Background: an optimization exercise with open tools, aiming at small area. Do not read the settings as production practice. In this exercise RTL edits were held to simulation tests only and were not proved equivalent to the original. Not every run is shown, and edits may drop behaviour that the tests do not exercise. Power and IR drop assume default switching activity.

[config.mk]
export PLATFORM = sky130hd
export DESIGN_NAME = axi_s_to_fifos
export DESIGN_NICKNAME = axi_s_to_fifos
export VERILOG_FILES = /design/flow/design.v
export SDC_FILE = /design/flow/constraint.sdc
export NUM_CORES = 4
export LEC_CHECK = 0
export CAP_MARGIN = 20
export CORE_MARGIN = 2
export CORE_UTILIZATION = 40
export SLEW_MARGIN = 20
[constraint.sdc]
create_clock -name core_clock -period 8.0 [get_ports {clk}]
set_input_delay 1.6000 -clock core_clock [delete_from_list [all_inputs] [get_ports {clk}]]
set_output_delay 1.6000 -clock core_clock [all_outputs]
set_load 0.01 [all_outputs]
[design.v]
module axi_s_to_fifos #(
    parameter integer FIFO_DEPTH = 32,
    parameter integer C_DATA_WIDTH = 32
)(
    input  logic                     clk,
    input  logic                     nrst,
    input  logic [31:0]  awaddr,
    input  logic [3:0]               awprot,
    input  logic                     awvalid,
    output logic                     awready,
    input  logic [C_DATA_WIDTH-1:0]  wdata,
    input  logic [C_DATA_WIDTH/8-1:0] wstrb,
    input  logic                     wvalid,
    output logic                     wready,
    output logic [1:0]               bresp,
    output logic                     bvalid,
    input  logic                     bready,
    input  logic [31:0]  araddr,
    input  logic [3:0]               arprot,
    input  logic                     arvalid,
    output logic                     arready,
    output logic [C_DATA_WIDTH-1:0]  rdata,
    output logic [1:0]               rresp,
    output logic                     rvalid,
    input  logic                     rready,
    input logic [C_DATA_WIDTH-1:0]  fifo_wdata,
    output logic                    fifo_full,
    output logic                    fifo_almost_full,
    input logic                     fifo_wena,
    output logic [C_DATA_WIDTH-1:0] fifo_rdata,
    output logic                    fifo_empty,
    output logic                    fifo_almost_empty,
    input logic                     fifo_rena
);
    localparam ADDR_STATUS  = 0;
    localparam ADDR_WRITE   = 1;
    localparam ADDR_READ    = 2;
    localparam BYTES        = C_DATA_WIDTH/8;
    localparam ADDR_LSB     = $clog2(BYTES); 
    logic [C_DATA_WIDTH-1:0]    reg_write   [0:FIFO_DEPTH-1];
    logic [C_DATA_WIDTH-1:0]    reg_read    [0:FIFO_DEPTH-1];
    logic [31:0]                araddr_reg;
    logic [31:0]                awaddr_reg;
    logic [C_DATA_WIDTH-1:0]    wdata_reg;
    logic full2;
    logic almost_full2;
    logic empty2;
    logic almost_empty2;
    logic full1;
    logic almost_full1;
    logic empty1;
    logic almost_empty1;
    logic wrote_axi;
    logic rd_pop;
    logic push_fifo1;
    logic pop_fifo1;
    logic push_fifo2;
    logic pop_fifo2;
    localparam int INDEX_W = $clog2(FIFO_DEPTH);
    logic [INDEX_W-1:0] write_index_axi, read_index_axi;
    logic [INDEX_W-1:0] write_index_fifo, read_index_fifo;
    logic [INDEX_W:0]   size_fifo1, size_fifo2;
    typedef enum logic {
        IDLE_READ,
        READ_DATA
    } state_read;
    state_read state_r;
    always_ff @(posedge clk or negedge nrst) begin
        if (!nrst) begin
            arready             <= 0;
            araddr_reg          <= 0;
            rdata               <= 0;
            rresp               <= 0;
            rvalid              <= 0;
            state_r             <= IDLE_READ;
            read_index_axi      <= 0;
            rd_pop              <= 0;
        end else begin
            case (state_r)
                IDLE_READ: begin
                    arready     <= 1;
                    if (arvalid && arready) begin
                        araddr_reg  <= araddr;
                        state_r     <= READ_DATA;
                        arready <= 0;
                    end
                end
                READ_DATA: begin
                    if (!rvalid) begin
                        rvalid  <= 1;
                        rresp   <= 0;
                        rd_pop  <= (araddr_reg[31:ADDR_LSB] == ADDR_READ) && !empty1;
                        if (araddr_reg[31:ADDR_LSB] == ADDR_STATUS) begin
                            rdata   <= {28'b0,
                                        full2,
                                        almost_full2,
                                        empty1,
                                        almost_empty1};
                        end else if (araddr_reg[31:ADDR_LSB] == ADDR_READ && !empty1) begin
                            rdata   <= reg_read[read_index_axi];
                        end else begin
                            rdata   <= 0;
                        end
                    end else if (rready) begin
                        if (rd_pop) begin
                            read_index_axi <= read_index_axi + 1;
                            if (read_index_axi == FIFO_DEPTH - 1) begin
                                read_index_axi <= 0;
                            end
                        end
                        rvalid  <= 0;
                        state_r <= IDLE_READ;
                    end
                end
                default: begin
                    state_r <= IDLE_READ;
                end
            endcase
        end
    end
    always_ff @(posedge clk or negedge nrst) begin
        if (!nrst) begin
            for (int i = 0; i < FIFO_DEPTH; i++) begin
                reg_read[i]     <= '0;
            end
            write_index_fifo    <= 0;
        end else begin
            if (fifo_wena && !full1) begin
                reg_read[write_index_fifo] <= fifo_wdata;
                write_index_fifo <= write_index_fifo + 1;
                if (write_index_fifo == FIFO_DEPTH - 1) begin
                    write_index_fifo <= 0;
                end
            end
        end
    end
    always_comb begin
        push_fifo1 = (fifo_wena && !full1);
        pop_fifo1 = rd_pop && (state_r == READ_DATA) && (rready && rvalid);
    end
    always_ff @(posedge clk or negedge nrst) begin
        if (!nrst) begin
            size_fifo1 <= FIFO_DEPTH;
        end else begin
            size_fifo1 <= size_fifo1 + pop_fifo1 - push_fifo1;
        end
    end
    typedef enum logic [1:0] {
        IDLE_WRITE,
        HAVE_AW,
        HAVE_W,
        RESP
    } state_write;
    state_write state_w;
    always_ff @(posedge clk or negedge nrst) begin
        if (!nrst) begin
            awready         <= 0;
            wready          <= 0;
            bvalid          <= 0;
            bresp           <= 0;
            awaddr_reg      <= 0;
            wdata_reg       <= 0;
            wrote_axi       <= 0;
            write_index_axi <= 0;
            state_w         <= IDLE_WRITE;
            for (int i = 0; i < FIFO_DEPTH; i++) begin
                reg_write[i] <= '0;
            end
        end else begin
            case (state_w)
                IDLE_WRITE: begin
                    awready <= 1;
                    wready  <= 1;
                    wrote_axi   <= 0;
                    if ((wvalid && wready) && (awvalid && awready)) begin
                        wdata_reg   <= wdata;
                        awaddr_reg  <= awaddr;
                        wready      <= 0;
                        awready     <= 0;
                        state_w     <= RESP;
                    end else if (awvalid && awready) begin
                        awaddr_reg  <= awaddr;
                        awready     <= 0;
                        state_w     <= HAVE_AW;
                    end else if (wvalid && wready) begin
                        wdata_reg   <= wdata;
                        wready      <= 0;
                        state_w     <= HAVE_W;
                    end
                end
                HAVE_AW: begin
                    wready  <= 1;
                    if (wvalid && wready) begin
                        wdata_reg   <= wdata;
                        wready      <= 0;
                        state_w     <= RESP;
                    end
                end
                HAVE_W: begin
                    awready <= 1;
                    if (awvalid && awready) begin
                        awaddr_reg  <= awaddr;
                        awready     <= 0;
                        state_w     <= RESP;
                    end
                end
                RESP: begin
                    if (awaddr_reg[31:ADDR_LSB] == ADDR_WRITE && !wrote_axi && !full2) begin
                        reg_write[write_index_axi] <= wdata_reg;
                        write_index_axi <= write_index_axi + 1;
                        if (write_index_axi == FIFO_DEPTH - 1) begin
                            write_index_axi <= 0;
                        end
                        wrote_axi <= 1;
                    end
                    bvalid  <= 1;
                    bresp   <= 0;
                    if (bready && bvalid) begin
                        bvalid  <= 0;
                        state_w <= IDLE_WRITE;
                    end
                end
                default: begin
                    state_w <= IDLE_WRITE;
                end
            endcase
        end
    end
    always_ff @(posedge clk or negedge nrst) begin
        if (!nrst) begin
            read_index_fifo <= 0;
        end else begin
            if (fifo_rena && !empty2) begin
                read_index_fifo <= read_index_fifo + 1;
                if (read_index_fifo == FIFO_DEPTH - 1) begin
                    read_index_fifo <= 0;
                end
            end
        end
    end
    always_comb begin
        pop_fifo2 = (fifo_rena && !empty2);
        push_fifo2 = (awaddr_reg[31:ADDR_LSB] == ADDR_WRITE && !wrote_axi && !full2) && (state_w == RESP);
    end
    always_ff @(posedge clk or negedge nrst) begin
        if (!nrst) begin
            size_fifo2 <= FIFO_DEPTH;
        end else begin
            size_fifo2 <= size_fifo2 + pop_fifo2 - push_fifo2;
        end
    end
    always_comb fifo_rdata = reg_write[read_index_fifo];
    always_comb begin
        empty2        = size_fifo2 == FIFO_DEPTH;
        almost_empty2 = size_fifo2 == (FIFO_DEPTH - 1);
        full2         = size_fifo2 == 0;
        almost_full2  = size_fifo2 == 1;
        empty1         = size_fifo1 == FIFO_DEPTH;
        almost_empty1  = size_fifo1 == (FIFO_DEPTH - 1);
        full1          = size_fifo1 == 0;
        almost_full1   = size_fifo1 == 1;
        fifo_full           = full1;
        fifo_almost_full    = almost_full1;
        fifo_empty          = empty2;
        fifo_almost_empty   = almost_empty2;
    end
endmodule
[run.sh]
#!/bin/bash
# synth_recipe.tcl (not shown) runs the flow's synth.tcl, then flattens the netlist and writes it again
# the make line also repeats each setting of config.mk as NAME=value (left out here)
make -C /OpenROAD-flow-scripts/flow DESIGN_CONFIG=/design/flow/config.mk WORK_HOME=/design/flow/orfs CLKGATE_MAP_FILE= SYNTH_SCRIPT=/design/flow/synth_recipe.tcl finish
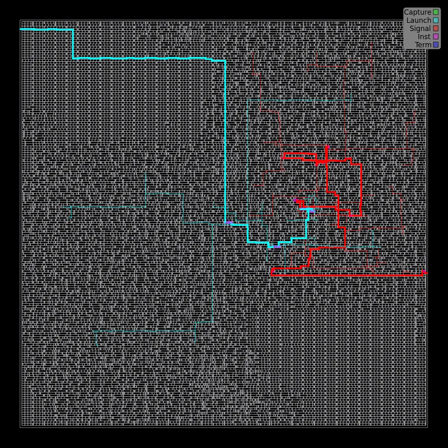
run_1/worst_path.png
setup TNS: 0 ps
Final Util: 45.9%
min Tclk post-route: 7230 ps
Finished Layout Cells: 10700
Final WS setup: 766 ps

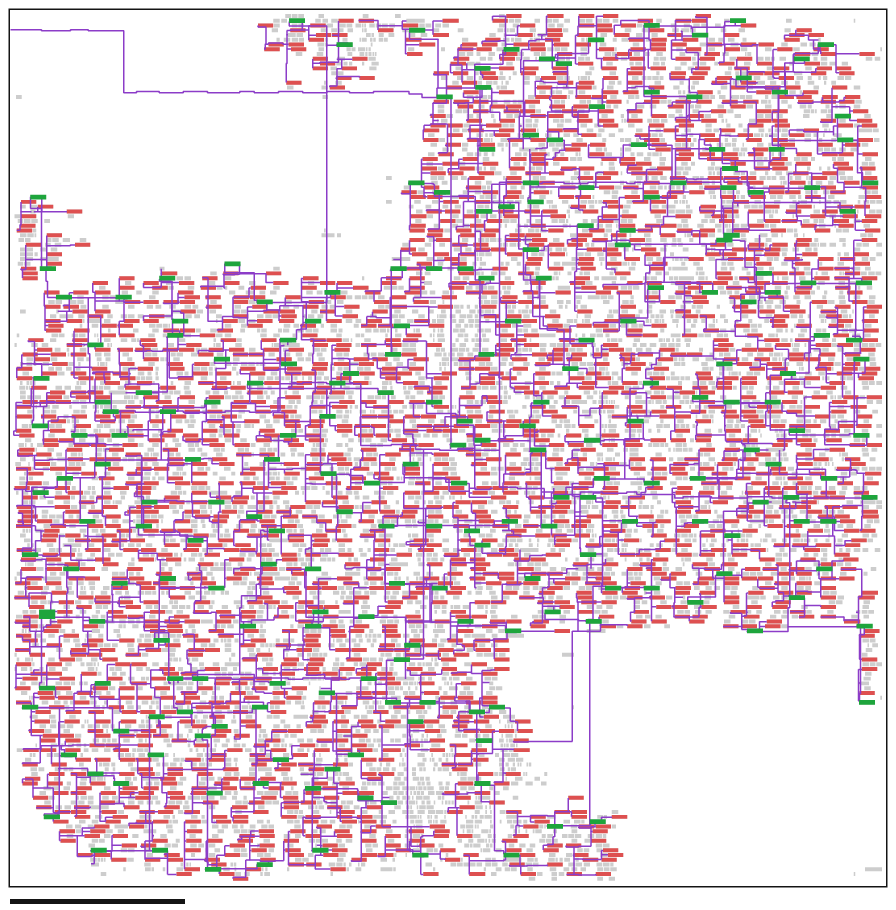
run_1/clk_routes.png
The bar under the picture is 100 um long.
legend:
  purple:
    item: clock wires
    length: 28.0 mm
  green:
    item: clock drivers
    count: 234
  red:
    item: flip-flops
    count: 2214
routed clock nets: 235
clk pwr: 11.4 mW
Fin Clk Skew: 96.3 ps
Clk network pwr share: 34.0%
Worst-Skew Late Latency: 940 ps

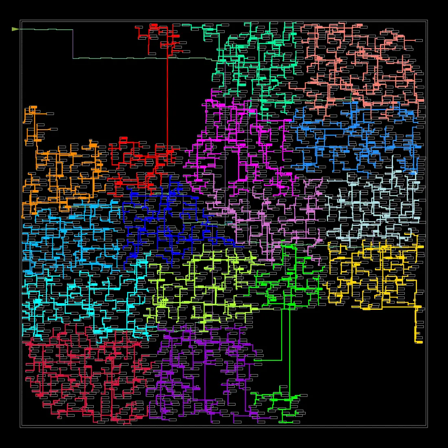
run_1/clock_tree.png
htree depth: 4
clock sink count: 2214

==> flow_metrics.tcl, run 1 <==
set metrics [dict create \
    min_from "rdata[28]$_DFFE_PN0P_" \
    critical_path_arrival_ps 5630 \
    synth_common_cells "dfrtp_1, mux2_2, clkbuf_1" \
    synth_fa_ha_area_share_pct 0.677 \
    mostFrequentLayoutCell "dfrtp_1" \
    synthXorXnorAreaFrac_pct 0.0891 \
    cp_num_buf_inv 4 \
    synth_compound_area_share_pct 8.62 \
    seq_cell_count 2214 \
    post_synth_num_cell_types 74 \
    place_inst 10300 \
    hold_violations 0 \
    wl_met2_um 171000 \
    pin_count 226 \
    worst-slew-pin-transition_ps 1230 \
    grt_pass1_vias 68400 \
    required_ps 6400 \
    wl_met3_um 29800 \
    track_usage_pct 29.1 \
    power.leakage_nw 52.4 \
    swShare_pct 31.2 \
    layout.nonclk_buf_share_pct 3.49 \
    finalCritPeriodShare_pct 90.4 \
    yosys-top-cells-area "dfrtp_1, mux2_2, a22oi_1, mux2i_1, clkbuf_1" \
    status "finished clean" \
    tap_cells 3220 \
    crit_cells 10 \
    largest_class "registers" \
    synth_top_family_by_area "multiplexers" \
    post_cts.repair.setup_buffers 0 \
    cpMostUsedCell "buf_4" \
    vias 67900 \
    drtIter0Drc 7848 \
    p_seq_mw 15.7 \
    holdWs_ps 483 \
    synth_warnings 3 \
    syn_to_final_growth_pct 14.6 \
    buffers_excl_clock 438 \
    critPathCaptureType "output port" \
    regToRegEndpoint "reg_write[25][6]$_DFFE_PN0P_" \
    numCtsBuffers 234 \
    multi_input_area_share_pct 36.3 \
    cp-endpoint "fifo_rdata[2]" \
    whs_path_depth 2 \
    setup_viol 0 \
    synthArstFlopShare_pct 100 \
    clock_area_share_pct 7.24 \
    cpMaxStageDelayCell "clkdlybuf4s50_1" \
    cts_tree "yes" \
    antenna_found_initial 23 \
    synthSimpleGateAreaFrac_pct 3.77 \
    grt_pass1_wl_um 521000 \
    synth-main-ff-cell "dfrtp_1" \
    clkSlewWorstSetupHoldPaths_ps 60 \
    io_buffers 205 \
    grt_use_met1_pct 38.3 \
    pwr-share-comb_pct 19.2 \
    grt_max_degree 169 \
    start_util_pct 40.1 \
    use_met2_pct 46.0 \
    fp.dieH_um 500 \
    insertedDiodeCount 9 \
    die_area_sq_um 250000 \
    yosysSeqAreaShare_pct 56.4 \
    critPathTopFamily "buffers and inverters" \
    drv_cap 0 \
    multi_input_comb_cells 4333 \
    maxSlewViolCount 0 \
    ys_ff_latch 2214 \
    gp_congestion 0.843 \
    slowest_delay_ps 680 \
    busiest_layer "met2" \
    most-common-layout-cells "dfrtp_1, mux2_2, a22oi_1" \
    grt_overflow 0 \
    critical_path.startpoint "read_index_fifo[0]$_DFFE_PN0P_" \
    hold_class "flip-flop to flip-flop" \
    clock_buffers 351 \
    wl_um 371000 \
    syn_area_per_cell_sq_um 13.5 \
    slew_headroom_pct 17.7 \
    comb-power_mw 6.45 \
    vias_per_cell 6.35 \
    pwr_density_cell_nw_per_um2 297 \
    p_int_mw 23.0 \
    die_width_um 500 \
    inverters_excl_clock 46 \
    core_sq_um 245000 \
    cts-root-buf "clkbuf_16" \
    place_area_sq_um 105000 \
    rrSetupSlack_ps 3240 \
    worstHoldEndpoint "rdata[28]$_DFFE_PN0P_" \
    cts_resized 0 \
    p_switching_mw 10.5 \
    cts_max_path_buffers 3 \
    stdcell_area_sq_um 113000 \
]
==> run 2: a larger rewrite; changed files in full <==
removed: run.sh
==> design.v <==
module axi_s_to_fifos #(
    parameter integer FIFO_DEPTH = 32,
    parameter integer C_DATA_WIDTH = 32
)(
    input  logic                     clk,
    input  logic                     nrst,
    input  logic [31:0]  awaddr,
    input  logic [3:0]               awprot,
    input  logic                     awvalid,
    output logic                     awready,
    input  logic [C_DATA_WIDTH-1:0]  wdata,
    input  logic [C_DATA_WIDTH/8-1:0] wstrb,
    input  logic                     wvalid,
    output logic                     wready,
    output logic [1:0]               bresp,
    output logic                     bvalid,
    input  logic                     bready,
    input  logic [31:0]  araddr,
    input  logic [3:0]               arprot,
    input  logic                     arvalid,
    output logic                     arready,
    output logic [C_DATA_WIDTH-1:0]  rdata,
    output logic [1:0]               rresp,
    output logic                     rvalid,
    input  logic                     rready,
    input logic [C_DATA_WIDTH-1:0]  fifo_wdata,
    output logic                    fifo_full,
    output logic                    fifo_almost_full,
    input logic                     fifo_wena,
    output logic [C_DATA_WIDTH-1:0] fifo_rdata,
    output logic                    fifo_empty,
    output logic                    fifo_almost_empty,
    input logic                     fifo_rena
);
    localparam int IW = $clog2(FIFO_DEPTH);
    localparam int DW = C_DATA_WIDTH;
    logic [DW-1:0] mem_r [0:FIFO_DEPTH-1];
    logic [DW-1:0] mem_w [0:FIFO_DEPTH-1];
    logic [DW-1:0] wdata_reg;
    logic [IW-1:0] wp_r, rp_r;
    logic [IW:0]   cnt_r;
    logic [IW-1:0] wp_w, rp_w;
    logic [IW:0]   cnt_w;
    logic full_r, afull_r, empty_r, aempty_r;
    logic full_w, afull_w, empty_w, aempty_w;
    assign full_r   = cnt_r == FIFO_DEPTH;
    assign afull_r  = cnt_r == FIFO_DEPTH - 1;
    assign empty_r  = cnt_r == 0;
    assign aempty_r = cnt_r == 1;
    assign full_w   = cnt_w == FIFO_DEPTH;
    assign afull_w  = cnt_w == FIFO_DEPTH - 1;
    assign empty_w  = cnt_w == 0;
    assign aempty_w = cnt_w == 1;
    assign fifo_full         = full_r;
    assign fifo_almost_full  = afull_r;
    assign fifo_empty        = empty_w;
    assign fifo_almost_empty = aempty_w;
    assign bresp = 2'b00;
    assign rresp = 2'b00;
    logic rd_wait;           
    logic sel_st, sel_rd;    
    logic rd_pop;            
    logic [3:0] st;          
    wire ar_hs = arvalid && arready;
    wire r_hs  = rvalid && rready;
    wire pop_r = rd_pop && r_hs;
    wire push_r = fifo_wena && !full_r;
    always_ff @(posedge clk or negedge nrst) begin
        if (!nrst) begin
            arready <= 1'b0;
            rvalid  <= 1'b0;
            rd_wait <= 1'b0;
            rd_pop  <= 1'b0;
        end else begin
            if (rd_wait) begin
                rd_wait <= 1'b0;
                rvalid  <= 1'b1;
                rd_pop  <= sel_rd && !empty_r;
            end else if (rvalid) begin
                if (rready) rvalid <= 1'b0;
            end else if (ar_hs) begin
                arready <= 1'b0;
                rd_wait <= 1'b1;
            end else begin
                arready <= 1'b1;
            end
        end
    end
    always_ff @(posedge clk) begin
        if (ar_hs) begin
            sel_st <= araddr[31:2] == 30'd0;
            sel_rd <= araddr[31:2] == 30'd2;
        end
        if (rd_wait)
            st <= sel_st ? {full_w, afull_w, empty_r, aempty_r} : 4'b0;
    end
    logic in_resp;           
    logic pend;              
    wire aw_hs = awvalid && awready;
    wire w_hs  = wvalid && wready;
    wire aw_is_wr = awaddr[31:2] == 30'd1;
    wire push_w = in_resp && pend && !full_w;
    wire pop_w  = fifo_rena && !empty_w;
    always_ff @(posedge clk or negedge nrst) begin
        if (!nrst) begin
            awready <= 1'b0;
            wready  <= 1'b0;
            bvalid  <= 1'b0;
            in_resp <= 1'b0;
            pend    <= 1'b0;
        end else begin
            if (in_resp) begin
                if (push_w) pend <= 1'b0;
                bvalid <= 1'b1;
                if (bready && bvalid) begin
                    bvalid  <= 1'b0;
                    in_resp <= 1'b0;
                    pend    <= 1'b0;
                end
            end else if (!awready && !wready) begin
                awready <= 1'b1;
                wready  <= 1'b1;
            end else begin
                if (aw_hs) begin
                    awready <= 1'b0;
                    pend    <= aw_is_wr;
                end
                if (w_hs)
                    wready <= 1'b0;
                if ((aw_hs || !awready) && (w_hs || !wready))
                    in_resp <= 1'b1;
            end
        end
    end
    always_ff @(posedge clk) begin
        if (w_hs) wdata_reg <= wdata;
    end
    always_ff @(posedge clk or negedge nrst) begin
        if (!nrst) begin
            wp_r  <= '0;
            rp_r  <= '0;
            cnt_r <= '0;
            wp_w  <= '0;
            rp_w  <= '0;
            cnt_w <= '0;
        end else begin
            wp_r  <= wp_r + push_r;
            rp_r  <= rp_r + pop_r;
            cnt_r <= cnt_r + {{IW{pop_r & ~push_r}}, pop_r ^ push_r};
            wp_w  <= wp_w + push_w;
            rp_w  <= rp_w + pop_w;
            cnt_w <= cnt_w + {{IW{pop_w & ~push_w}}, pop_w ^ push_w};
        end
    end
    logic [DW-1:0] rd_r, rd_w;
    logic [FIFO_DEPTH-1:0] sel_r, sel_w;
    logic [FIFO_DEPTH*DW-1:0] flat_r, flat_w;
    always_comb begin
        for (int k = 0; k < FIFO_DEPTH; k++) begin
            sel_r[k] = rd_pop && (rp_r == k[IW-1:0]);
            sel_w[k] = (rp_w == k[IW-1:0]);
            flat_r[k*DW +: DW] = mem_r[k];
            flat_w[k*DW +: DW] = mem_w[k];
        end
    end
    axi_s_to_fifos_ohmux #(.N(FIFO_DEPTH), .W(DW)) u_mux_r (.sel(sel_r), .d(flat_r), .y(rd_r));
    axi_s_to_fifos_ohmux #(.N(FIFO_DEPTH), .W(DW)) u_mux_w (.sel(sel_w), .d(flat_w), .y(rd_w));
    genvar g;
    generate
        for (g = 0; g < FIFO_DEPTH; g++) begin : g_row
            always_ff @(posedge clk) begin
                if (push_r && wp_r == g) mem_r[g] <= fifo_wdata;
                if (push_w && wp_w == g) mem_w[g] <= wdata_reg;
            end
        end
    endgenerate
    assign rdata      = rd_r | {{(DW-4){1'b0}}, st};
    assign fifo_rdata = rd_w;
endmodule
module axi_s_to_fifos_ohmux #(
    parameter integer N = 32,
    parameter integer W = 32
)(
    input  logic [N-1:0]   sel,
    input  logic [N*W-1:0] d,
    output logic [W-1:0]   y
);
    genvar b, k;
    generate
        for (b = 0; b < W; b++) begin : g_bit
            logic [N-1:0] col;
            for (k = 0; k < N; k++) begin : g_col
                assign col[k] = d[k*W + b];
            end
            axi_s_to_fifos_ohmux32 u_bit (.sel(sel), .d(col), .y(y[b]));
        end
    endgenerate
endmodule
module axi_s_to_fifos_ohmux32 (
    input  logic [31:0] sel,
    input  logic [31:0] d,
    output logic        y
);
    logic [10:0] g;
    genvar k;
    generate
        for (k = 0; k < 10; k++) begin : g_aoi
            axi_s_to_fifos_aoi222 u_aoi (
                .a0(sel[3*k]),   .b0(d[3*k]),
                .a1(sel[3*k+1]), .b1(d[3*k+1]),
                .a2(sel[3*k+2]), .b2(d[3*k+2]),
                .y(g[k]));
        end
    endgenerate
    axi_s_to_fifos_aoi22 u_aoi_last (
        .a0(sel[30]), .b0(d[30]),
        .a1(sel[31]), .b1(d[31]),
        .y(g[10]));
    assign y = ~&g;
endmodule
module axi_s_to_fifos_aoi222 (
    input  logic a0, b0, a1, b1, a2, b2,
    output logic y
);
    assign y = ~((a0 & b0) | (a1 & b1) | (a2 & b2));
endmodule
module axi_s_to_fifos_aoi22 (
    input  logic a0, b0, a1, b1,
    output logic y
);
    assign y = ~((a0 & b0) | (a1 & b1));
endmodule
==> flow/run.sh <==
#!/bin/bash
# Standard ORFS layout (standard.sh, synthesis unchanged) with:
#  - single-stage buf_1 port buffers instead of the default delay buffers
#  - clkbuf_8 leaf clusters of at most 18 sinks, and no dummy loads in CTS
#  - power recovery (downsizing) after global route
set -euo pipefail
export BUFFER_PORTS_ARGS="-buffer_cell sky130_fd_sc_hd__buf_1"
export CTS_ARGS="-sink_clustering_enable -repair_clock_nets -dont_use_dummy_load -buf_list sky130_fd_sc_hd__clkbuf_8 -sink_clustering_size 18 -sink_clustering_max_diameter 40"
export RECOVER_POWER=100
bash standard.sh > standard_run.log 2>&1
==> standard.sh <==
#!/bin/bash
# synth_recipe.tcl (not shown) runs the flow's synth.tcl, then flattens the netlist and writes it again
# the make line also repeats each setting of config.mk as NAME=value (left out here)
make -C /OpenROAD-flow-scripts/flow DESIGN_CONFIG=/design/flow/config.mk WORK_HOME=/design/flow/orfs CLKGATE_MAP_FILE= SYNTH_SCRIPT=/design/flow/synth_recipe.tcl "${@:-finish}"
==> config.mk <==
export PLATFORM = sky130hd
export DESIGN_NAME = axi_s_to_fifos
export DESIGN_NICKNAME = axi_s_to_fifos
export VERILOG_FILES = /design/flow/design.v
export SDC_FILE = /design/flow/constraint.sdc
export NUM_CORES = 4
export LEC_CHECK = 0
export CAP_MARGIN = 20
export CORE_MARGIN = 2
export CORE_UTILIZATION = 80
export SLEW_MARGIN = 20
export SYNTH_HIERARCHICAL = 1
export SYNTH_MINIMUM_KEEP_SIZE = 0
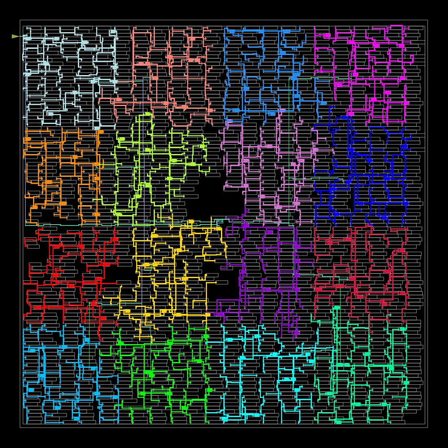
run_2/clock_tree.png
CTS root buf: clkbuf_8
sequential cells: 2127
total CTS buffers: 172

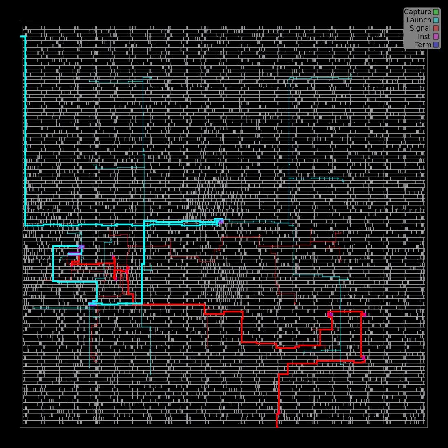
run_2/worst_path.png
Finished Layout Cells: 5232
Final Util: 87.3%
Final WS setup: 891 ps
min Tclk post-route: 7110 ps

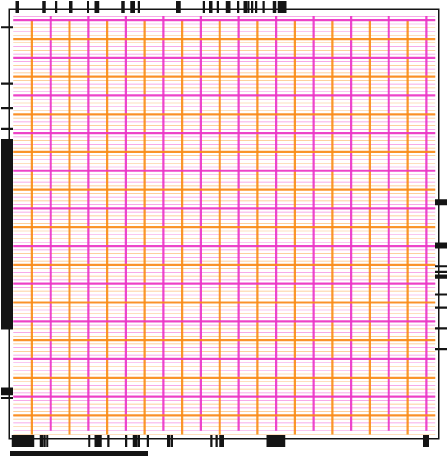
run_2/power_grid.png
The bar under the picture is 100 um long. Pins as bars on the die edge.
legend:
  magenta:
    net: VDD
  orange:
    net: VSS
rows: 111
signal pins: 226
met1 rails: 112
met4 straps: 22
met5 straps: 22
die height: 309 um
DIE WIDTH: 309 um

==> flow_metrics.tcl, run 2 <==
set metrics [dict create \
    regToRegEndpoint "mem_r[17][21]$_DFFE_PP_" \
    cts_num_sinks 2127 \
    setup_viol 0 \
    pwr_density_cell_nw_per_um2 277 \
    cts_tree "yes" \
    pwr-share-comb_pct 17.6 \
    synth_fa_ha_area_share_pct 0.285 \
    layout.nonclk_buf_share_pct 1.96 \
    synthArstFlopShare_pct 1.93 \
    violations "max-capacitance violations, max-slew violations" \
    drv_cap 84 \
    yosys-top-cells-area "edfxtp_1, a222oi_1, dfrtp_1, nand4_1, a22oi_2" \
    multi_input_area_share_pct 13.9 \
    critPathTopFamily "simple AND/OR/NAND/NOR gates" \
    maxSlewViolCount 2233 \
    synth_warnings 9 \
    stdcell_area_sq_um 80400 \
    multi_input_comb_cells 1313 \
    mostFrequentLayoutCell "edfxtp_1" \
    grt_pass1_vias 43200 \
    slowest_delay_ps 1510 \
    drtIter0Drc 9987 \
    synth-main-ff-cell "edfxtp_1" \
    track_usage_pct 42.7 \
    hold_class "flip-flop to flip-flop" \
    slew_headroom_pct -120 \
    busiest_layer "met2" \
    grt_use_met1_pct 58.6 \
    clock_area_share_pct 2.95 \
    cpMaxStageDelayCell "nor2_1" \
    p_int_mw 15.9 \
    synth_top_family_by_area "compound AO/OA/AOI/OAI gates" \
    inverters_excl_clock 13 \
    critical_path_arrival_ps 5510 \
    swShare_pct 28.7 \
    power.leakage_nw 24.3 \
    whs_path_depth 1 \
    rrSetupSlack_ps 3010 \
    comb-power_mw 3.92 \
    io_buffers 205 \
    post_cts.repair.setup_buffers 0 \
    grt_overflow 0 \
    finalCritPeriodShare_pct 88.9 \
    syn_to_final_growth_pct 7.79 \
    synthSimpleGateAreaFrac_pct 3.83 \
    skew_ps 84.2 \
    gp_congestion 0.932 \
    pin_count 226 \
    p_seq_mw 13.3 \
    grt_max_degree 42 \
    cts_max_path_buffers 3 \
    cts_max_level 4 \
    worst-slew-pin-transition_ps 3300 \
    p_switching_mw 6.39 \
    holdWs_ps 500 \
    largest_class "registers" \
    status "finished with violations" \
    use_met2_pct 61.1 \
    cp-endpoint "rdata[20]" \
    ys_ff_latch 2127 \
    timing.setup.tns_ps 0 \
    wl_met2_um 89500 \
    vias_per_cell 8.34 \
    critPathCaptureType "output port" \
    core_sq_um 92100 \
    buffers_excl_clock 359 \
    tap_cells 1243 \
    wl_met3_um 43000 \
]
## Run 3: what changed since run 2
==> flow/run.sh (replaced) <==
#!/bin/bash
# Standard ORFS layout (standard.sh, synthesis unchanged) with:
#  - single-stage buf_1 port buffers instead of the default delay buffers
#  - clkbuf_8 leaf clusters of at most 18 sinks, and no dummy loads in CTS
set -euo pipefail
export BUFFER_PORTS_ARGS="-buffer_cell sky130_fd_sc_hd__buf_1"
export CTS_ARGS="-sink_clustering_enable -repair_clock_nets -dont_use_dummy_load -buf_list sky130_fd_sc_hd__clkbuf_8 -sink_clustering_size 18 -sink_clustering_max_diameter 40"
bash standard.sh > standard_run.log 2>&1
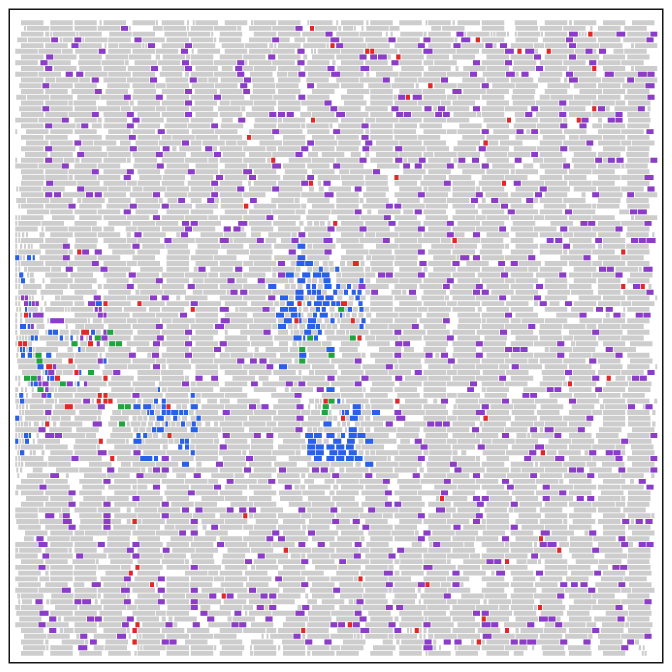
run_3/logic_types.png
legend:
  purple:
    family: inverting AOI/OAI gates
    cells: 732
    where: all over the die
  green:
    family: XOR/XNOR gates
    cells: 24
    where: west
  red:
    family: AND and OR gates
    cells: 89
    where: all over the die
  blue:
    family: NOR gates
    cells: 182
most common cell after layout, fill and taps aside: edfxtp_1
fraction of area in multi-input gates: 14.0%
Finished Layout Cells: 5231

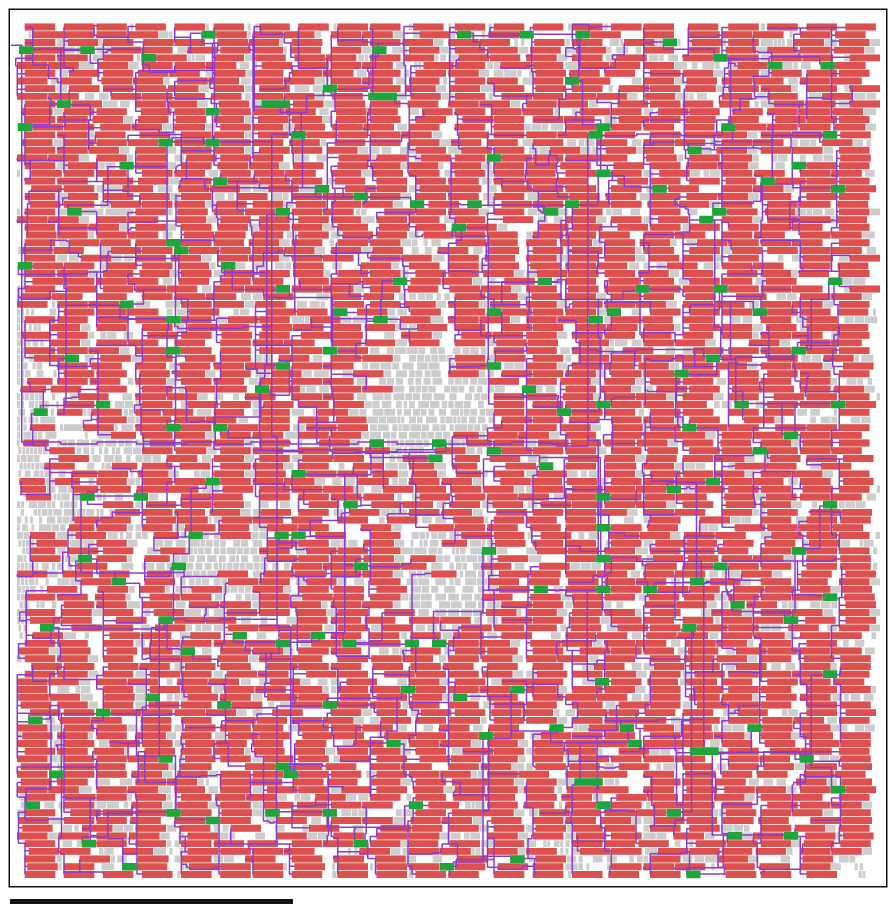
run_3/clk_routes.png
The bar under the picture is 100 um long.
legend:
  red:
    item: flip-flops
    count: 2127
  green:
    item: clock drivers
    count: 172
  purple:
    item: clock wires
    length: 17600 um
flops lie: all over the die
Fin Clk Skew: 77.8 ps
Clk network pwr share: 22.4%

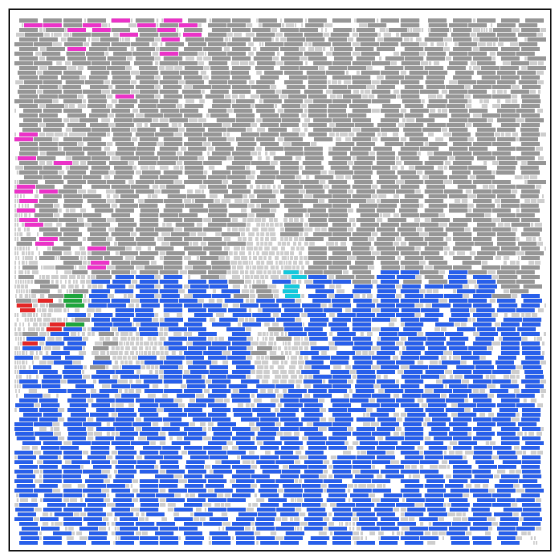
run_3/flops_by_reg.png
Other sequential cells in the stronger grey, the rest of the logic in the fainter grey.
legend:
  blue:
    signal: `mem_r`
    placed_flops: 1024
  green:
    signal: `st`
    placed_flops: 4
    where: west
  red:
    signal: `cnt_r`
    placed_flops: 6
    where: west
  cyan:
    signal: `rp_w`
    placed_flops: 5
    where: centre
  magenta:
    signal: `wdata_reg`
    placed_flops: 32
    where: north-west
not coloured: 1056
sequential cell area share: 78.4%
Sequential Area: 63700 sq um
Final Util: 88.2%
P_seq: 13.3 mW

==> flow_metrics.tcl, run 3 <==
set metrics [dict create \
    status "finished clean" \
    finalCritPeriodShare_pct 72.6 \
    r2r_cells 9 \
    final_layout_size_suffix_gt1_share_pct 14.1 \
    synth_compound_area_share_pct 9.95 \
    use_met2_pct 61.1 \
    holdWs_ps 500 \
    r2r-start "cnt_r[1]$_DFF_PN0_" \
    comb-power_mw 4.03 \
    path_cells "nand2b_1, or3_1, nor2_2, buf_4, a222oi_1, nand4_1, or3_1, buf_1" \
    synth_top_family_by_area "compound AO/OA/AOI/OAI gates" \
    preCtsSetupSlack_ps 3160 \
    core_sq_um 92100 \
    critical_path.startpoint "rp_r[0]$_DFF_PN0_" \
    slowest_delay_ps 660 \
    post_synth_num_cell_types 49 \
    wl_met1_um 62200 \
    antenna_left 0 \
    p_int_mw 15.9 \
    drt-wirelength-per-cell_um 38.6 \
    ys_ff_latch 2127 \
    tap_cells 1243 \
    nNetsFinal 4152 \
    pwr-share-seq_pct 59.6 \
    numCtsBuffers 172 \
    insertion_delay_ps 870 \
    crit_type "flip-flop to output port" \
    cpMostUsedCell "or3_1" \
    pin_count 226 \
    clock_power_mw 5.00 \
    critPathTopFamily "simple AND/OR/NAND/NOR gates" \
    required_ps 6400 \
    seq_cell_count 2127 \
    grt_overflow 0 \
    clock_area_share_pct 2.92 \
    yosys-top-cells-area "edfxtp_1, a222oi_1, dfrtp_1, nand4_1, a22oi_2" \
    power.leakage_nw 24.8 \
    maxSlewViolCount 0 \
    cts_hold_buf 0 \
    multi_input_comb_cells 1313 \
    synth_fa_ha_area_share_pct 0.285 \
    dr.pass1.iters 19 \
    wl_met3_um 42200 \
    drc 0 \
    cpMaxStageDelayCell "a222oi_1" \
    fin_crit_ps 5800 \
    critPathCaptureType "output port" \
    drv_cap 0 \
    track_usage_pct 42.7 \
    cts_num_sinks 2127 \
    stdcell_area_sq_um 81200 \
    worst-slew-pin-transition_ps 1180 \
    cts_tree "yes" \
    grt_max_degree 42 \
    inverters_excl_clock 13 \
    cts_resized 0 \
    most-common-layout-cells "edfxtp_1, a222oi_1, buf_1" \
    critical_path_arrival_ps 4200 \
    buffers_excl_clock 359 \
    post-synth-top-count-cell "edfxtp_1" \
    syn_to_final_growth_pct 8.87 \
    post_cts.repair.setup_buffers 0 \
    grt_pass1_vias 43200 \
    worstHoldEndpoint "pend$_DFFE_PN0P_" \
    synth-main-ff-cell "edfxtp_1" \
    syn_area_per_cell_sq_um 21.4 \
    cts_max_path_buffers 3 \
    layout_setup_ws_ps 2200 \
    top_layer_used "met5" \
    cts-root-buf "clkbuf_8" \
    synth_common_cells "edfxtp_1, a222oi_1, nand4_1" \
    pwr-share-comb_pct 18.0 \
    timing.setup.tns_ps 0 \
    synthSimpleGateAreaFrac_pct 3.83 \
    insertedDiodeCount 4 \
    p_total_mw 22.3 \
    largest_class "registers" \
    rrSetupSlack_ps 4110 \
    fp.dieH_um 309 \
    hold_violations 0 \
    vias 43500 \
    p_switching_mw 6.43 \
    die_width_um 309 \
    grt_pass1_wl_um 282000 \
    min_from "pend$_DFFE_PN0P_" \
    cp-endpoint "rdata[30]" \
    hold_class "flip-flop to flip-flop" \
    io_buffers 205 \
    start_util_pct 81.0 \
    gp_congestion 0.932 \
    swShare_pct 28.8 \
    multi_input_area_sq_um 11400 \
    synth_edf_count 2086 \
    pwr_density_cell_nw_per_um2 275 \
    synth_warnings 9 \
    hpwl_um 109000 \
    setup_viol 0 \
    layout.nonclk_buf_share_pct 2.62 \
    drtIter0Drc 10300 \
    yosysSeqAreaShare_pct 85.4 \
    cts_max_level 4 \
    fillerInstances 3419 \
    wl_um 202000 \
    synthArstFlopShare_pct 1.93 \
    fp-row-count 111 \
    place_area_sq_um 78500 \
    whs_path_depth 1 \
    antenna_found_initial 14 \
    wl_met2_um 89600 \
    use_met3_pct 19.0 \
    rsz0062_at_grt "no" \
    fmax_ghz 0.172 \
    die_area_sq_um 95700 \
    vdd_drop_max_mv 0.278 \
    vias_per_cell 8.32 \
    grt_use_met1_pct 58.6 \
    crit_cells 8 \
    syn-cell-area_sq_um 74600 \
    clkSlewWorstSetupHoldPaths_ps 90 \
    cp_num_buf_inv 2 \
    synth_top_cell_area_share_pct 84.0 \
    startpoint_type "flip-flop" \
    busiest_layer "met2" \
    regToRegEndpoint "cnt_r[5]$_DFF_PN0_" \
    slew_headroom_pct 21.2 \
    synthXorXnorAreaFrac_pct 0.282 \
]
## Run 4: what changed since run 3
--- a/design.v
+++ b/design.v
@@ -153,24 +153,45 @@
         end
     end
     logic [DW-1:0] rd_r, rd_w;
-    logic [FIFO_DEPTH-1:0] sel_r, sel_w;
+    logic [FIFO_DEPTH-1:0] sel_r, sel_w, we_r, we_w;
     logic [FIFO_DEPTH*DW-1:0] flat_r, flat_w;
+    logic [7:0] sel_r_lo, sel_w_lo, we_r_lo, we_w_lo;
+    logic [3:0] sel_r_hi, sel_w_hi, we_r_hi, we_w_hi;
     always_comb begin
+        for (int j = 0; j < 8; j++) begin
+            sel_r_lo[j] = rd_pop && (rp_r[2:0] == j[2:0]);
+            sel_w_lo[j] = (rp_w[2:0] == j[2:0]);
+            we_r_lo[j]  = push_r && (wp_r[2:0] == j[2:0]);
+            we_w_lo[j]  = push_w && (wp_w[2:0] == j[2:0]);
+        end
+        for (int i = 0; i < 4; i++) begin
+            sel_r_hi[i] = (rp_r[4:3] == i[1:0]);
+            sel_w_hi[i] = (rp_w[4:3] == i[1:0]);
+            we_r_hi[i]  = (wp_r[4:3] == i[1:0]);
+            we_w_hi[i]  = (wp_w[4:3] == i[1:0]);
+        end
         for (int k = 0; k < FIFO_DEPTH; k++) begin
-            sel_r[k] = rd_pop && (rp_r == k[IW-1:0]);
-            sel_w[k] = (rp_w == k[IW-1:0]);
             flat_r[k*DW +: DW] = mem_r[k];
             flat_w[k*DW +: DW] = mem_w[k];
         end
     end
+    genvar gd;
+    generate
+        for (gd = 0; gd < FIFO_DEPTH; gd++) begin : g_dec
+            axi_s_to_fifos_and2 u_sel_r (.a(sel_r_lo[gd % 8]), .b(sel_r_hi[gd / 8]), .y(sel_r[gd]));
+            axi_s_to_fifos_and2 u_sel_w (.a(sel_w_lo[gd % 8]), .b(sel_w_hi[gd / 8]), .y(sel_w[gd]));
+            axi_s_to_fifos_and2 u_we_r  (.a(we_r_lo[gd % 8]),  .b(we_r_hi[gd / 8]),  .y(we_r[gd]));
+            axi_s_to_fifos_and2 u_we_w  (.a(we_w_lo[gd % 8]),  .b(we_w_hi[gd / 8]),  .y(we_w[gd]));
+        end
+    endgenerate
     axi_s_to_fifos_ohmux #(.N(FIFO_DEPTH), .W(DW)) u_mux_r (.sel(sel_r), .d(flat_r), .y(rd_r));
     axi_s_to_fifos_ohmux #(.N(FIFO_DEPTH), .W(DW)) u_mux_w (.sel(sel_w), .d(flat_w), .y(rd_w));
     genvar g;
     generate
         for (g = 0; g < FIFO_DEPTH; g++) begin : g_row
             always_ff @(posedge clk) begin
-                if (push_r && wp_r == g) mem_r[g] <= fifo_wdata;
-                if (push_w && wp_w == g) mem_w[g] <= wdata_reg;
+                if (we_r[g]) mem_r[g] <= fifo_wdata;
+                if (we_w[g]) mem_w[g] <= wdata_reg;
             end
         end
     endgenerate
@@ -201,7 +222,7 @@
     input  logic [31:0] d,
     output logic        y
 );
-    logic [10:0] g;
+    logic [9:0] g;
     genvar k;
     generate
         for (k = 0; k < 10; k++) begin : g_aoi
@@ -212,11 +233,10 @@
                 .y(g[k]));
         end
     endgenerate
-    axi_s_to_fifos_aoi22 u_aoi_last (
-        .a0(sel[30]), .b0(d[30]),
-        .a1(sel[31]), .b1(d[31]),
-        .y(g[10]));
-    assign y = ~&g;
+    logic [1:0] h;
+    axi_s_to_fifos_nand2 u_n30 (.a(sel[30]), .b(d[30]), .y(h[0]));
+    axi_s_to_fifos_nand2 u_n31 (.a(sel[31]), .b(d[31]), .y(h[1]));
+    assign y = ~&{g[9:0], h};
 endmodule
 module axi_s_to_fifos_aoi222 (
     input  logic a0, b0, a1, b1, a2, b2,
@@ -224,9 +244,15 @@
 );
     assign y = ~((a0 & b0) | (a1 & b1) | (a2 & b2));
 endmodule
-module axi_s_to_fifos_aoi22 (
-    input  logic a0, b0, a1, b1,
+module axi_s_to_fifos_nand2 (
+    input  logic a, b,
     output logic y
 );
-    assign y = ~((a0 & b0) | (a1 & b1));
-endmodule
+    assign y = ~(a & b);
+endmodule
+module axi_s_to_fifos_and2 (
+    input  logic a, b,
+    output logic y
+);
+    assign y = a & b;
+endmodule
--- a/config.mk
+++ b/config.mk
@@ -7,7 +7,7 @@
 export LEC_CHECK = 0
 export CAP_MARGIN = 20
 export CORE_MARGIN = 2
-export CORE_UTILIZATION = 80
+export CORE_UTILIZATION = 86
 export SLEW_MARGIN = 20
 export SYNTH_HIERARCHICAL = 1
 export SYNTH_MINIMUM_KEEP_SIZE = 0
==> flow_metrics.tcl, run 4 <==
set metrics [dict create \
    synth_edf_count 2086 \
    cts-root-buf "clkbuf_8" \
    cts_num_sinks 2127 \
    cts_max_level 4 \
    synthArstFlopShare_pct 1.93 \
    fp.dieH_um 298 \
    synth-main-ff-cell "edfxtp_1" \
    cts_resized 0 \
    ys_ff_latch 2127 \
    synth_common_cells "edfxtp_1, a222oi_1, nand4_1" \
    antenna_found_initial 11 \
    post_synth_num_cell_types 51 \
    syn-cell-area_sq_um 74600 \
    hpwl_um 108000 \
    synth_area_leader_cell "edfxtp_1" \
    synth_warnings 9 \
    place_inst 4939 \
    grt_max_degree 42 \
    synthSimpleGateAreaFrac_pct 4.87 \
    syn_area_per_cell_sq_um 21.1 \
    haltStage "5_1_grt" \
    preCtsSetupSlack_ps 3450 \
    cts_max_path_buffers 3 \
    synth_compound_area_share_pct 8.91 \
    error "[ERROR DPL-0033] detailed placement checks failed during check placement." \
    yosys-top-cells-area "edfxtp_1, a222oi_1, nand4_1, dfrtp_1, and2_1" \
    post_cts.repair.setup_buffers 0 \
    start_util_pct 87.2 \
    synthXorXnorAreaFrac_pct 0.305 \
    post-synth-top-count-cell "edfxtp_1" \
    fp-row-count 107 \
    status "stopped before the end" \
    numCtsBuffers 165 \
    io_buffers 205 \
    synth_top_cell_area_share_pct 84.0 \
    die_width_um 298 \
    synth_fa_ha_area_share_pct 0.269 \
    gp_congestion 0.887 \
    muxShareOfSynthArea_pct 0.0285 \
    syn_inst 3527 \
    yosysSeqAreaShare_pct 85.4 \
    cts_hold_buf 0 \
    place_area_sq_um 77300 \
    synth_top_family_by_area "compound AO/OA/AOI/OAI gates" \
    pin_count 226 \
]
## Run 5: what changed since run 4
--- a/config.mk
+++ b/config.mk
@@ -7,7 +7,7 @@
 export LEC_CHECK = 0
 export CAP_MARGIN = 20
 export CORE_MARGIN = 2
-export CORE_UTILIZATION = 86
+export CORE_UTILIZATION = 80
 export SLEW_MARGIN = 20
 export SYNTH_HIERARCHICAL = 1
 export SYNTH_MINIMUM_KEEP_SIZE = 0
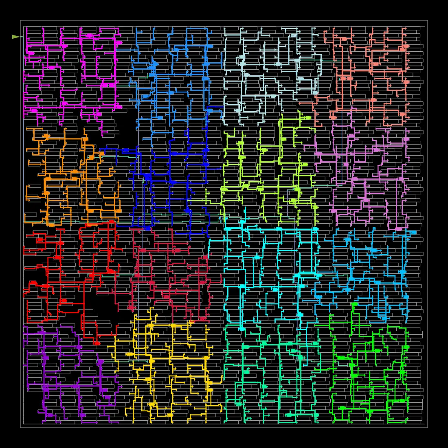
run_5/clock_tree.png
clock sink count: 2127
total CTS buffers: 169

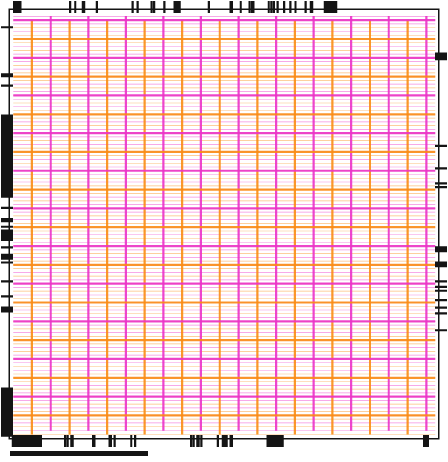
run_5/power_grid.png
The bar under the picture is 100 um long. Pins as bars on the die edge.
legend:
  orange:
    net: VSS
  magenta:
    net: VDD
met1 rails: 112
signal pins: 226
rows: 111
met4 straps: 22
met5 straps: 22
DIE WIDTH: 309 um
maximum vdd drop: 0.258 mV
die height: 309 um
Core Area: 92100 sq um

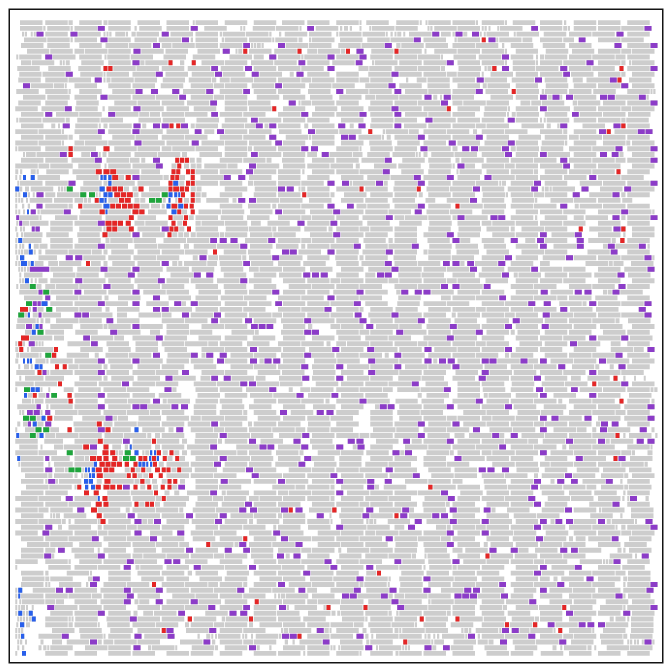
run_5/logic_types.png
legend:
  blue:
    family: NOR gates
    cells: 78
  green:
    family: XOR/XNOR gates
    cells: 26
  red:
    family: AND and OR gates
    cells: 210
  purple:
    family: inverting AOI/OAI gates
    cells: 665
    where: all over the die
fraction of area in multi-input gates: 13.6%
Finished Layout Cells: 5208

==> flow_metrics.tcl, run 5 <==
set metrics [dict create \
    status "finished clean" \
    cts_resized 0 \
    wl_met3_um 34000 \
    grt_overflow 0 \
    wl_met1_um 60800 \
    layout_setup_ws_ps 2430 \
    buffers_excl_clock 282 \
    critPathCaptureType "output port" \
    power.leakage_nw 24.5 \
    slowest_delay_ps 900 \
    dr.pass1.iters 10 \
    insertion_delay_ps 880 \
    largest_class "registers" \
    grt_use_met1_pct 56.9 \
    post-synth-top-count-cell "edfxtp_1" \
    p_seq_mw 13.3 \
    worstHoldEndpoint "cnt_w[5]$_DFF_PN0_" \
    synth_top_cell_area_share_pct 84.0 \
    synth_warnings 9 \
    syn_to_final_growth_pct 7.15 \
    vias 42500 \
    comb-power_mw 3.32 \
    r2r_cells 8 \
    muxShareOfSynthArea_pct 0.0285 \
    setup_viol 0 \
    inverters_excl_clock 19 \
    clkSlewWorstSetupHoldPaths_ps 70 \
    cp-endpoint "fifo_rdata[4]" \
    wl_um 190000 \
    crit_type "flip-flop to output port" \
    synthXorXnorAreaFrac_pct 0.305 \
    start_util_pct 81.0 \
    die_area_sq_um 95700 \
    swShare_pct 26.9 \
    critical_path_arrival_ps 3970 \
    seq_cell_count 2127 \
    crit_cells 7 \
    post_cts.repair.setup_buffers 0 \
    fin_crit_ps 5570 \
    syn_inst 3527 \
    place_area_sq_um 77400 \
    cp_num_buf_inv 2 \
    yosys-top-cells-area "edfxtp_1, a222oi_1, nand4_1, dfrtp_1, and2_1" \
    syn_area_per_cell_sq_um 21.1 \
    slew_headroom_pct 16.7 \
    skew_ps 61.1 \
    drc 0 \
    use_met3_pct 12.0 \
    final_layout_size_suffix_gt1_share_pct 8.78 \
    drtIter0Drc 10600 \
    wl_met2_um 87400 \
    fin_util_pct 86.8 \
    maxSlewViolCount 0 \
    p_total_mw 21.6 \
    whs_path_depth 1 \
    register_area_sq_um 63700 \
    nNetsFinal 4129 \
    critPathTopFamily "simple AND/OR/NAND/NOR gates" \
    clock_power_mw 4.93 \
    cts_max_path_buffers 3 \
    post_synth_num_cell_types 51 \
    synth_top_family_by_area "compound AO/OA/AOI/OAI gates" \
    top_layer_used "met5" \
    synthArstFlopShare_pct 1.93 \
    busiest_layer "met2" \
    p_switching_mw 5.80 \
    synth_compound_area_share_pct 8.91 \
    yosysSeqAreaShare_pct 85.4 \
    cts-root-buf "clkbuf_8" \
    synthSimpleGateAreaFrac_pct 4.87 \
    clock_area_share_pct 2.91 \
    holdWs_ps 517 \
    grt_pass1_vias 42600 \
    cpMaxStageDelayCell "and2_1" \
    required_ps 6400 \
    stdcell_area_sq_um 79900 \
    cts_hold_buf 0 \
    synth_common_cells "edfxtp_1, a222oi_1, nand4_1" \
    vias_per_cell 8.17 \
    grt_max_degree 42 \
    crit_fanout 18 \
    synth_area_leader_cell "edfxtp_1" \
    pin_count 226 \
    drv_cap 0 \
    rrSetupSlack_ps 4580 \
    fillerInstances 3681 \
    cts_max_level 4 \
    multi_input_area_sq_um 10800 \
    preCtsSetupSlack_ps 3470 \
    antenna_left 0 \
    ys_ff_latch 2127 \
    maxPowerGroup "registers" \
    fp-row-count 111 \
    synth_fa_ha_area_share_pct 0.269 \
    hold_violations 0 \
    critical_path.startpoint "rp_w[4]$_DFF_PN0_" \
    hpwl_um 102000 \
    pwr-share-comb_pct 15.4 \
    r2r-start "cnt_w[2]$_DFF_PN0_" \
    rsz0062_at_grt "no" \
    grt_pass1_wl_um 269000 \
    track_usage_pct 40.1 \
    synth-main-ff-cell "edfxtp_1" \
    use_met2_pct 59.6 \
    hold_class "flip-flop to flip-flop" \
    most-common-layout-cells "edfxtp_1, a222oi_1, nand4_1" \
    timing.setup.tns_ps 0 \
    mostFrequentLayoutCell "edfxtp_1" \
    clock_buffers 169 \
    seq_share_pct 79.7 \
    io_buffers 205 \
    place_inst 5033 \
    regToRegEndpoint "cnt_w[4]$_DFF_PN0_" \
    multi_input_comb_cells 1365 \
    tap_cells 1243 \
    pwr_density_cell_nw_per_um2 270 \
    drt-wirelength-per-cell_um 36.4 \
    p_int_mw 15.8 \
    synth_edf_count 2086 \
    pwr-share-clk_pct 22.9 \
    min_from "cnt_w[5]$_DFF_PN0_" \
    layout.nonclk_buf_share_pct 1.77 \
    path_cells "nor2b_1, and2_1, buf_4, a222oi_1, nand4_1, or3_1, buf_1" \
    fmax_ghz 0.180 \
    syn-cell-area_sq_um 74600 \
    cts_tree "yes" \
    pwr-share-seq_pct 61.7 \
    insertedDiodeCount 3 \
    finalCritPeriodShare_pct 69.6 \
    startpoint_type "flip-flop" \
    worst-slew-pin-transition_ps 1250 \
    gp_congestion 0.841 \
    antenna_found_initial 5 \
]
## Run 6: what changed since run 5
--- a/config.mk
+++ b/config.mk
@@ -5,9 +5,9 @@
 export SDC_FILE = /design/flow/constraint.sdc
 export NUM_CORES = 4
 export LEC_CHECK = 0
-export CAP_MARGIN = 20
+export CAP_MARGIN = 5
 export CORE_MARGIN = 2
-export CORE_UTILIZATION = 80
-export SLEW_MARGIN = 20
+export CORE_UTILIZATION = 82
+export SLEW_MARGIN = 5
 export SYNTH_HIERARCHICAL = 1
 export SYNTH_MINIMUM_KEEP_SIZE = 0
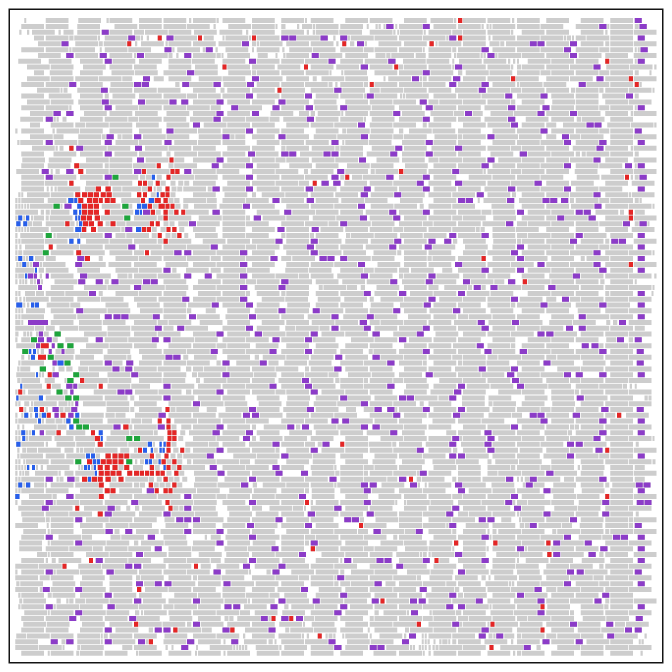
run_6/logic_types.png
legend:
  purple:
    family: inverting AOI/OAI gates
    cells: 665
    where: all over the die
  red:
    family: AND and OR gates
    cells: 210
  green:
    family: XOR/XNOR gates
    cells: 26
    where: west
  blue:
    family: NOR gates
    cells: 78
fraction of area in multi-input gates: 13.6%
Finished Layout Cells: 5146

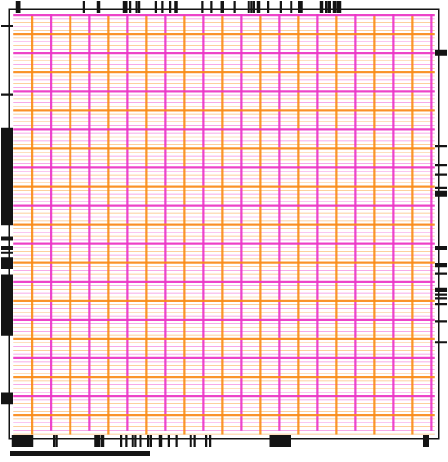
run_6/power_grid.png
The bar under the picture is 100 um long. Pins as bars on the die edge.
legend:
  orange:
    net: VSS
  magenta:
    net: VDD
met4 straps: 22
signal pins: 226
rows: 110
met5 straps: 22
Core Area: 90000 sq um
die height: 306 um

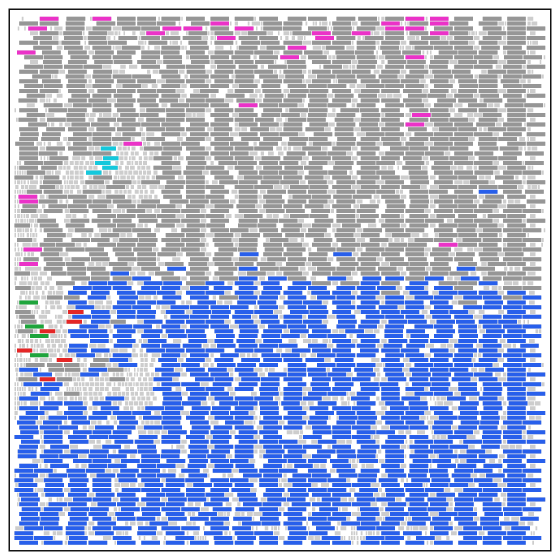
run_6/flops_by_reg.png
Other sequential cells in the stronger grey, the rest of the logic in the fainter grey.
legend:
  red:
    signal: `cnt_r`
    placed_flops: 6
    where: west
  green:
    signal: `st`
    placed_flops: 4
    where: west
  magenta:
    signal: `wdata_reg`
    placed_flops: 32
  blue:
    signal: `mem_r`
    placed_flops: 1024
  cyan:
    signal: `rp_w`
    placed_flops: 5
    where: north-west
not coloured: 1056
Final Util: 88.7%
sequential cell area share: 79.8%

==> flow_metrics.tcl, run 6 <==
set metrics [dict create \
    ys_ff_latch 2127 \
    post_synth_num_cell_types 51 \
    layout.nonclk_buf_share_pct 1.69 \
    cts-root-buf "clkbuf_8" \
    buffers_excl_clock 279 \
    path_cells "nand2b_1, nor2_1, and2_1, buf_4, a222oi_1, nand4_1, or3_1, or2_2, buf_1" \
    synthArstFlopShare_pct 1.93 \
    clock_buffers 177 \
    io_buffers 205 \
    seq_cell_count 2127 \
    status "finished clean" \
    p_int_mw 15.9 \
    cpMaxStageDelayCell "a222oi_1" \
    rrSetupSlack_ps 4710 \
    yosysSeqAreaShare_pct 85.4 \
    wl_met3_um 34200 \
    synth_area_leader_cell "edfxtp_1" \
    syn_to_final_growth_pct 7.06 \
    start_util_pct 82.8 \
    critical_path_arrival_ps 3890 \
    p_switching_mw 5.83 \
    insertedDiodeCount 3 \
    preCtsSetupSlack_ps 3530 \
    fp-row-count 110 \
    swShare_pct 26.9 \
    rsz0062_at_grt "no" \
    worstHoldEndpoint "awready$_DFFE_PN0P_" \
    cts_hold_buf 0 \
    grt_pass1_wl_um 270000 \
    antenna_left 0 \
    busiest_layer "met2" \
    wl_um 188000 \
    drv_cap 0 \
    critPathCaptureType "output port" \
    synthXorXnorAreaFrac_pct 0.305 \
    register_area_sq_um 63700 \
    r2r-start "cnt_w[2]$_DFF_PN0_" \
    fillerInstances 3260 \
    critPathTopFamily "simple AND/OR/NAND/NOR gates" \
    largest_class "registers" \
    synth_top_family_by_area "compound AO/OA/AOI/OAI gates" \
    insertion_delay_ps 890 \
    yosys-top-cells-area "edfxtp_1, a222oi_1, nand4_1, dfrtp_1, and2_1" \
    p_total_mw 21.7 \
    multi_input_area_sq_um 10800 \
    hold_violations 0 \
    r2r_cells 8 \
    syn_inst 3527 \
    grt_overflow 0 \
    drt-wirelength-per-cell_um 36.6 \
    die_area_sq_um 93400 \
    regToRegEndpoint "cnt_w[4]$_DFF_PN0_" \
    setup_viol 0 \
    synthSimpleGateAreaFrac_pct 4.87 \
    cts_max_level 4 \
    mostFrequentLayoutCell "edfxtp_1" \
    p_seq_mw 13.3 \
    grt_use_met1_pct 57.2 \
    maxSlewViolCount 0 \
    cts_max_path_buffers 3 \
    stdcell_area_sq_um 79800 \
    syn-cell-area_sq_um 74600 \
    cp-endpoint "rdata[2]" \
    multi_input_comb_cells 1365 \
    most-common-layout-cells "edfxtp_1, a222oi_1, nand4_1" \
    synth_common_cells "edfxtp_1, a222oi_1, nand4_1" \
    numCtsBuffers 177 \
    grt_max_degree 42 \
    power.leakage_nw 24.5 \
    pin_count 226 \
]
## Run 7: what changed since run 6
==> flow/run.sh (replaced) <==
#!/bin/bash
# Standard ORFS layout (standard.sh, synthesis unchanged) with:
#  - single-stage buf_1 port buffers instead of the default delay buffers
#  - clkbuf_8 leaf clusters of at most 20 sinks within 50 um, and no dummy loads in CTS
set -euo pipefail
export BUFFER_PORTS_ARGS="-buffer_cell sky130_fd_sc_hd__buf_1"
export CTS_ARGS="-sink_clustering_enable -repair_clock_nets -dont_use_dummy_load -buf_list sky130_fd_sc_hd__clkbuf_8 -sink_clustering_size 20 -sink_clustering_max_diameter 50"
bash standard.sh > standard_run.log 2>&1
--- a/config.mk
+++ b/config.mk
@@ -5,9 +5,9 @@
 export SDC_FILE = /design/flow/constraint.sdc
 export NUM_CORES = 4
 export LEC_CHECK = 0
-export CAP_MARGIN = 5
+export CAP_MARGIN = 20
 export CORE_MARGIN = 2
-export CORE_UTILIZATION = 82
-export SLEW_MARGIN = 5
+export CORE_UTILIZATION = 80
+export SLEW_MARGIN = 20
 export SYNTH_HIERARCHICAL = 1
 export SYNTH_MINIMUM_KEEP_SIZE = 0
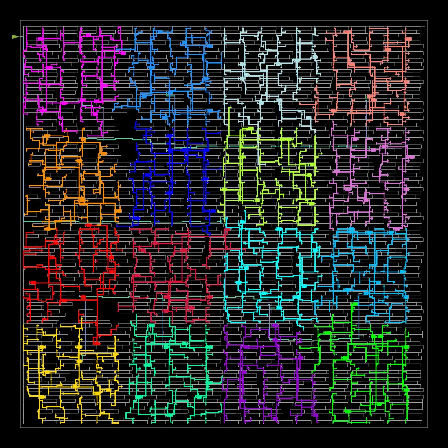
run_7/clock_tree.png
total CTS buffers: 142

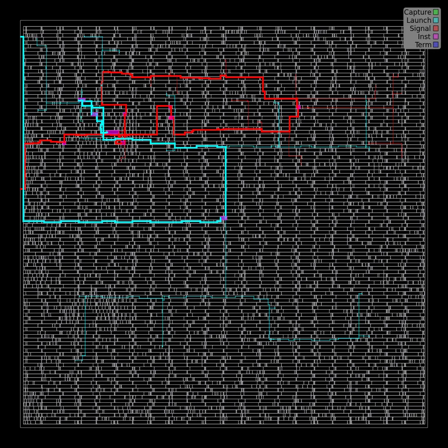
run_7/worst_path.png
Finished Layout Cells: 5182
Final WS setup: 2440 ps
min Tclk post-route: 5560 ps

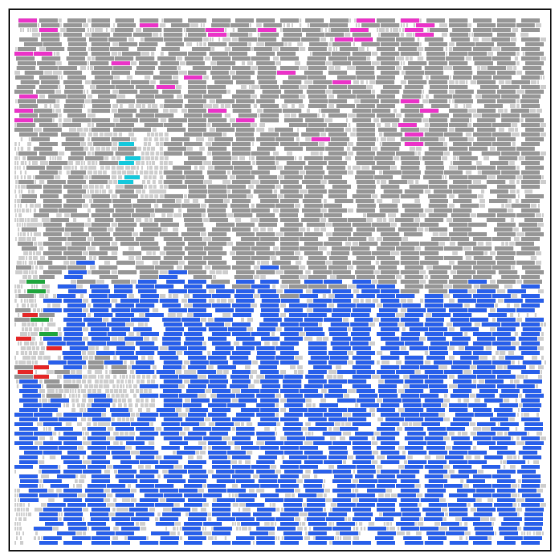
run_7/flops_by_reg.png
Other sequential cells in the stronger grey, the rest of the logic in the fainter grey.
legend:
  blue:
    signal: `mem_r`
    placed_flops: 1024
  cyan:
    signal: `rp_w`
    placed_flops: 5
    where: north-west
  red:
    signal: `cnt_r`
    placed_flops: 6
  magenta:
    signal: `wdata_reg`
    placed_flops: 32
    where: a horizontal strip, top
  green:
    signal: `st`
    placed_flops: 4
    where: west
not coloured: 1056
sequential cell area share: 80.0%
Final Util: 86.4%

==> flow_metrics.tcl, run 7 <==
set metrics [dict create \
    post_cts.repair.setup_buffers 0 \
    wl_met3_um 33000 \
    multi_input_comb_cells 1365 \
    tap_cells 1243 \
    critical_path_arrival_ps 3960 \
    gp_congestion 0.841 \
    ys_ff_latch 2127 \
    cts_tree "yes" \
    nNetsFinal 4105 \
    cp-endpoint "fifo_rdata[4]" \
    synth_common_cells "edfxtp_1, a222oi_1, nand4_1" \
    comb-power_mw 3.32 \
    maxSlewViolCount 0 \
    pwr_density_cell_nw_per_um2 267 \
    cts_max_level 4 \
    top_layer_used "met5" \
    use_met2_pct 59.4 \
    yosysSeqAreaShare_pct 85.4 \
    busiest_layer "met2" \
    p_int_mw 15.5 \
    seq_cell_count 2127 \
    slowest_delay_ps 530 \
    synthArstFlopShare_pct 1.93 \
    grt_pass1_wl_um 268000 \
    post_synth_num_cell_types 51 \
    synth_edf_count 2086 \
    power.leakage_nw 24.4 \
    most-common-layout-cells "edfxtp_1, a222oi_1, nand4_1" \
    mostFrequentLayoutCell "edfxtp_1" \
    crit_type "flip-flop to output port" \
    die_width_um 309 \
    fp-row-count 111 \
    synthSimpleGateAreaFrac_pct 4.87 \
    cts_hold_buf 0 \
    vias_per_cell 8.20 \
    syn_inst 3527 \
    cts-root-buf "clkbuf_8" \
    cts_max_path_buffers 3 \
    wl_um 189000 \
    insertedDiodeCount 1 \
    grt_max_degree 42 \
    preCtsSetupSlack_ps 3470 \
    wl_met1_um 61300 \
    hold_class "flip-flop to flip-flop" \
    pwr-share-clk_pct 21.6 \
    crit_fanout 18 \
    synth_fa_ha_area_share_pct 0.269 \
    startpoint_type "flip-flop" \
    critPathCaptureType "output port" \
    synth_warnings 9 \
    swShare_pct 27.0 \
    clkSlewWorstSetupHoldPaths_ps 110 \
    multi_input_area_share_pct 13.6 \
    r2r-start "cnt_w[2]$_DFF_PN0_" \
    syn_to_final_growth_pct 6.73 \
    final_layout_size_suffix_gt1_share_pct 8.23 \
    die_area_sq_um 95700 \
    synth_area_leader_cell "edfxtp_1" \
    pin_count 226 \
    fmax_ghz 0.180 \
    insertion_delay_ps 870 \
    vdd_drop_max_mv 0.280 \
    grt_pass1_vias 42300 \
    largest_class "registers" \
    rsz0062_at_grt "no" \
    inverters_excl_clock 19 \
    worstHoldEndpoint "cnt_w[5]$_DFF_PN0_" \
    critical_path.startpoint "rp_w[2]$_DFF_PN0_" \
    clock_buffers 142 \
    regToRegEndpoint "cnt_w[4]$_DFF_PN0_" \
    yosys-top-cells-area "edfxtp_1, a222oi_1, nand4_1, dfrtp_1, and2_1" \
    use_met3_pct 11.6 \
    fillerInstances 3683 \
    critPathTopFamily "simple AND/OR/NAND/NOR gates" \
    timing.setup.tns_ps 0 \
    synth_top_family_by_area "compound AO/OA/AOI/OAI gates" \
    dr.pass1.iters 11 \
    p_switching_mw 5.74 \
    layout.nonclk_buf_share_pct 1.86 \
    rrSetupSlack_ps 4540 \
    drt-wirelength-per-cell_um 36.5 \
    stdcell_area_sq_um 79600 \
    r2r_cells 8 \
    track_usage_pct 39.9 \
    drtIter0Drc 10400 \
    antenna_left 0 \
    synth_top_cell_area_share_pct 84.0 \
    required_ps 6400 \
    min_from "cnt_w[5]$_DFF_PN0_" \
    synth_compound_area_share_pct 8.91 \
    antenna_found_initial 6 \
    grt_use_met1_pct 56.7 \
    pwr-share-seq_pct 62.7 \
    setup_viol 0 \
    status "finished clean" \
    p_total_mw 21.2 \
    cpMaxStageDelayCell "dfrtp_1" \
    buffers_excl_clock 285 \
    wl_met2_um 87000 \
    holdWs_ps 522 \
    place_inst 5033 \
    whs_path_depth 1 \
    muxShareOfSynthArea_pct 0.0285 \
    drv_cap 0 \
    multi_input_area_sq_um 10800 \
    worst-slew-pin-transition_ps 1240 \
    grt_overflow 0 \
    io_buffers 205 \
    skew_ps 61.8 \
    crit_cells 7 \
    hold_violations 0 \
    cp_num_buf_inv 2 \
    fp.dieH_um 309 \
    post-synth-top-count-cell "edfxtp_1" \
    syn-cell-area_sq_um 74600 \
    finalCritPeriodShare_pct 69.5 \
    path_cells "and3b_1, and2_1, buf_4, a222oi_1, nand4_1, or3_1, buf_1" \
    place_area_sq_um 77400 \
    cts_resized 0 \
    register_area_sq_um 63700 \
    drc 0 \
    core_sq_um 92100 \
    synthXorXnorAreaFrac_pct 0.305 \
    vias 42500 \
    start_util_pct 81.0 \
    syn_area_per_cell_sq_um 21.1 \
    hpwl_um 102000 \
    p_seq_mw 13.3 \
    clock_area_share_pct 2.46 \
]
## Run 8: what changed since run 7
--- a/design.v
+++ b/design.v
@@ -34,12 +34,10 @@
 );
     localparam int IW = $clog2(FIFO_DEPTH);
     localparam int DW = C_DATA_WIDTH;
-    logic [DW-1:0] mem_r [0:FIFO_DEPTH-1];
-    logic [DW-1:0] mem_w [0:FIFO_DEPTH-1];
+    logic [FIFO_DEPTH-1:0][DW-1:0] mem_r;
+    logic [FIFO_DEPTH-1:0][DW-1:0] mem_w;
     logic [DW-1:0] wdata_reg;
-    logic [IW-1:0] wp_r, rp_r;
     logic [IW:0]   cnt_r;
-    logic [IW-1:0] wp_w, rp_w;
     logic [IW:0]   cnt_w;
     logic full_r, afull_r, empty_r, aempty_r;
     logic full_w, afull_w, empty_w, aempty_w;
@@ -137,64 +135,40 @@
     end
     always_ff @(posedge clk or negedge nrst) begin
         if (!nrst) begin
-            wp_r  <= '0;
-            rp_r  <= '0;
             cnt_r <= '0;
-            wp_w  <= '0;
-            rp_w  <= '0;
             cnt_w <= '0;
         end else begin
-            wp_r  <= wp_r + push_r;
-            rp_r  <= rp_r + pop_r;
             cnt_r <= cnt_r + {{IW{pop_r & ~push_r}}, pop_r ^ push_r};
-            wp_w  <= wp_w + push_w;
-            rp_w  <= rp_w + pop_w;
             cnt_w <= cnt_w + {{IW{pop_w & ~push_w}}, pop_w ^ push_w};
         end
     end
     logic [DW-1:0] rd_r, rd_w;
-    logic [FIFO_DEPTH-1:0] sel_r, sel_w, we_r, we_w;
-    logic [FIFO_DEPTH*DW-1:0] flat_r, flat_w;
-    logic [7:0] sel_r_lo, sel_w_lo, we_r_lo, we_w_lo;
-    logic [3:0] sel_r_hi, sel_w_hi, we_r_hi, we_w_hi;
+    logic [FIFO_DEPTH-1:0] sel_r, sel_w;
+    logic [7:0] sel_r_lo, sel_w_lo;
+    logic [4:0] sel_r_hi, sel_w_hi;
     always_comb begin
         for (int j = 0; j < 8; j++) begin
-            sel_r_lo[j] = rd_pop && (rp_r[2:0] == j[2:0]);
-            sel_w_lo[j] = (rp_w[2:0] == j[2:0]);
-            we_r_lo[j]  = push_r && (wp_r[2:0] == j[2:0]);
-            we_w_lo[j]  = push_w && (wp_w[2:0] == j[2:0]);
-        end
-        for (int i = 0; i < 4; i++) begin
-            sel_r_hi[i] = (rp_r[4:3] == i[1:0]);
-            sel_w_hi[i] = (rp_w[4:3] == i[1:0]);
-            we_r_hi[i]  = (wp_r[4:3] == i[1:0]);
-            we_w_hi[i]  = (wp_w[4:3] == i[1:0]);
-        end
-        for (int k = 0; k < FIFO_DEPTH; k++) begin
-            flat_r[k*DW +: DW] = mem_r[k];
-            flat_w[k*DW +: DW] = mem_w[k];
+            sel_r_lo[j] = rd_pop && (cnt_r[2:0] == j[2:0]);
+            sel_w_lo[j] = (cnt_w[2:0] == j[2:0]);
+        end
+        for (int i = 0; i < 5; i++) begin
+            sel_r_hi[i] = (cnt_r[IW:3] == i[2:0]);
+            sel_w_hi[i] = (cnt_w[IW:3] == i[2:0]);
         end
     end
     genvar gd;
     generate
         for (gd = 0; gd < FIFO_DEPTH; gd++) begin : g_dec
-            axi_s_to_fifos_and2 u_sel_r (.a(sel_r_lo[gd % 8]), .b(sel_r_hi[gd / 8]), .y(sel_r[gd]));
-            axi_s_to_fifos_and2 u_sel_w (.a(sel_w_lo[gd % 8]), .b(sel_w_hi[gd / 8]), .y(sel_w[gd]));
-            axi_s_to_fifos_and2 u_we_r  (.a(we_r_lo[gd % 8]),  .b(we_r_hi[gd / 8]),  .y(we_r[gd]));
-            axi_s_to_fifos_and2 u_we_w  (.a(we_w_lo[gd % 8]),  .b(we_w_hi[gd / 8]),  .y(we_w[gd]));
+            axi_s_to_fifos_and2 u_sel_r (.a(sel_r_lo[(gd + 1) % 8]), .b(sel_r_hi[(gd + 1) / 8]), .y(sel_r[gd]));
+            axi_s_to_fifos_and2 u_sel_w (.a(sel_w_lo[(gd + 1) % 8]), .b(sel_w_hi[(gd + 1) / 8]), .y(sel_w[gd]));
         end
     endgenerate
-    axi_s_to_fifos_ohmux #(.N(FIFO_DEPTH), .W(DW)) u_mux_r (.sel(sel_r), .d(flat_r), .y(rd_r));
-    axi_s_to_fifos_ohmux #(.N(FIFO_DEPTH), .W(DW)) u_mux_w (.sel(sel_w), .d(flat_w), .y(rd_w));
-    genvar g;
-    generate
-        for (g = 0; g < FIFO_DEPTH; g++) begin : g_row
-            always_ff @(posedge clk) begin
-                if (we_r[g]) mem_r[g] <= fifo_wdata;
-                if (we_w[g]) mem_w[g] <= wdata_reg;
-            end
-        end
-    endgenerate
+    axi_s_to_fifos_ohmux #(.N(FIFO_DEPTH), .W(DW)) u_mux_r (.sel(sel_r), .d(mem_r), .y(rd_r));
+    axi_s_to_fifos_ohmux #(.N(FIFO_DEPTH), .W(DW)) u_mux_w (.sel(sel_w), .d(mem_w), .y(rd_w));
+    always_ff @(posedge clk) begin
+        if (push_r) mem_r <= {mem_r[FIFO_DEPTH-2:0], fifo_wdata};
+        if (push_w) mem_w <= {mem_w[FIFO_DEPTH-2:0], wdata_reg};
+    end
     assign rdata      = rd_r | {{(DW-4){1'b0}}, st};
     assign fifo_rdata = rd_w;
 endmodule
==> flow/run.sh (replaced) <==
#!/bin/bash
# Standard ORFS layout (standard.sh, synthesis unchanged) with:
#  - single-stage buf_1 port buffers instead of the default delay buffers
#  - clkbuf_8 leaf clusters of at most 18 sinks, and no dummy loads in CTS
set -euo pipefail
export BUFFER_PORTS_ARGS="-buffer_cell sky130_fd_sc_hd__buf_1"
export CTS_ARGS="-sink_clustering_enable -repair_clock_nets -dont_use_dummy_load -buf_list sky130_fd_sc_hd__clkbuf_8 -sink_clustering_size 18 -sink_clustering_max_diameter 40"
bash standard.sh > standard_run.log 2>&1
--- a/config.mk
+++ b/config.mk
@@ -8,6 +8,7 @@
 export CAP_MARGIN = 20
 export CORE_MARGIN = 2
 export CORE_UTILIZATION = 80
+export GPL_TIMING_DRIVEN = 0
 export SLEW_MARGIN = 20
 export SYNTH_HIERARCHICAL = 1
 export SYNTH_MINIMUM_KEEP_SIZE = 0
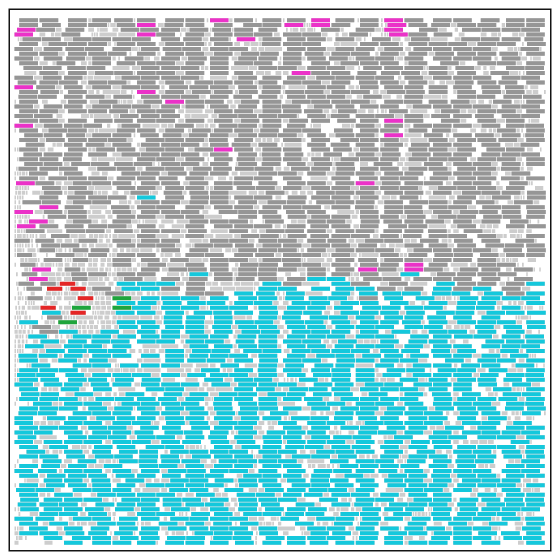
run_8/flops_by_reg.png
Other sequential cells in the stronger grey, the rest of the logic in the fainter grey.
legend:
  red:
    signal: `cnt_r`
    placed_flops: 6
    where: west
  green:
    signal: `st`
    placed_flops: 4
    where: west
  magenta:
    signal: `wdata_reg`
    placed_flops: 32
  cyan:
    signal: `mem_r`
    placed_flops: 1024
Sequential Area: 63200 sq um
Final Util: 88.9%
sequential cell area share: 78.7%

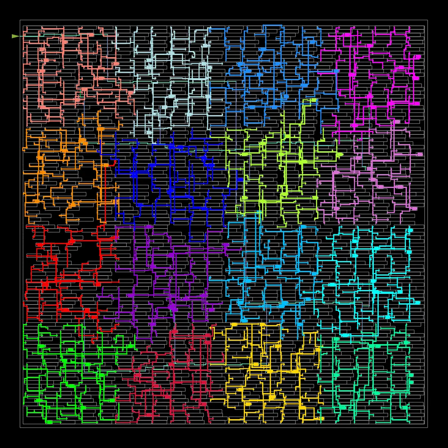
run_8/clock_tree.png
clock sink count: 2107
total CTS buffers: 172
sequential cells: 2107

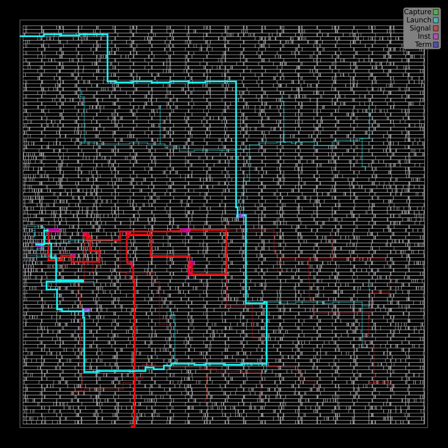
run_8/worst_path.png
Final WS setup: 2370 ps
Finished Layout Cells: 5011
min Tclk post-route: 5630 ps

==> flow_metrics.tcl, run 8 <==
set metrics [dict create \
    fillerInstances 3187 \
    timing.setup.tns_ps 0 \
    startpoint_type "flip-flop" \
    worstHoldEndpoint "mem_r[550]$_DFFE_PP_" \
    critical_path.startpoint "cnt_r[5]$_DFF_PN0_" \
    wl_um 184000 \
    gp_congestion 0.844 \
    crit_cells 8 \
    vdd_drop_max_mv 0.263 \
    swShare_pct 25.4 \
    slowest_delay_ps 770 \
    finalCritPeriodShare_pct 70.3 \
    use_met3_pct 11.6 \
    layout.nonclk_buf_share_pct 4.00 \
    skew_ps 69.5 \
    syn-cell-area_sq_um 73100 \
    post_cts.repair.setup_buffers 0 \
    status "finished clean" \
    hold_violations 0 \
    inverters_excl_clock 12 \
    synth_fa_ha_area_share_pct 0.260 \
    pwr-share-clk_pct 24.3 \
    buffers_excl_clock 306 \
    antenna_found_initial 2 \
    clock_area_share_pct 2.95 \
    wl_met3_um 30800 \
    multi_input_comb_cells 1235 \
    drc 0 \
    die_area_sq_um 93800 \
    place_inst 4836 \
    hpwl_um 102000 \
    busiest_layer "met2" \
    synth_top_family_by_area "compound AO/OA/AOI/OAI gates" \
    syn_to_final_growth_pct 9.82 \
    maxSlewViolCount 0 \
    path_cells "nor3b_1, and2_2, buf_12, a222oi_1, nand4_1, or3_1, or2_2, buf_1" \
    required_ps 6400 \
    p_switching_mw 5.33 \
    yosys-top-cells-area "edfxtp_1, a222oi_1, nand4_1, nand2_1, dfrtp_1" \
    track_usage_pct 39.3 \
    cp_num_buf_inv 2 \
    place_area_sq_um 77900 \
    pwr_density_cell_nw_per_um2 261 \
    clock_buffers 172 \
    io_buffers 205 \
    die_width_um 306 \
    cpMaxStageDelayCell "and2_2" \
    multi_input_area_sq_um 10000 \
    vias_per_cell 8.35 \
    vias 41800 \
    synth_compound_area_share_pct 8.96 \
    insertion_delay_ps 910 \
    holdWs_ps 397 \
    post-synth-top-count-cell "edfxtp_1" \
    ys_ff_latch 2107 \
    p_seq_mw 13.3 \
    multi_input_area_share_pct 12.5 \
    dr.pass1.iters 11 \
    antenna_left 0 \
    setup_viol 0 \
    grt_overflow 0 \
    whs_path_depth 0 \
    cp-endpoint "rdata[3]" \
    post_synth_num_cell_types 41 \
    regToRegEndpoint "mem_w[695]$_DFFE_PP_" \
    final_layout_size_suffix_gt1_share_pct 9.19 \
    insertedDiodeCount 3 \
    start_util_pct 81.0 \
]
## Run 9: what changed since run 8
--- a/config.mk
+++ b/config.mk
@@ -8,7 +8,6 @@
 export CAP_MARGIN = 20
 export CORE_MARGIN = 2
 export CORE_UTILIZATION = 80
-export GPL_TIMING_DRIVEN = 0
 export SLEW_MARGIN = 20
 export SYNTH_HIERARCHICAL = 1
 export SYNTH_MINIMUM_KEEP_SIZE = 0
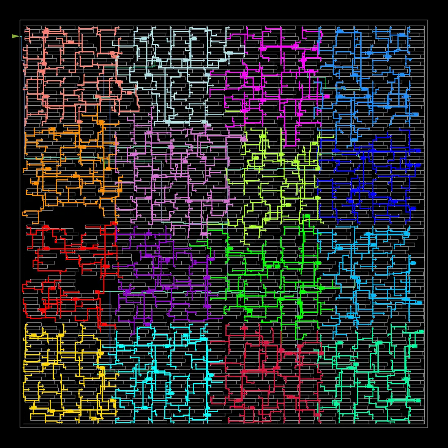
run_9/clock_tree.png
total CTS buffers: 178

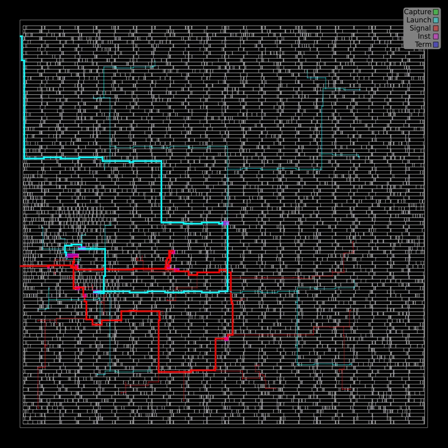
run_9/worst_path.png
min Tclk post-route: 6030 ps
Final WS setup: 1970 ps
Finished Layout Cells: 5009
Final Util: 87.2%

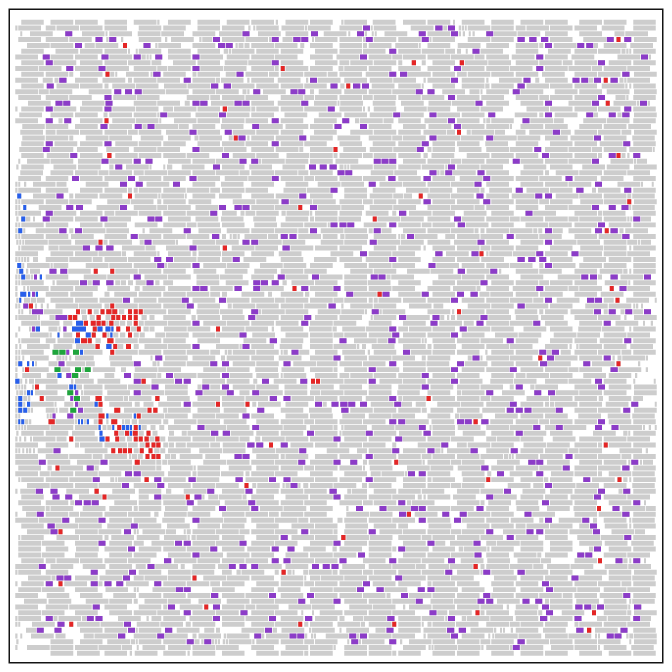
run_9/logic_types.png
legend:
  blue:
    family: NOR gates
    cells: 55
    where: west
  red:
    family: AND and OR gates
    cells: 148
  green:
    family: XOR/XNOR gates
    cells: 10
    where: west
  purple:
    family: inverting AOI/OAI gates
    cells: 656
    where: all over the die
fraction of area in multi-input gates: 12.6%

==> flow_metrics.tcl, run 9 <==
set metrics [dict create \
    post_synth_num_cell_types 41 \
    holdWs_ps 386 \
    synth_edf_count 2086 \
    comb-power_mw 2.43 \
    syn_inst 3356 \
    wl_met2_um 80200 \
    cts_num_sinks 2107 \
    yosys-top-cells-area "edfxtp_1, a222oi_1, nand4_1, nand2_1, dfrtp_1" \
    synth-main-ff-cell "edfxtp_1" \
    cts_resized 0 \
    cpMaxStageDelayCell "and2_1" \
    pin_count 226 \
    hold_class "flip-flop to flip-flop" \
    fp.dieH_um 306 \
    die_area_sq_um 93800 \
    layout.nonclk_buf_share_pct 2.13 \
    dr.pass1.iters 12 \
    stdcell_area_sq_um 78700 \
    critical_path.startpoint "cnt_r[5]$_DFF_PN0_" \
    seq_share_pct 80.2 \
    core_sq_um 90300 \
    synth_warnings 7 \
    preCtsSetupSlack_ps 3090 \
    cts_max_level 4 \
    cts-root-buf "clkbuf_8" \
    grt_pass1_wl_um 254000 \
    grt_pass1_vias 40500 \
    finalCritPeriodShare_pct 75.4 \
    power.leakage_nw 24.9 \
    p_switching_mw 5.23 \
    io_buffers 205 \
    gp_congestion 0.863 \
    critPathCaptureType "output port" \
    cp-endpoint "rdata[0]" \
    muxShareOfSynthArea_pct 0.0154 \
    slew_headroom_pct 19.9 \
    startpoint_type "flip-flop" \
    use_met2_pct 56.1 \
    insertion_delay_ps 910 \
    slowest_delay_ps 1030 \
    synth_top_family_by_area "compound AO/OA/AOI/OAI gates" \
    grt_use_met1_pct 52.7 \
    pwr_density_cell_nw_per_um2 265 \
    vias 40800 \
    crit_cells 8 \
    critical_path_arrival_ps 4430 \
    syn_area_per_cell_sq_um 21.8 \
    synth_top_cell_area_share_pct 85.7 \
    clock_area_share_pct 3.11 \
    maxSlewViolCount 0 \
    vdd_drop_max_mv 0.208 \
    wl_met1_um 56900 \
    r2r-start "cnt_w[1]$_DFF_PN0_" \
    setup_viol 0 \
    p_int_mw 15.6 \
    pwr-share-comb_pct 11.6 \
    rrSetupSlack_ps 4250 \
    p_seq_mw 13.3 \
    grt_overflow 0 \
    synth_compound_area_share_pct 8.96 \
    synthSimpleGateAreaFrac_pct 4.14 \
    buffers_excl_clock 298 \
    synthXorXnorAreaFrac_pct 0.120 \
    place_inst 4824 \
    cts_max_path_buffers 3 \
    largest_class "registers" \
    worstHoldEndpoint "mem_w[31]$_DFFE_PP_" \
    antenna_found_initial 1 \
    pwr-share-clk_pct 24.6 \
    r2r_cells 5 \
    synth_area_leader_cell "edfxtp_1" \
    clock_power_mw 5.13 \
    insertedDiodeCount 3 \
    synthArstFlopShare_pct 0.997 \
    hpwl_um 93900 \
    inverters_excl_clock 12 \
    mostFrequentLayoutCell "edfxtp_1" \
    cts_tree "yes" \
    crit_fanout 17 \
    antenna_left 0 \
    swShare_pct 25.1 \
    critPathTopFamily "simple AND/OR/NAND/NOR gates" \
    register_area_sq_um 63200 \
    final_layout_size_suffix_gt1_share_pct 7.70 \
    tap_cells 1176 \
    fmax_ghz 0.166 \
    timing.setup.tns_ps 0 \
    drtIter0Drc 9883 \
    clock_buffers 178 \
    multi_input_comb_cells 1235 \
    post_cts.repair.setup_buffers 0 \
    path_cells "nor3b_1, and2_1, buf_4, a222oi_1, nand4_1, or3_1, or2_2, buf_1" \
    post-synth-top-count-cell "edfxtp_1" \
    syn_to_final_growth_pct 7.69 \
    yosysSeqAreaShare_pct 86.4 \
    regToRegEndpoint "mem_w[163]$_DFFE_PP_" \
    pwr-share-seq_pct 63.8 \
    status "finished clean" \
    skew_ps 70.7 \
    use_met3_pct 12.8 \
    most-common-layout-cells "edfxtp_1, a222oi_1, buf_1" \
    fp-row-count 110 \
    crit_type "flip-flop to output port" \
    worst-slew-pin-transition_ps 1200 \
    synth_fa_ha_area_share_pct 0.260 \
    p_total_mw 20.9 \
    fillerInstances 3484 \
    start_util_pct 81.0 \
    cp_num_buf_inv 2 \
    drt-wirelength-per-cell_um 35.4 \
    drv_cap 0 \
    hold_violations 0 \
    top_layer_used "met4" \
    drc 0 \
    wl_met3_um 31800 \
    required_ps 6400 \
    multi_input_area_sq_um 9920 \
    seq_cell_count 2107 \
    track_usage_pct 37.6 \
    ys_ff_latch 2107 \
    grt_max_degree 238 \
    maxPowerGroup "registers" \
    min_from "wdata_reg[31]$_DFFE_PP_" \
    whs_path_depth 0 \
    clkSlewWorstSetupHoldPaths_ps 100 \
    busiest_layer "met2" \
    wl_um 177000 \
    synth_common_cells "edfxtp_1, a222oi_1, nand4_1" \
    place_area_sq_um 76200 \
    die_width_um 306 \
    syn-cell-area_sq_um 73100 \
    vias_per_cell 8.15 \
    rsz0062_at_grt "no" \
]
## Run 10: what changed since run 9
--- a/config.mk
+++ b/config.mk
@@ -7,7 +7,7 @@
 export LEC_CHECK = 0
 export CAP_MARGIN = 20
 export CORE_MARGIN = 2
-export CORE_UTILIZATION = 80
+export CORE_UTILIZATION = 83
 export SLEW_MARGIN = 20
 export SYNTH_HIERARCHICAL = 1
 export SYNTH_MINIMUM_KEEP_SIZE = 0
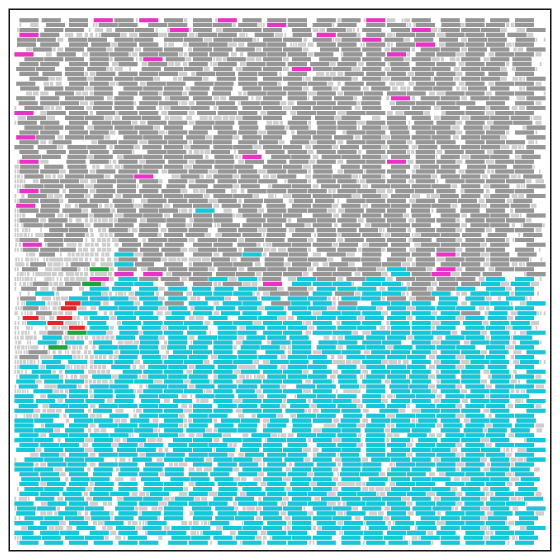
run_10/flops_by_reg.png
Other sequential cells in the stronger grey, the rest of the logic in the fainter grey.
legend:
  cyan:
    signal: `mem_r`
    placed_flops: 1024
  magenta:
    signal: `wdata_reg`
    placed_flops: 32
  green:
    signal: `st`
    placed_flops: 4
    where: west
  red:
    signal: `cnt_r`
    placed_flops: 6
    where: west
not coloured: 1041
sequential cell area share: 80.5%
Final Util: 90.1%

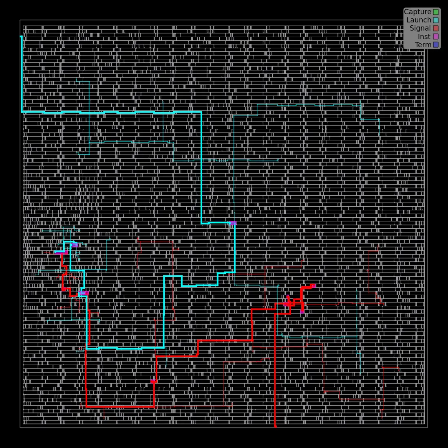
run_10/worst_path.png
Finished Layout Cells: 4961
min Tclk post-route: 5950 ps

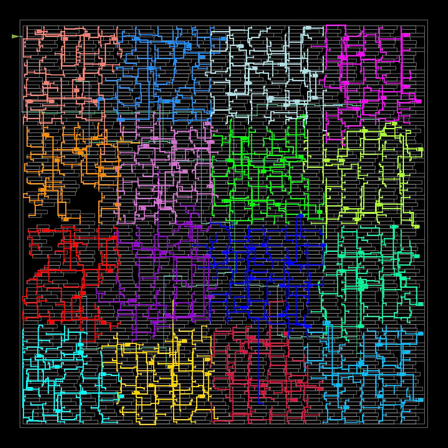
run_10/clock_tree.png
total CTS buffers: 169

==> flow_metrics.tcl, run 10 <==
set metrics [dict create \
    tap_cells 1155 \
    swShare_pct 25.6 \
    synthArstFlopShare_pct 0.997 \
    place_inst 4785 \
    synth_warnings 7 \
    nNetsFinal 3967 \
    drv_cap 0 \
    min_from "wdata_reg[6]$_DFFE_PP_" \
    comb-power_mw 2.43 \
    synth_edf_count 2086 \
    synth_compound_area_share_pct 8.96 \
    startpoint_type "flip-flop" \
    antenna_found_initial 4 \
    skew_ps 80.4 \
    r2r_cells 7 \
    vdd_drop_max_mv 0.326 \
    buffers_excl_clock 279 \
    fp-row-count 108 \
    pwr_density_cell_nw_per_um2 266 \
    crit_fanout 23 \
    grt_pass1_wl_um 263000 \
    fillerInstances 2871 \
    crit_cells 7 \
    pwr-share-clk_pct 24.4 \
    place_area_sq_um 76000 \
    vias 42100 \
    syn-cell-area_sq_um 73100 \
    grt_use_met1_pct 57.4 \
    drt-wirelength-per-cell_um 37.7 \
    syn_area_per_cell_sq_um 21.8 \
    r2r-start "cnt_r[1]$_DFF_PN0_" \
    busiest_layer "met2" \
    post_synth_num_cell_types 41 \
    post-synth-top-count-cell "edfxtp_1" \
    use_met2_pct 61.2 \
    maxSlewViolCount 0 \
    grt_overflow 0 \
    grt_pass1_vias 41700 \
    fmax_ghz 0.168 \
    cts_hold_buf 0 \
    synth_fa_ha_area_share_pct 0.260 \
    cts_resized 0 \
    p_seq_mw 13.3 \
    rrSetupSlack_ps 4650 \
    synthSimpleGateAreaFrac_pct 4.14 \
    syn_to_final_growth_pct 7.26 \
    synth-main-ff-cell "edfxtp_1" \
    holdWs_ps 404 \
    most-common-layout-cells "edfxtp_1, a222oi_1, buf_1" \
    yosys-top-cells-area "edfxtp_1, a222oi_1, nand4_1, nand2_1, dfrtp_1" \
    critical_path.startpoint "cnt_r[4]$_DFF_PN0_" \
    yosysSeqAreaShare_pct 86.4 \
    start_util_pct 84.0 \
    status "finished clean" \
    synth_top_family_by_area "compound AO/OA/AOI/OAI gates" \
    hpwl_um 98900 \
    mostFrequentLayoutCell "edfxtp_1" \
    wl_met1_um 56500 \
    multi_input_area_sq_um 9930 \
    vias_per_cell 8.48 \
    hold_violations 0 \
    fp.dieH_um 301 \
    p_total_mw 20.9 \
    layout_setup_ws_ps 2050 \
    wl_met2_um 86400 \
    wl_met3_um 34300 \
    syn_inst 3356 \
    critPathTopFamily "simple AND/OR/NAND/NOR gates" \
    die_width_um 301 \
    slew_headroom_pct 15.0 \
    preCtsSetupSlack_ps 3230 \
    regToRegEndpoint "mem_r[846]$_DFFE_PP_" \
    worstHoldEndpoint "mem_w[6]$_DFFE_PP_" \
    cp-endpoint "rdata[16]" \
    clock_power_mw 5.09 \
    core_sq_um 87000 \
    post_cts.repair.setup_buffers 0 \
    synth_area_leader_cell "edfxtp_1" \
    layout.nonclk_buf_share_pct 1.91 \
    ys_ff_latch 2107 \
    die_area_sq_um 90500 \
    cts_num_sinks 2107 \
    slowest_delay_ps 770 \
    cp_num_buf_inv 2 \
    dr.pass1.iters 15 \
    final_layout_size_suffix_gt1_share_pct 7.26 \
    critical_path_arrival_ps 4350 \
    stdcell_area_sq_um 78400 \
    cts_max_level 4 \
    drtIter0Drc 11400 \
    pwr-share-seq_pct 63.9 \
    track_usage_pct 40.9 \
    largest_class "registers" \
    cts-root-buf "clkbuf_8" \
    pwr-share-comb_pct 11.6 \
    clkSlewWorstSetupHoldPaths_ps 100 \
    multi_input_area_share_pct 12.7 \
    synth_top_cell_area_share_pct 85.7 \
    synth_common_cells "edfxtp_1, a222oi_1, nand4_1" \
    use_met3_pct 11.7 \
    top_layer_used "met5" \
    inverters_excl_clock 12 \
    grt_max_degree 245 \
    setup_viol 0 \
    rsz0062_at_grt "no" \
    timing.setup.tns_ps 0 \
    muxShareOfSynthArea_pct 0.0154 \
    drc 0 \
    synthXorXnorAreaFrac_pct 0.120 \
    register_area_sq_um 63200 \
    cts_tree "yes" \
    io_buffers 205 \
    wl_um 187000 \
    finalCritPeriodShare_pct 74.3 \
    p_switching_mw 5.33 \
    seq_cell_count 2107 \
    antenna_left 0 \
    pin_count 226 \
    cpMaxStageDelayCell "and2_1" \
    whs_path_depth 0 \
    crit_type "flip-flop to output port" \
    insertedDiodeCount 4 \
    path_cells "nor3b_1, and2_1, buf_4, a222oi_1, nand4_1, or3_1, buf_1" \
    gp_congestion 0.851 \
    p_int_mw 15.5 \
    critPathCaptureType "output port" \
    required_ps 6400 \
    multi_input_comb_cells 1235 \
    maxPowerGroup "registers" \
    hold_class "flip-flop to flip-flop" \
    clock_buffers 169 \
    clock_area_share_pct 2.97 \
    cts_max_path_buffers 3 \
    power.leakage_nw 24.7 \
    insertion_delay_ps 920 \
    worst-slew-pin-transition_ps 1270 \
]
## Run 11: what changed since run 10
==> flow/run.sh (replaced) <==
#!/bin/bash
# Standard ORFS layout (standard.sh, synthesis unchanged) with:
#  - single-stage buf_1 port buffers instead of the default delay buffers
#  - clkbuf_8 leaf clusters of at most 18 sinks, no dummy loads in CTS, and
#    double-width clock wiring (non-default rule) on the whole clock tree
set -euo pipefail
export BUFFER_PORTS_ARGS="-buffer_cell sky130_fd_sc_hd__buf_1"
export CTS_ARGS="-sink_clustering_enable -repair_clock_nets -dont_use_dummy_load -apply_ndr full -buf_list sky130_fd_sc_hd__clkbuf_8 -sink_clustering_size 18 -sink_clustering_max_diameter 40"
bash standard.sh > standard_run.log 2>&1
--- a/config.mk
+++ b/config.mk
@@ -7,7 +7,7 @@
 export LEC_CHECK = 0
 export CAP_MARGIN = 20
 export CORE_MARGIN = 2
-export CORE_UTILIZATION = 83
+export CORE_UTILIZATION = 80
 export SLEW_MARGIN = 20
 export SYNTH_HIERARCHICAL = 1
 export SYNTH_MINIMUM_KEEP_SIZE = 0
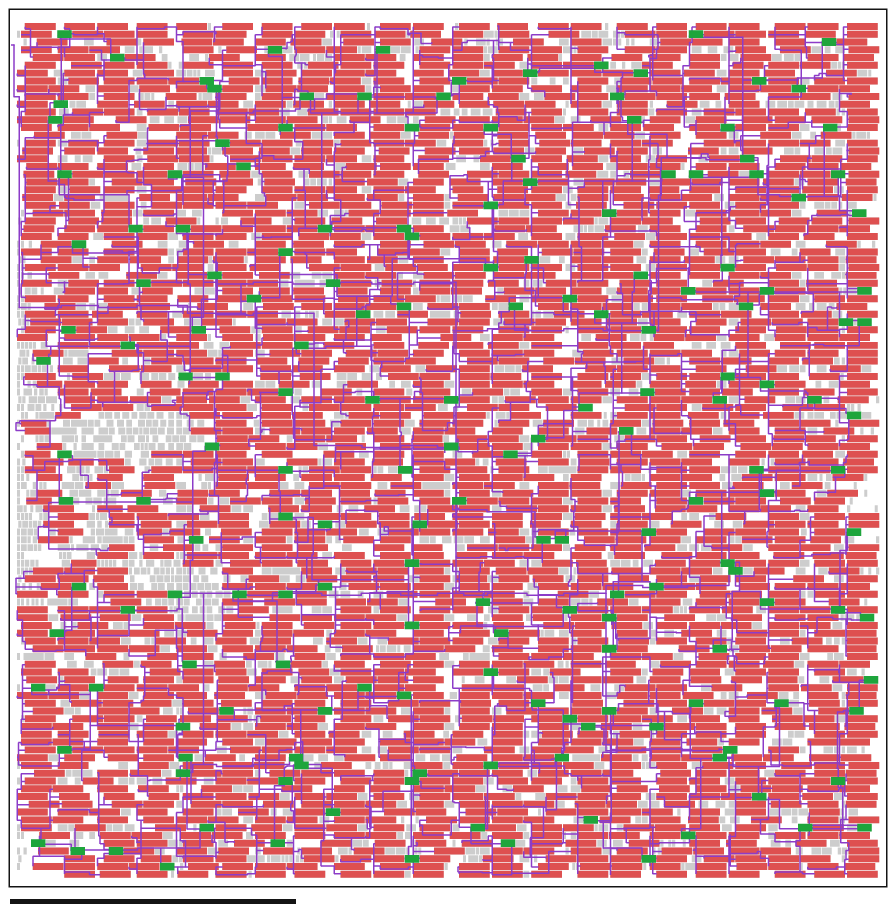
run_11/clk_routes.png
The bar under the picture is 100 um long.
legend:
  red:
    item: flip-flops
    count: 2107
  purple:
    item: clock wires
    length: 19100 um
  green:
    item: clock drivers
    count: 178
flops lie: all over the die
routed clock nets: 179
clk pwr: 5.13 mW
Fin Clk Skew: 70.7 ps

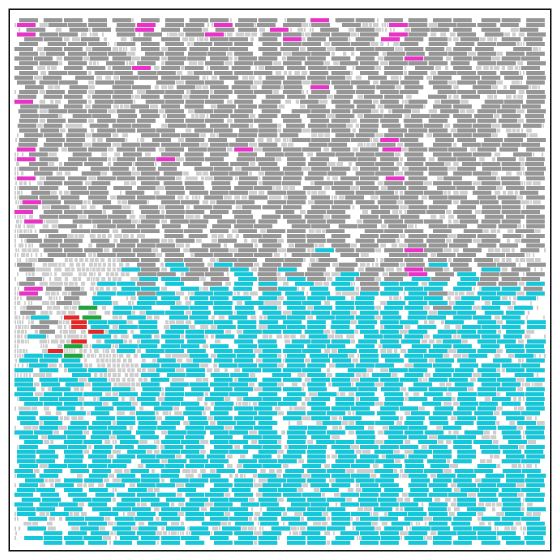
run_11/flops_by_reg.png
Other sequential cells in the stronger grey, the rest of the logic in the fainter grey.
legend:
  green:
    signal: `st`
    placed_flops: 4
    where: west
  cyan:
    signal: `mem_r`
    placed_flops: 1024
  magenta:
    signal: `wdata_reg`
    placed_flops: 32
  red:
    signal: `cnt_r`
    placed_flops: 6
    where: west
Final Util: 87.2%
sequential cell area share: 80.2%

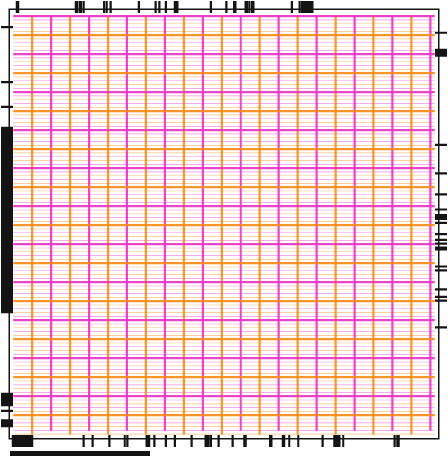
run_11/power_grid.png
The bar under the picture is 100 um long. Pins as bars on the die edge.
legend:
  magenta:
    net: VDD
  orange:
    net: VSS
met5 straps: 22
met1 rails: 111
rows: 110
met4 straps: 22
die height: 306 um
DIE WIDTH: 306 um
maximum vdd drop: 0.208 mV

==> flow_metrics.tcl, run 11 <==
set metrics [dict create \
    crit_type "flip-flop to output port" \
    synth-main-ff-cell "edfxtp_1" \
    status "finished clean" \
    synth_common_cells "edfxtp_1, a222oi_1, nand4_1" \
    use_met2_pct 56.1 \
    post-synth-top-count-cell "edfxtp_1" \
    pwr-share-clk_pct 24.6 \
    muxShareOfSynthArea_pct 0.0154 \
    multi_input_area_share_pct 12.6 \
    crit_cells 8 \
    cp-endpoint "rdata[0]" \
    finalCritPeriodShare_pct 75.4 \
    insertion_delay_ps 910 \
    whs_path_depth 0 \
    hold_violations 0 \
    grt_max_degree 238 \
    cts-root-buf "clkbuf_8" \
    fp-row-count 110 \
    antenna_left 0 \
    antenna_found_initial 1 \
    syn_inst 3356 \
    regToRegEndpoint "mem_w[163]$_DFFE_PP_" \
    wl_met2_um 80200 \
    multi_input_comb_cells 1235 \
    instances_no_fill 5009 \
    rrSetupSlack_ps 4250 \
    synth_top_family_by_area "compound AO/OA/AOI/OAI gates" \
    power.leakage_nw 24.9 \
    clkSlewWorstSetupHoldPaths_ps 100 \
    startpoint_type "flip-flop" \
    syn-cell-area_sq_um 73100 \
    r2r_cells 5 \
    pwr_density_cell_nw_per_um2 265 \
    fmax_ghz 0.166 \
    final_layout_size_suffix_gt1_share_pct 7.70 \
    most-common-layout-cells "edfxtp_1, a222oi_1, buf_1" \
    tap_cells 1176 \
    register_area_sq_um 63200 \
    gp_congestion 0.863 \
    required_ps 6400 \
    synthSimpleGateAreaFrac_pct 4.14 \
    layout.nonclk_buf_share_pct 2.13 \
    yosysSeqAreaShare_pct 86.4 \
    maxPowerGroup "registers" \
    place_area_sq_um 76200 \
    cts_num_sinks 2107 \
    cts_resized 0 \
    ys_ff_latch 2107 \
    comb-power_mw 2.43 \
    wl_um 177000 \
    grt_overflow 0 \
    syn_to_final_growth_pct 7.69 \
    busiest_layer "met2" \
    synthArstFlopShare_pct 0.997 \
    critical_path_arrival_ps 4430 \
    wl_met3_um 31800 \
    rsz0062_at_grt "no" \
    hold_class "flip-flop to flip-flop" \
    grt_pass1_wl_um 254000 \
    critPathTopFamily "simple AND/OR/NAND/NOR gates" \
    synth_top_cell_area_share_pct 85.7 \
    crit_fanout 17 \
    top_layer_used "met4" \
    synth_compound_area_share_pct 8.96 \
    post_cts.repair.setup_buffers 0 \
    preCtsSetupSlack_ps 3090 \
    largest_class "registers" \
    multi_input_area_sq_um 9920 \
    die_area_sq_um 93800 \
    worst-slew-pin-transition_ps 1200 \
    insertedDiodeCount 3 \
    synth_warnings 7 \
    p_seq_mw 13.3 \
    dr.pass1.iters 12 \
    slew_headroom_pct 19.9 \
    syn_area_per_cell_sq_um 21.8 \
    synthXorXnorAreaFrac_pct 0.120 \
    cpMaxStageDelayCell "and2_1" \
    p_total_mw 20.9 \
    wl_met1_um 56900 \
    holdWs_ps 386 \
    numCtsBuffers 178 \
    buffers_excl_clock 298 \
    critical_path.startpoint "cnt_r[5]$_DFF_PN0_" \
    cp_num_buf_inv 2 \
    slowest_delay_ps 1030 \
    layout_setup_ws_ps 1970 \
    p_int_mw 15.6 \
    synth_fa_ha_area_share_pct 0.260 \
    pwr-share-seq_pct 63.8 \
    r2r-start "cnt_w[1]$_DFF_PN0_" \
    synth_edf_count 2086 \
    fin_crit_ps 6030 \
    cts_max_level 4 \
    stdcell_area_sq_um 78700 \
    worstHoldEndpoint "mem_w[31]$_DFFE_PP_" \
    clock_buffers 178 \
    drtIter0Drc 9883 \
    hpwl_um 93900 \
    swShare_pct 25.1 \
    clock_area_share_pct 3.11 \
    place_inst 4824 \
    drc 0 \
    synth_area_leader_cell "edfxtp_1" \
    track_usage_pct 37.6 \
    post_synth_num_cell_types 41 \
    maxSlewViolCount 0 \
    path_cells "nor3b_1, and2_1, buf_4, a222oi_1, nand4_1, or3_1, or2_2, buf_1" \
    pwr-share-comb_pct 11.6 \
    nNetsFinal 3995 \
    grt_pass1_vias 40500 \
    yosys-top-cells-area "edfxtp_1, a222oi_1, nand4_1, nand2_1, dfrtp_1" \
    grt_use_met1_pct 52.7 \
    cts_max_path_buffers 3 \
    io_buffers 205 \
    fillerInstances 3484 \
    min_from "wdata_reg[31]$_DFFE_PP_" \
    core_sq_um 90300 \
    seq_cell_count 2107 \
    setup_viol 0 \
    vias 40800 \
    vias_per_cell 8.15 \
    mostFrequentLayoutCell "edfxtp_1" \
    cts_tree "yes" \
    start_util_pct 81.0 \
    pin_count 226 \
    cts_hold_buf 0 \
    critPathCaptureType "output port" \
    drv_cap 0 \
    p_switching_mw 5.23 \
    timing.setup.tns_ps 0 \
    inverters_excl_clock 12 \
    use_met3_pct 12.8 \
    drt-wirelength-per-cell_um 35.4 \
]
## Run 12: what changed since run 11
==> flow/run.sh (replaced) <==
#!/bin/bash
# Standard ORFS layout (standard.sh, synthesis unchanged) with:
#  - single-stage buf_1 port buffers instead of the default delay buffers
#  - clkbuf_8 leaf clusters of at most 20 sinks within 50 um, and no dummy loads in CTS
set -euo pipefail
export BUFFER_PORTS_ARGS="-buffer_cell sky130_fd_sc_hd__buf_1"
export CTS_ARGS="-sink_clustering_enable -repair_clock_nets -dont_use_dummy_load -buf_list sky130_fd_sc_hd__clkbuf_8 -sink_clustering_size 20 -sink_clustering_max_diameter 50"
bash standard.sh > standard_run.log 2>&1
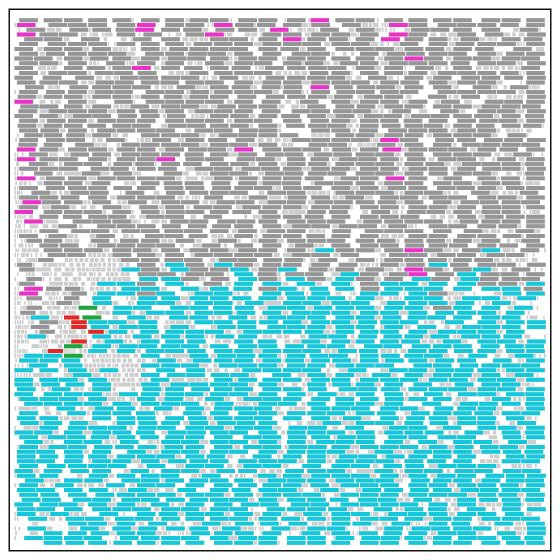
run_12/flops_by_reg.png
Other sequential cells in the stronger grey, the rest of the logic in the fainter grey.
legend:
  green:
    signal: `st`
    placed_flops: 4
    where: west
  red:
    signal: `cnt_r`
    placed_flops: 6
    where: west
  magenta:
    signal: `wdata_reg`
    placed_flops: 32
  cyan:
    signal: `mem_r`
    placed_flops: 1024
sequential cell area share: 80.7%
Final Util: 86.7%

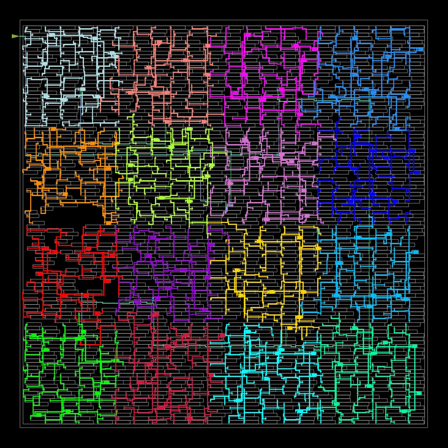
run_12/clock_tree.png
total CTS buffers: 145

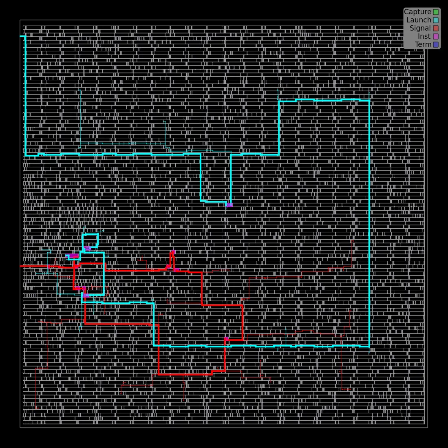
run_12/worst_path.png
min Tclk post-route: 5920 ps
Final WS setup: 2080 ps
Finished Layout Cells: 4975

==> flow_metrics.tcl, run 12 <==
set metrics [dict create \
    status "finished clean" \
    layout.nonclk_buf_share_pct 2.14 \
    r2r_cells 5 \
    pwr-share-clk_pct 23.0 \
    vias_per_cell 8.17 \
    cp_num_buf_inv 2 \
    post_synth_num_cell_types 41 \
    setup_viol 0 \
    synth_area_leader_cell "edfxtp_1" \
    power.leakage_nw 24.6 \
    io_buffers 205 \
    drt-wirelength-per-cell_um 35.5 \
    top_layer_used "met4" \
    clock_buffers 145 \
    holdWs_ps 412 \
    antenna_found_initial 2 \
    hpwl_um 93900 \
    fp.dieH_um 306 \
    crit_type "flip-flop to output port" \
    whs_path_depth 0 \
    use_met2_pct 55.9 \
    inverters_excl_clock 12 \
    wl_um 177000 \
    hold_class "flip-flop to flip-flop" \
    clock_area_share_pct 2.55 \
    vias 40700 \
    synthArstFlopShare_pct 0.997 \
    swShare_pct 25.1 \
    core_sq_um 90300 \
    nNetsFinal 3962 \
    drv_cap 0 \
    p_total_mw 20.4 \
    wl_met2_um 81200 \
    cts_max_path_buffers 3 \
    vdd_drop_max_mv 0.221 \
    startpoint_type "flip-flop" \
    clkSlewWorstSetupHoldPaths_ps 110 \
    grt_pass1_vias 40200 \
    register_area_sq_um 63200 \
    tap_cells 1176 \
    die_area_sq_um 93800 \
    hold_violations 0 \
    rsz0062_at_grt "no" \
    slowest_delay_ps 1030 \
    pin_count 226 \
    finalCritPeriodShare_pct 74.0 \
    clock_power_mw 4.68 \
    grt_overflow 0 \
    synth-main-ff-cell "edfxtp_1" \
    buffers_excl_clock 298 \
    critPathTopFamily "simple AND/OR/NAND/NOR gates" \
    grt_use_met1_pct 52.7 \
    die_width_um 306 \
    cts_resized 0 \
    cp-endpoint "rdata[0]" \
    synth_compound_area_share_pct 8.96 \
    track_usage_pct 37.4 \
    crit_cells 8 \
    cts_num_sinks 2107 \
    syn_to_final_growth_pct 7.07 \
    multi_input_area_share_pct 12.7 \
    p_int_mw 15.3 \
    comb-power_mw 2.42 \
    pwr-share-comb_pct 11.9 \
    synth_warnings 7 \
    final_layout_size_suffix_gt1_share_pct 6.90 \
    critical_path_arrival_ps 4320 \
    r2r-start "cnt_w[1]$_DFF_PN0_" \
    seq_cell_count 2107 \
    ys_ff_latch 2107 \
    stdcell_area_sq_um 78300 \
    multi_input_comb_cells 1235 \
    use_met3_pct 12.3 \
    multi_input_area_sq_um 9920 \
    syn-cell-area_sq_um 73100 \
    preCtsSetupSlack_ps 3090 \
    synthSimpleGateAreaFrac_pct 4.14 \
    pwr_density_cell_nw_per_um2 261 \
    insertion_delay_ps 850 \
    synth_common_cells "edfxtp_1, a222oi_1, nand4_1" \
    min_from "wdata_reg[25]$_DFFE_PP_" \
    grt_pass1_wl_um 253000 \
    wl_met1_um 56700 \
    synth_top_family_by_area "compound AO/OA/AOI/OAI gates" \
    synth_top_cell_area_share_pct 85.7 \
    fillerInstances 3556 \
    antenna_left 0 \
    maxSlewViolCount 0 \
    p_seq_mw 13.3 \
    mostFrequentLayoutCell "edfxtp_1" \
    cts_hold_buf 0 \
    worstHoldEndpoint "mem_w[25]$_DFFE_PP_" \
    drtIter0Drc 9815 \
    worst-slew-pin-transition_ps 1200 \
    fmax_ghz 0.169 \
    place_area_sq_um 76200 \
    start_util_pct 81.0 \
    critical_path.startpoint "cnt_r[5]$_DFF_PN0_" \
    path_cells "nor3b_1, and2_1, buf_4, a222oi_1, nand4_1, or3_1, or2_2, buf_1" \
    post_cts.repair.setup_buffers 0 \
    rrSetupSlack_ps 4250 \
    maxPowerGroup "registers" \
    syn_area_per_cell_sq_um 21.8 \
    slew_headroom_pct 20.2 \
    muxShareOfSynthArea_pct 0.0154 \
    regToRegEndpoint "mem_w[560]$_DFFE_PP_" \
    required_ps 6400 \
    wl_met3_um 31600 \
    yosysSeqAreaShare_pct 86.4 \
    fp-row-count 110 \
    cts_max_level 4 \
    pwr-share-seq_pct 65.2 \
    grt_max_degree 238 \
    gp_congestion 0.863 \
    critPathCaptureType "output port" \
    insertedDiodeCount 2 \
    drc 0 \
    post-synth-top-count-cell "edfxtp_1" \
    yosys-top-cells-area "edfxtp_1, a222oi_1, nand4_1, nand2_1, dfrtp_1" \
    crit_fanout 17 \
    cpMaxStageDelayCell "and2_1" \
    most-common-layout-cells "edfxtp_1, a222oi_1, buf_1" \
    syn_inst 3356 \
]

==> screenshots <==
Gate families picked out.
shot_01.png
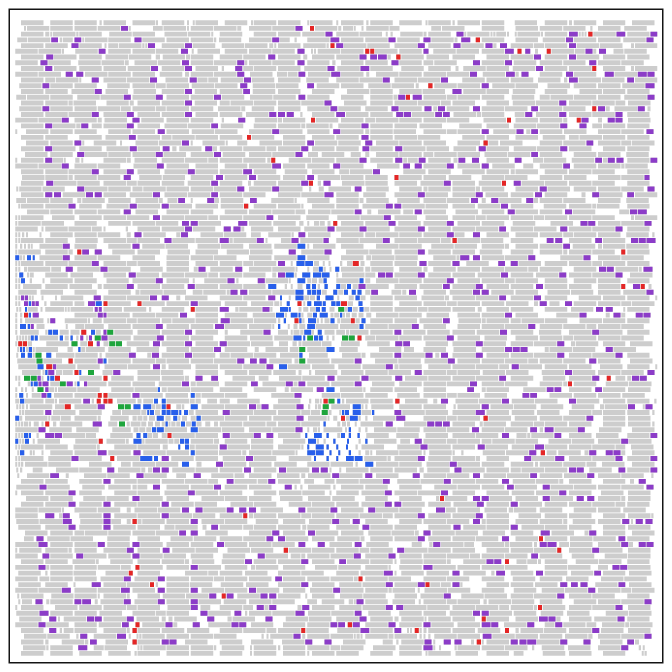
shot_02.png
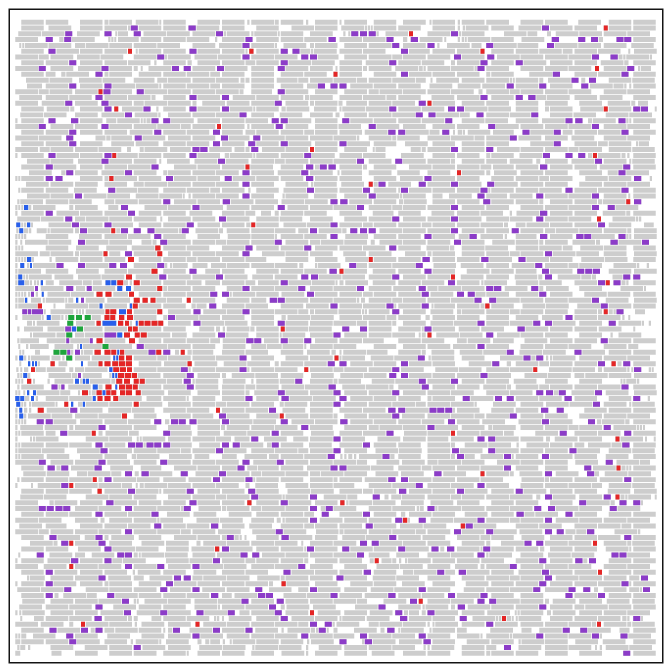
shot_03.png
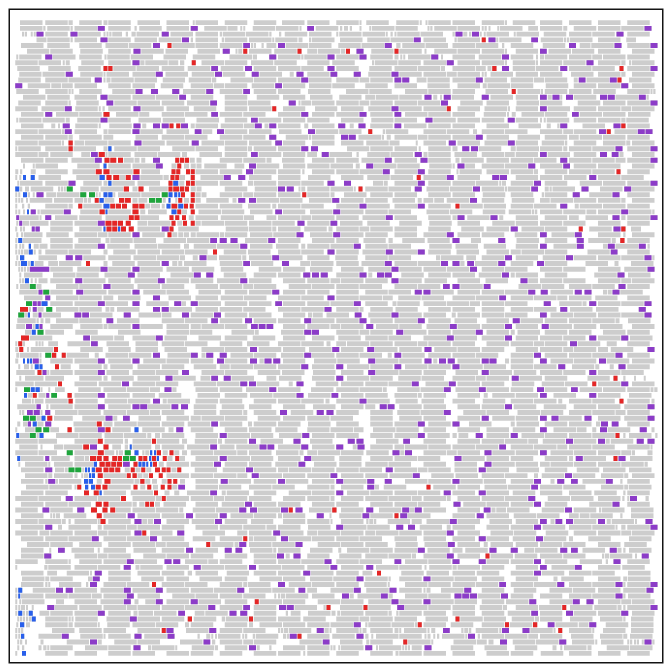
shot_04.png
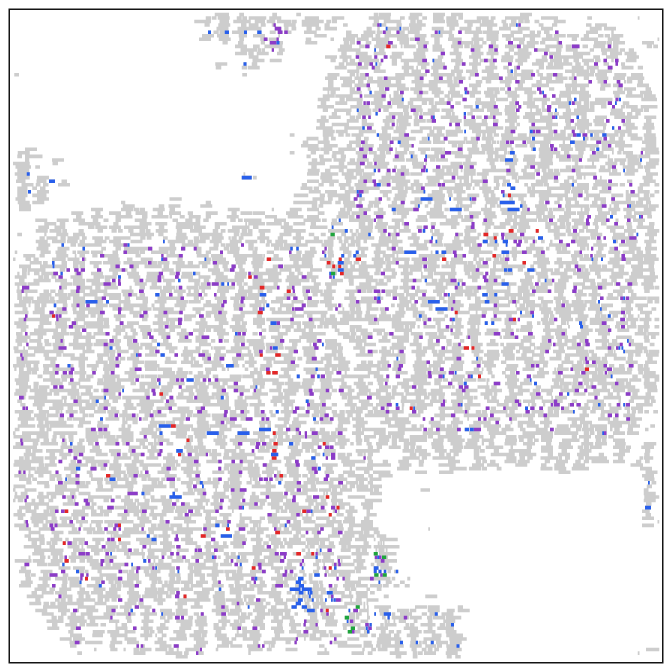
shot_04.png: run 1
shot_01.png: run 2
shot_02.png: run 8
shot_03.png: run 7
The one with the most cells is shot_04.png.

Key to shot_04.png:
legend:
  green:
    family: XOR/XNOR gates
    cells: 10
  purple:
    family: inverting AOI/OAI gates
    cells: 963
    where: all over the die
  red:
    family: AND and OR gates
    cells: 62
  blue:
    family: NOR gates
    cells: 307
    where: all over the die


==> layout pictures side by side <==
Where the registers sit.
Other sequential cells in the stronger grey, the rest of the logic in the fainter grey.
(a)
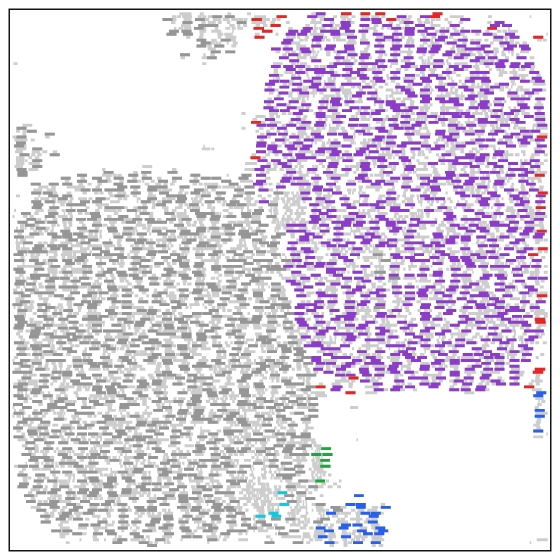
(b)
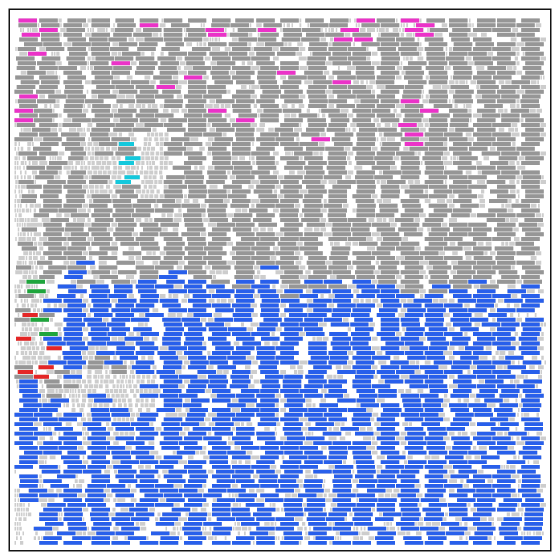
(a) is run 1.
(b) is run 5.
- most cells: (a)

Key to (b):
legend:
  blue:
    signal: `mem_r`
    placed_flops: 1024
  red:
    signal: `cnt_r`
    placed_flops: 6
  magenta:
    signal: `wdata_reg`
    placed_flops: 32
    where: a horizontal strip, top
  cyan:
    signal: `rp_w`
    placed_flops: 5
    where: north-west
  green:
    signal: `st`
    placed_flops: 4
    where: west

[re-timing with driven ports]
How much do the figures lean on ideal ports? The routed layouts below were timed once more, with nothing changed but the port constraints. Step 1 sets driving cells, clkbuf_16 on the clock port and buf_2 on the other inputs (assumed; they add their load-dependent delay and slew). Step 2 also shifts input and output timing later by t, the mid clock arrival at the registers, as if the neighbouring blocks saw the same clock. a / b / c = no drivers / after step 1 / after step 2; a / b = the first two.
| run | t, ns | setup slack, ns | cell pins on the clock port's net |
|---|---|---|---|
| run 1 | 0.988 | 0.766 / 0.667 / 1.655 | 1 |
| run 2 | 0.917 | 0.891 / 0.813 / 1.731 | 1 |
| run 3 | 0.912 | 2.196 / 2.121 / 3.034 | 1 |
| run 5 | 0.923 | 2.434 / 2.363 / 3.286 | 1 |
| run 6 | 0.921 | 2.506 / 2.435 / 3.356 | 1 |
| run 7 | 0.916 | 2.444 / 2.373 / 3.289 | 1 |
| run 8 | 0.948 | 2.373 / 2.298 / 3.246 | 1 |
| run 9 | 0.948 | 1.971 / 1.899 / 2.846 | 1 |
| run 10 | 0.948 | 2.054 / 1.982 / 2.930 | 1 |
| run 11 | 0.948 | 1.971 / 1.899 / 2.846 | 1 |
| run 12 | 0.890 | 2.080 / 2.008 / 2.898 | 1 |
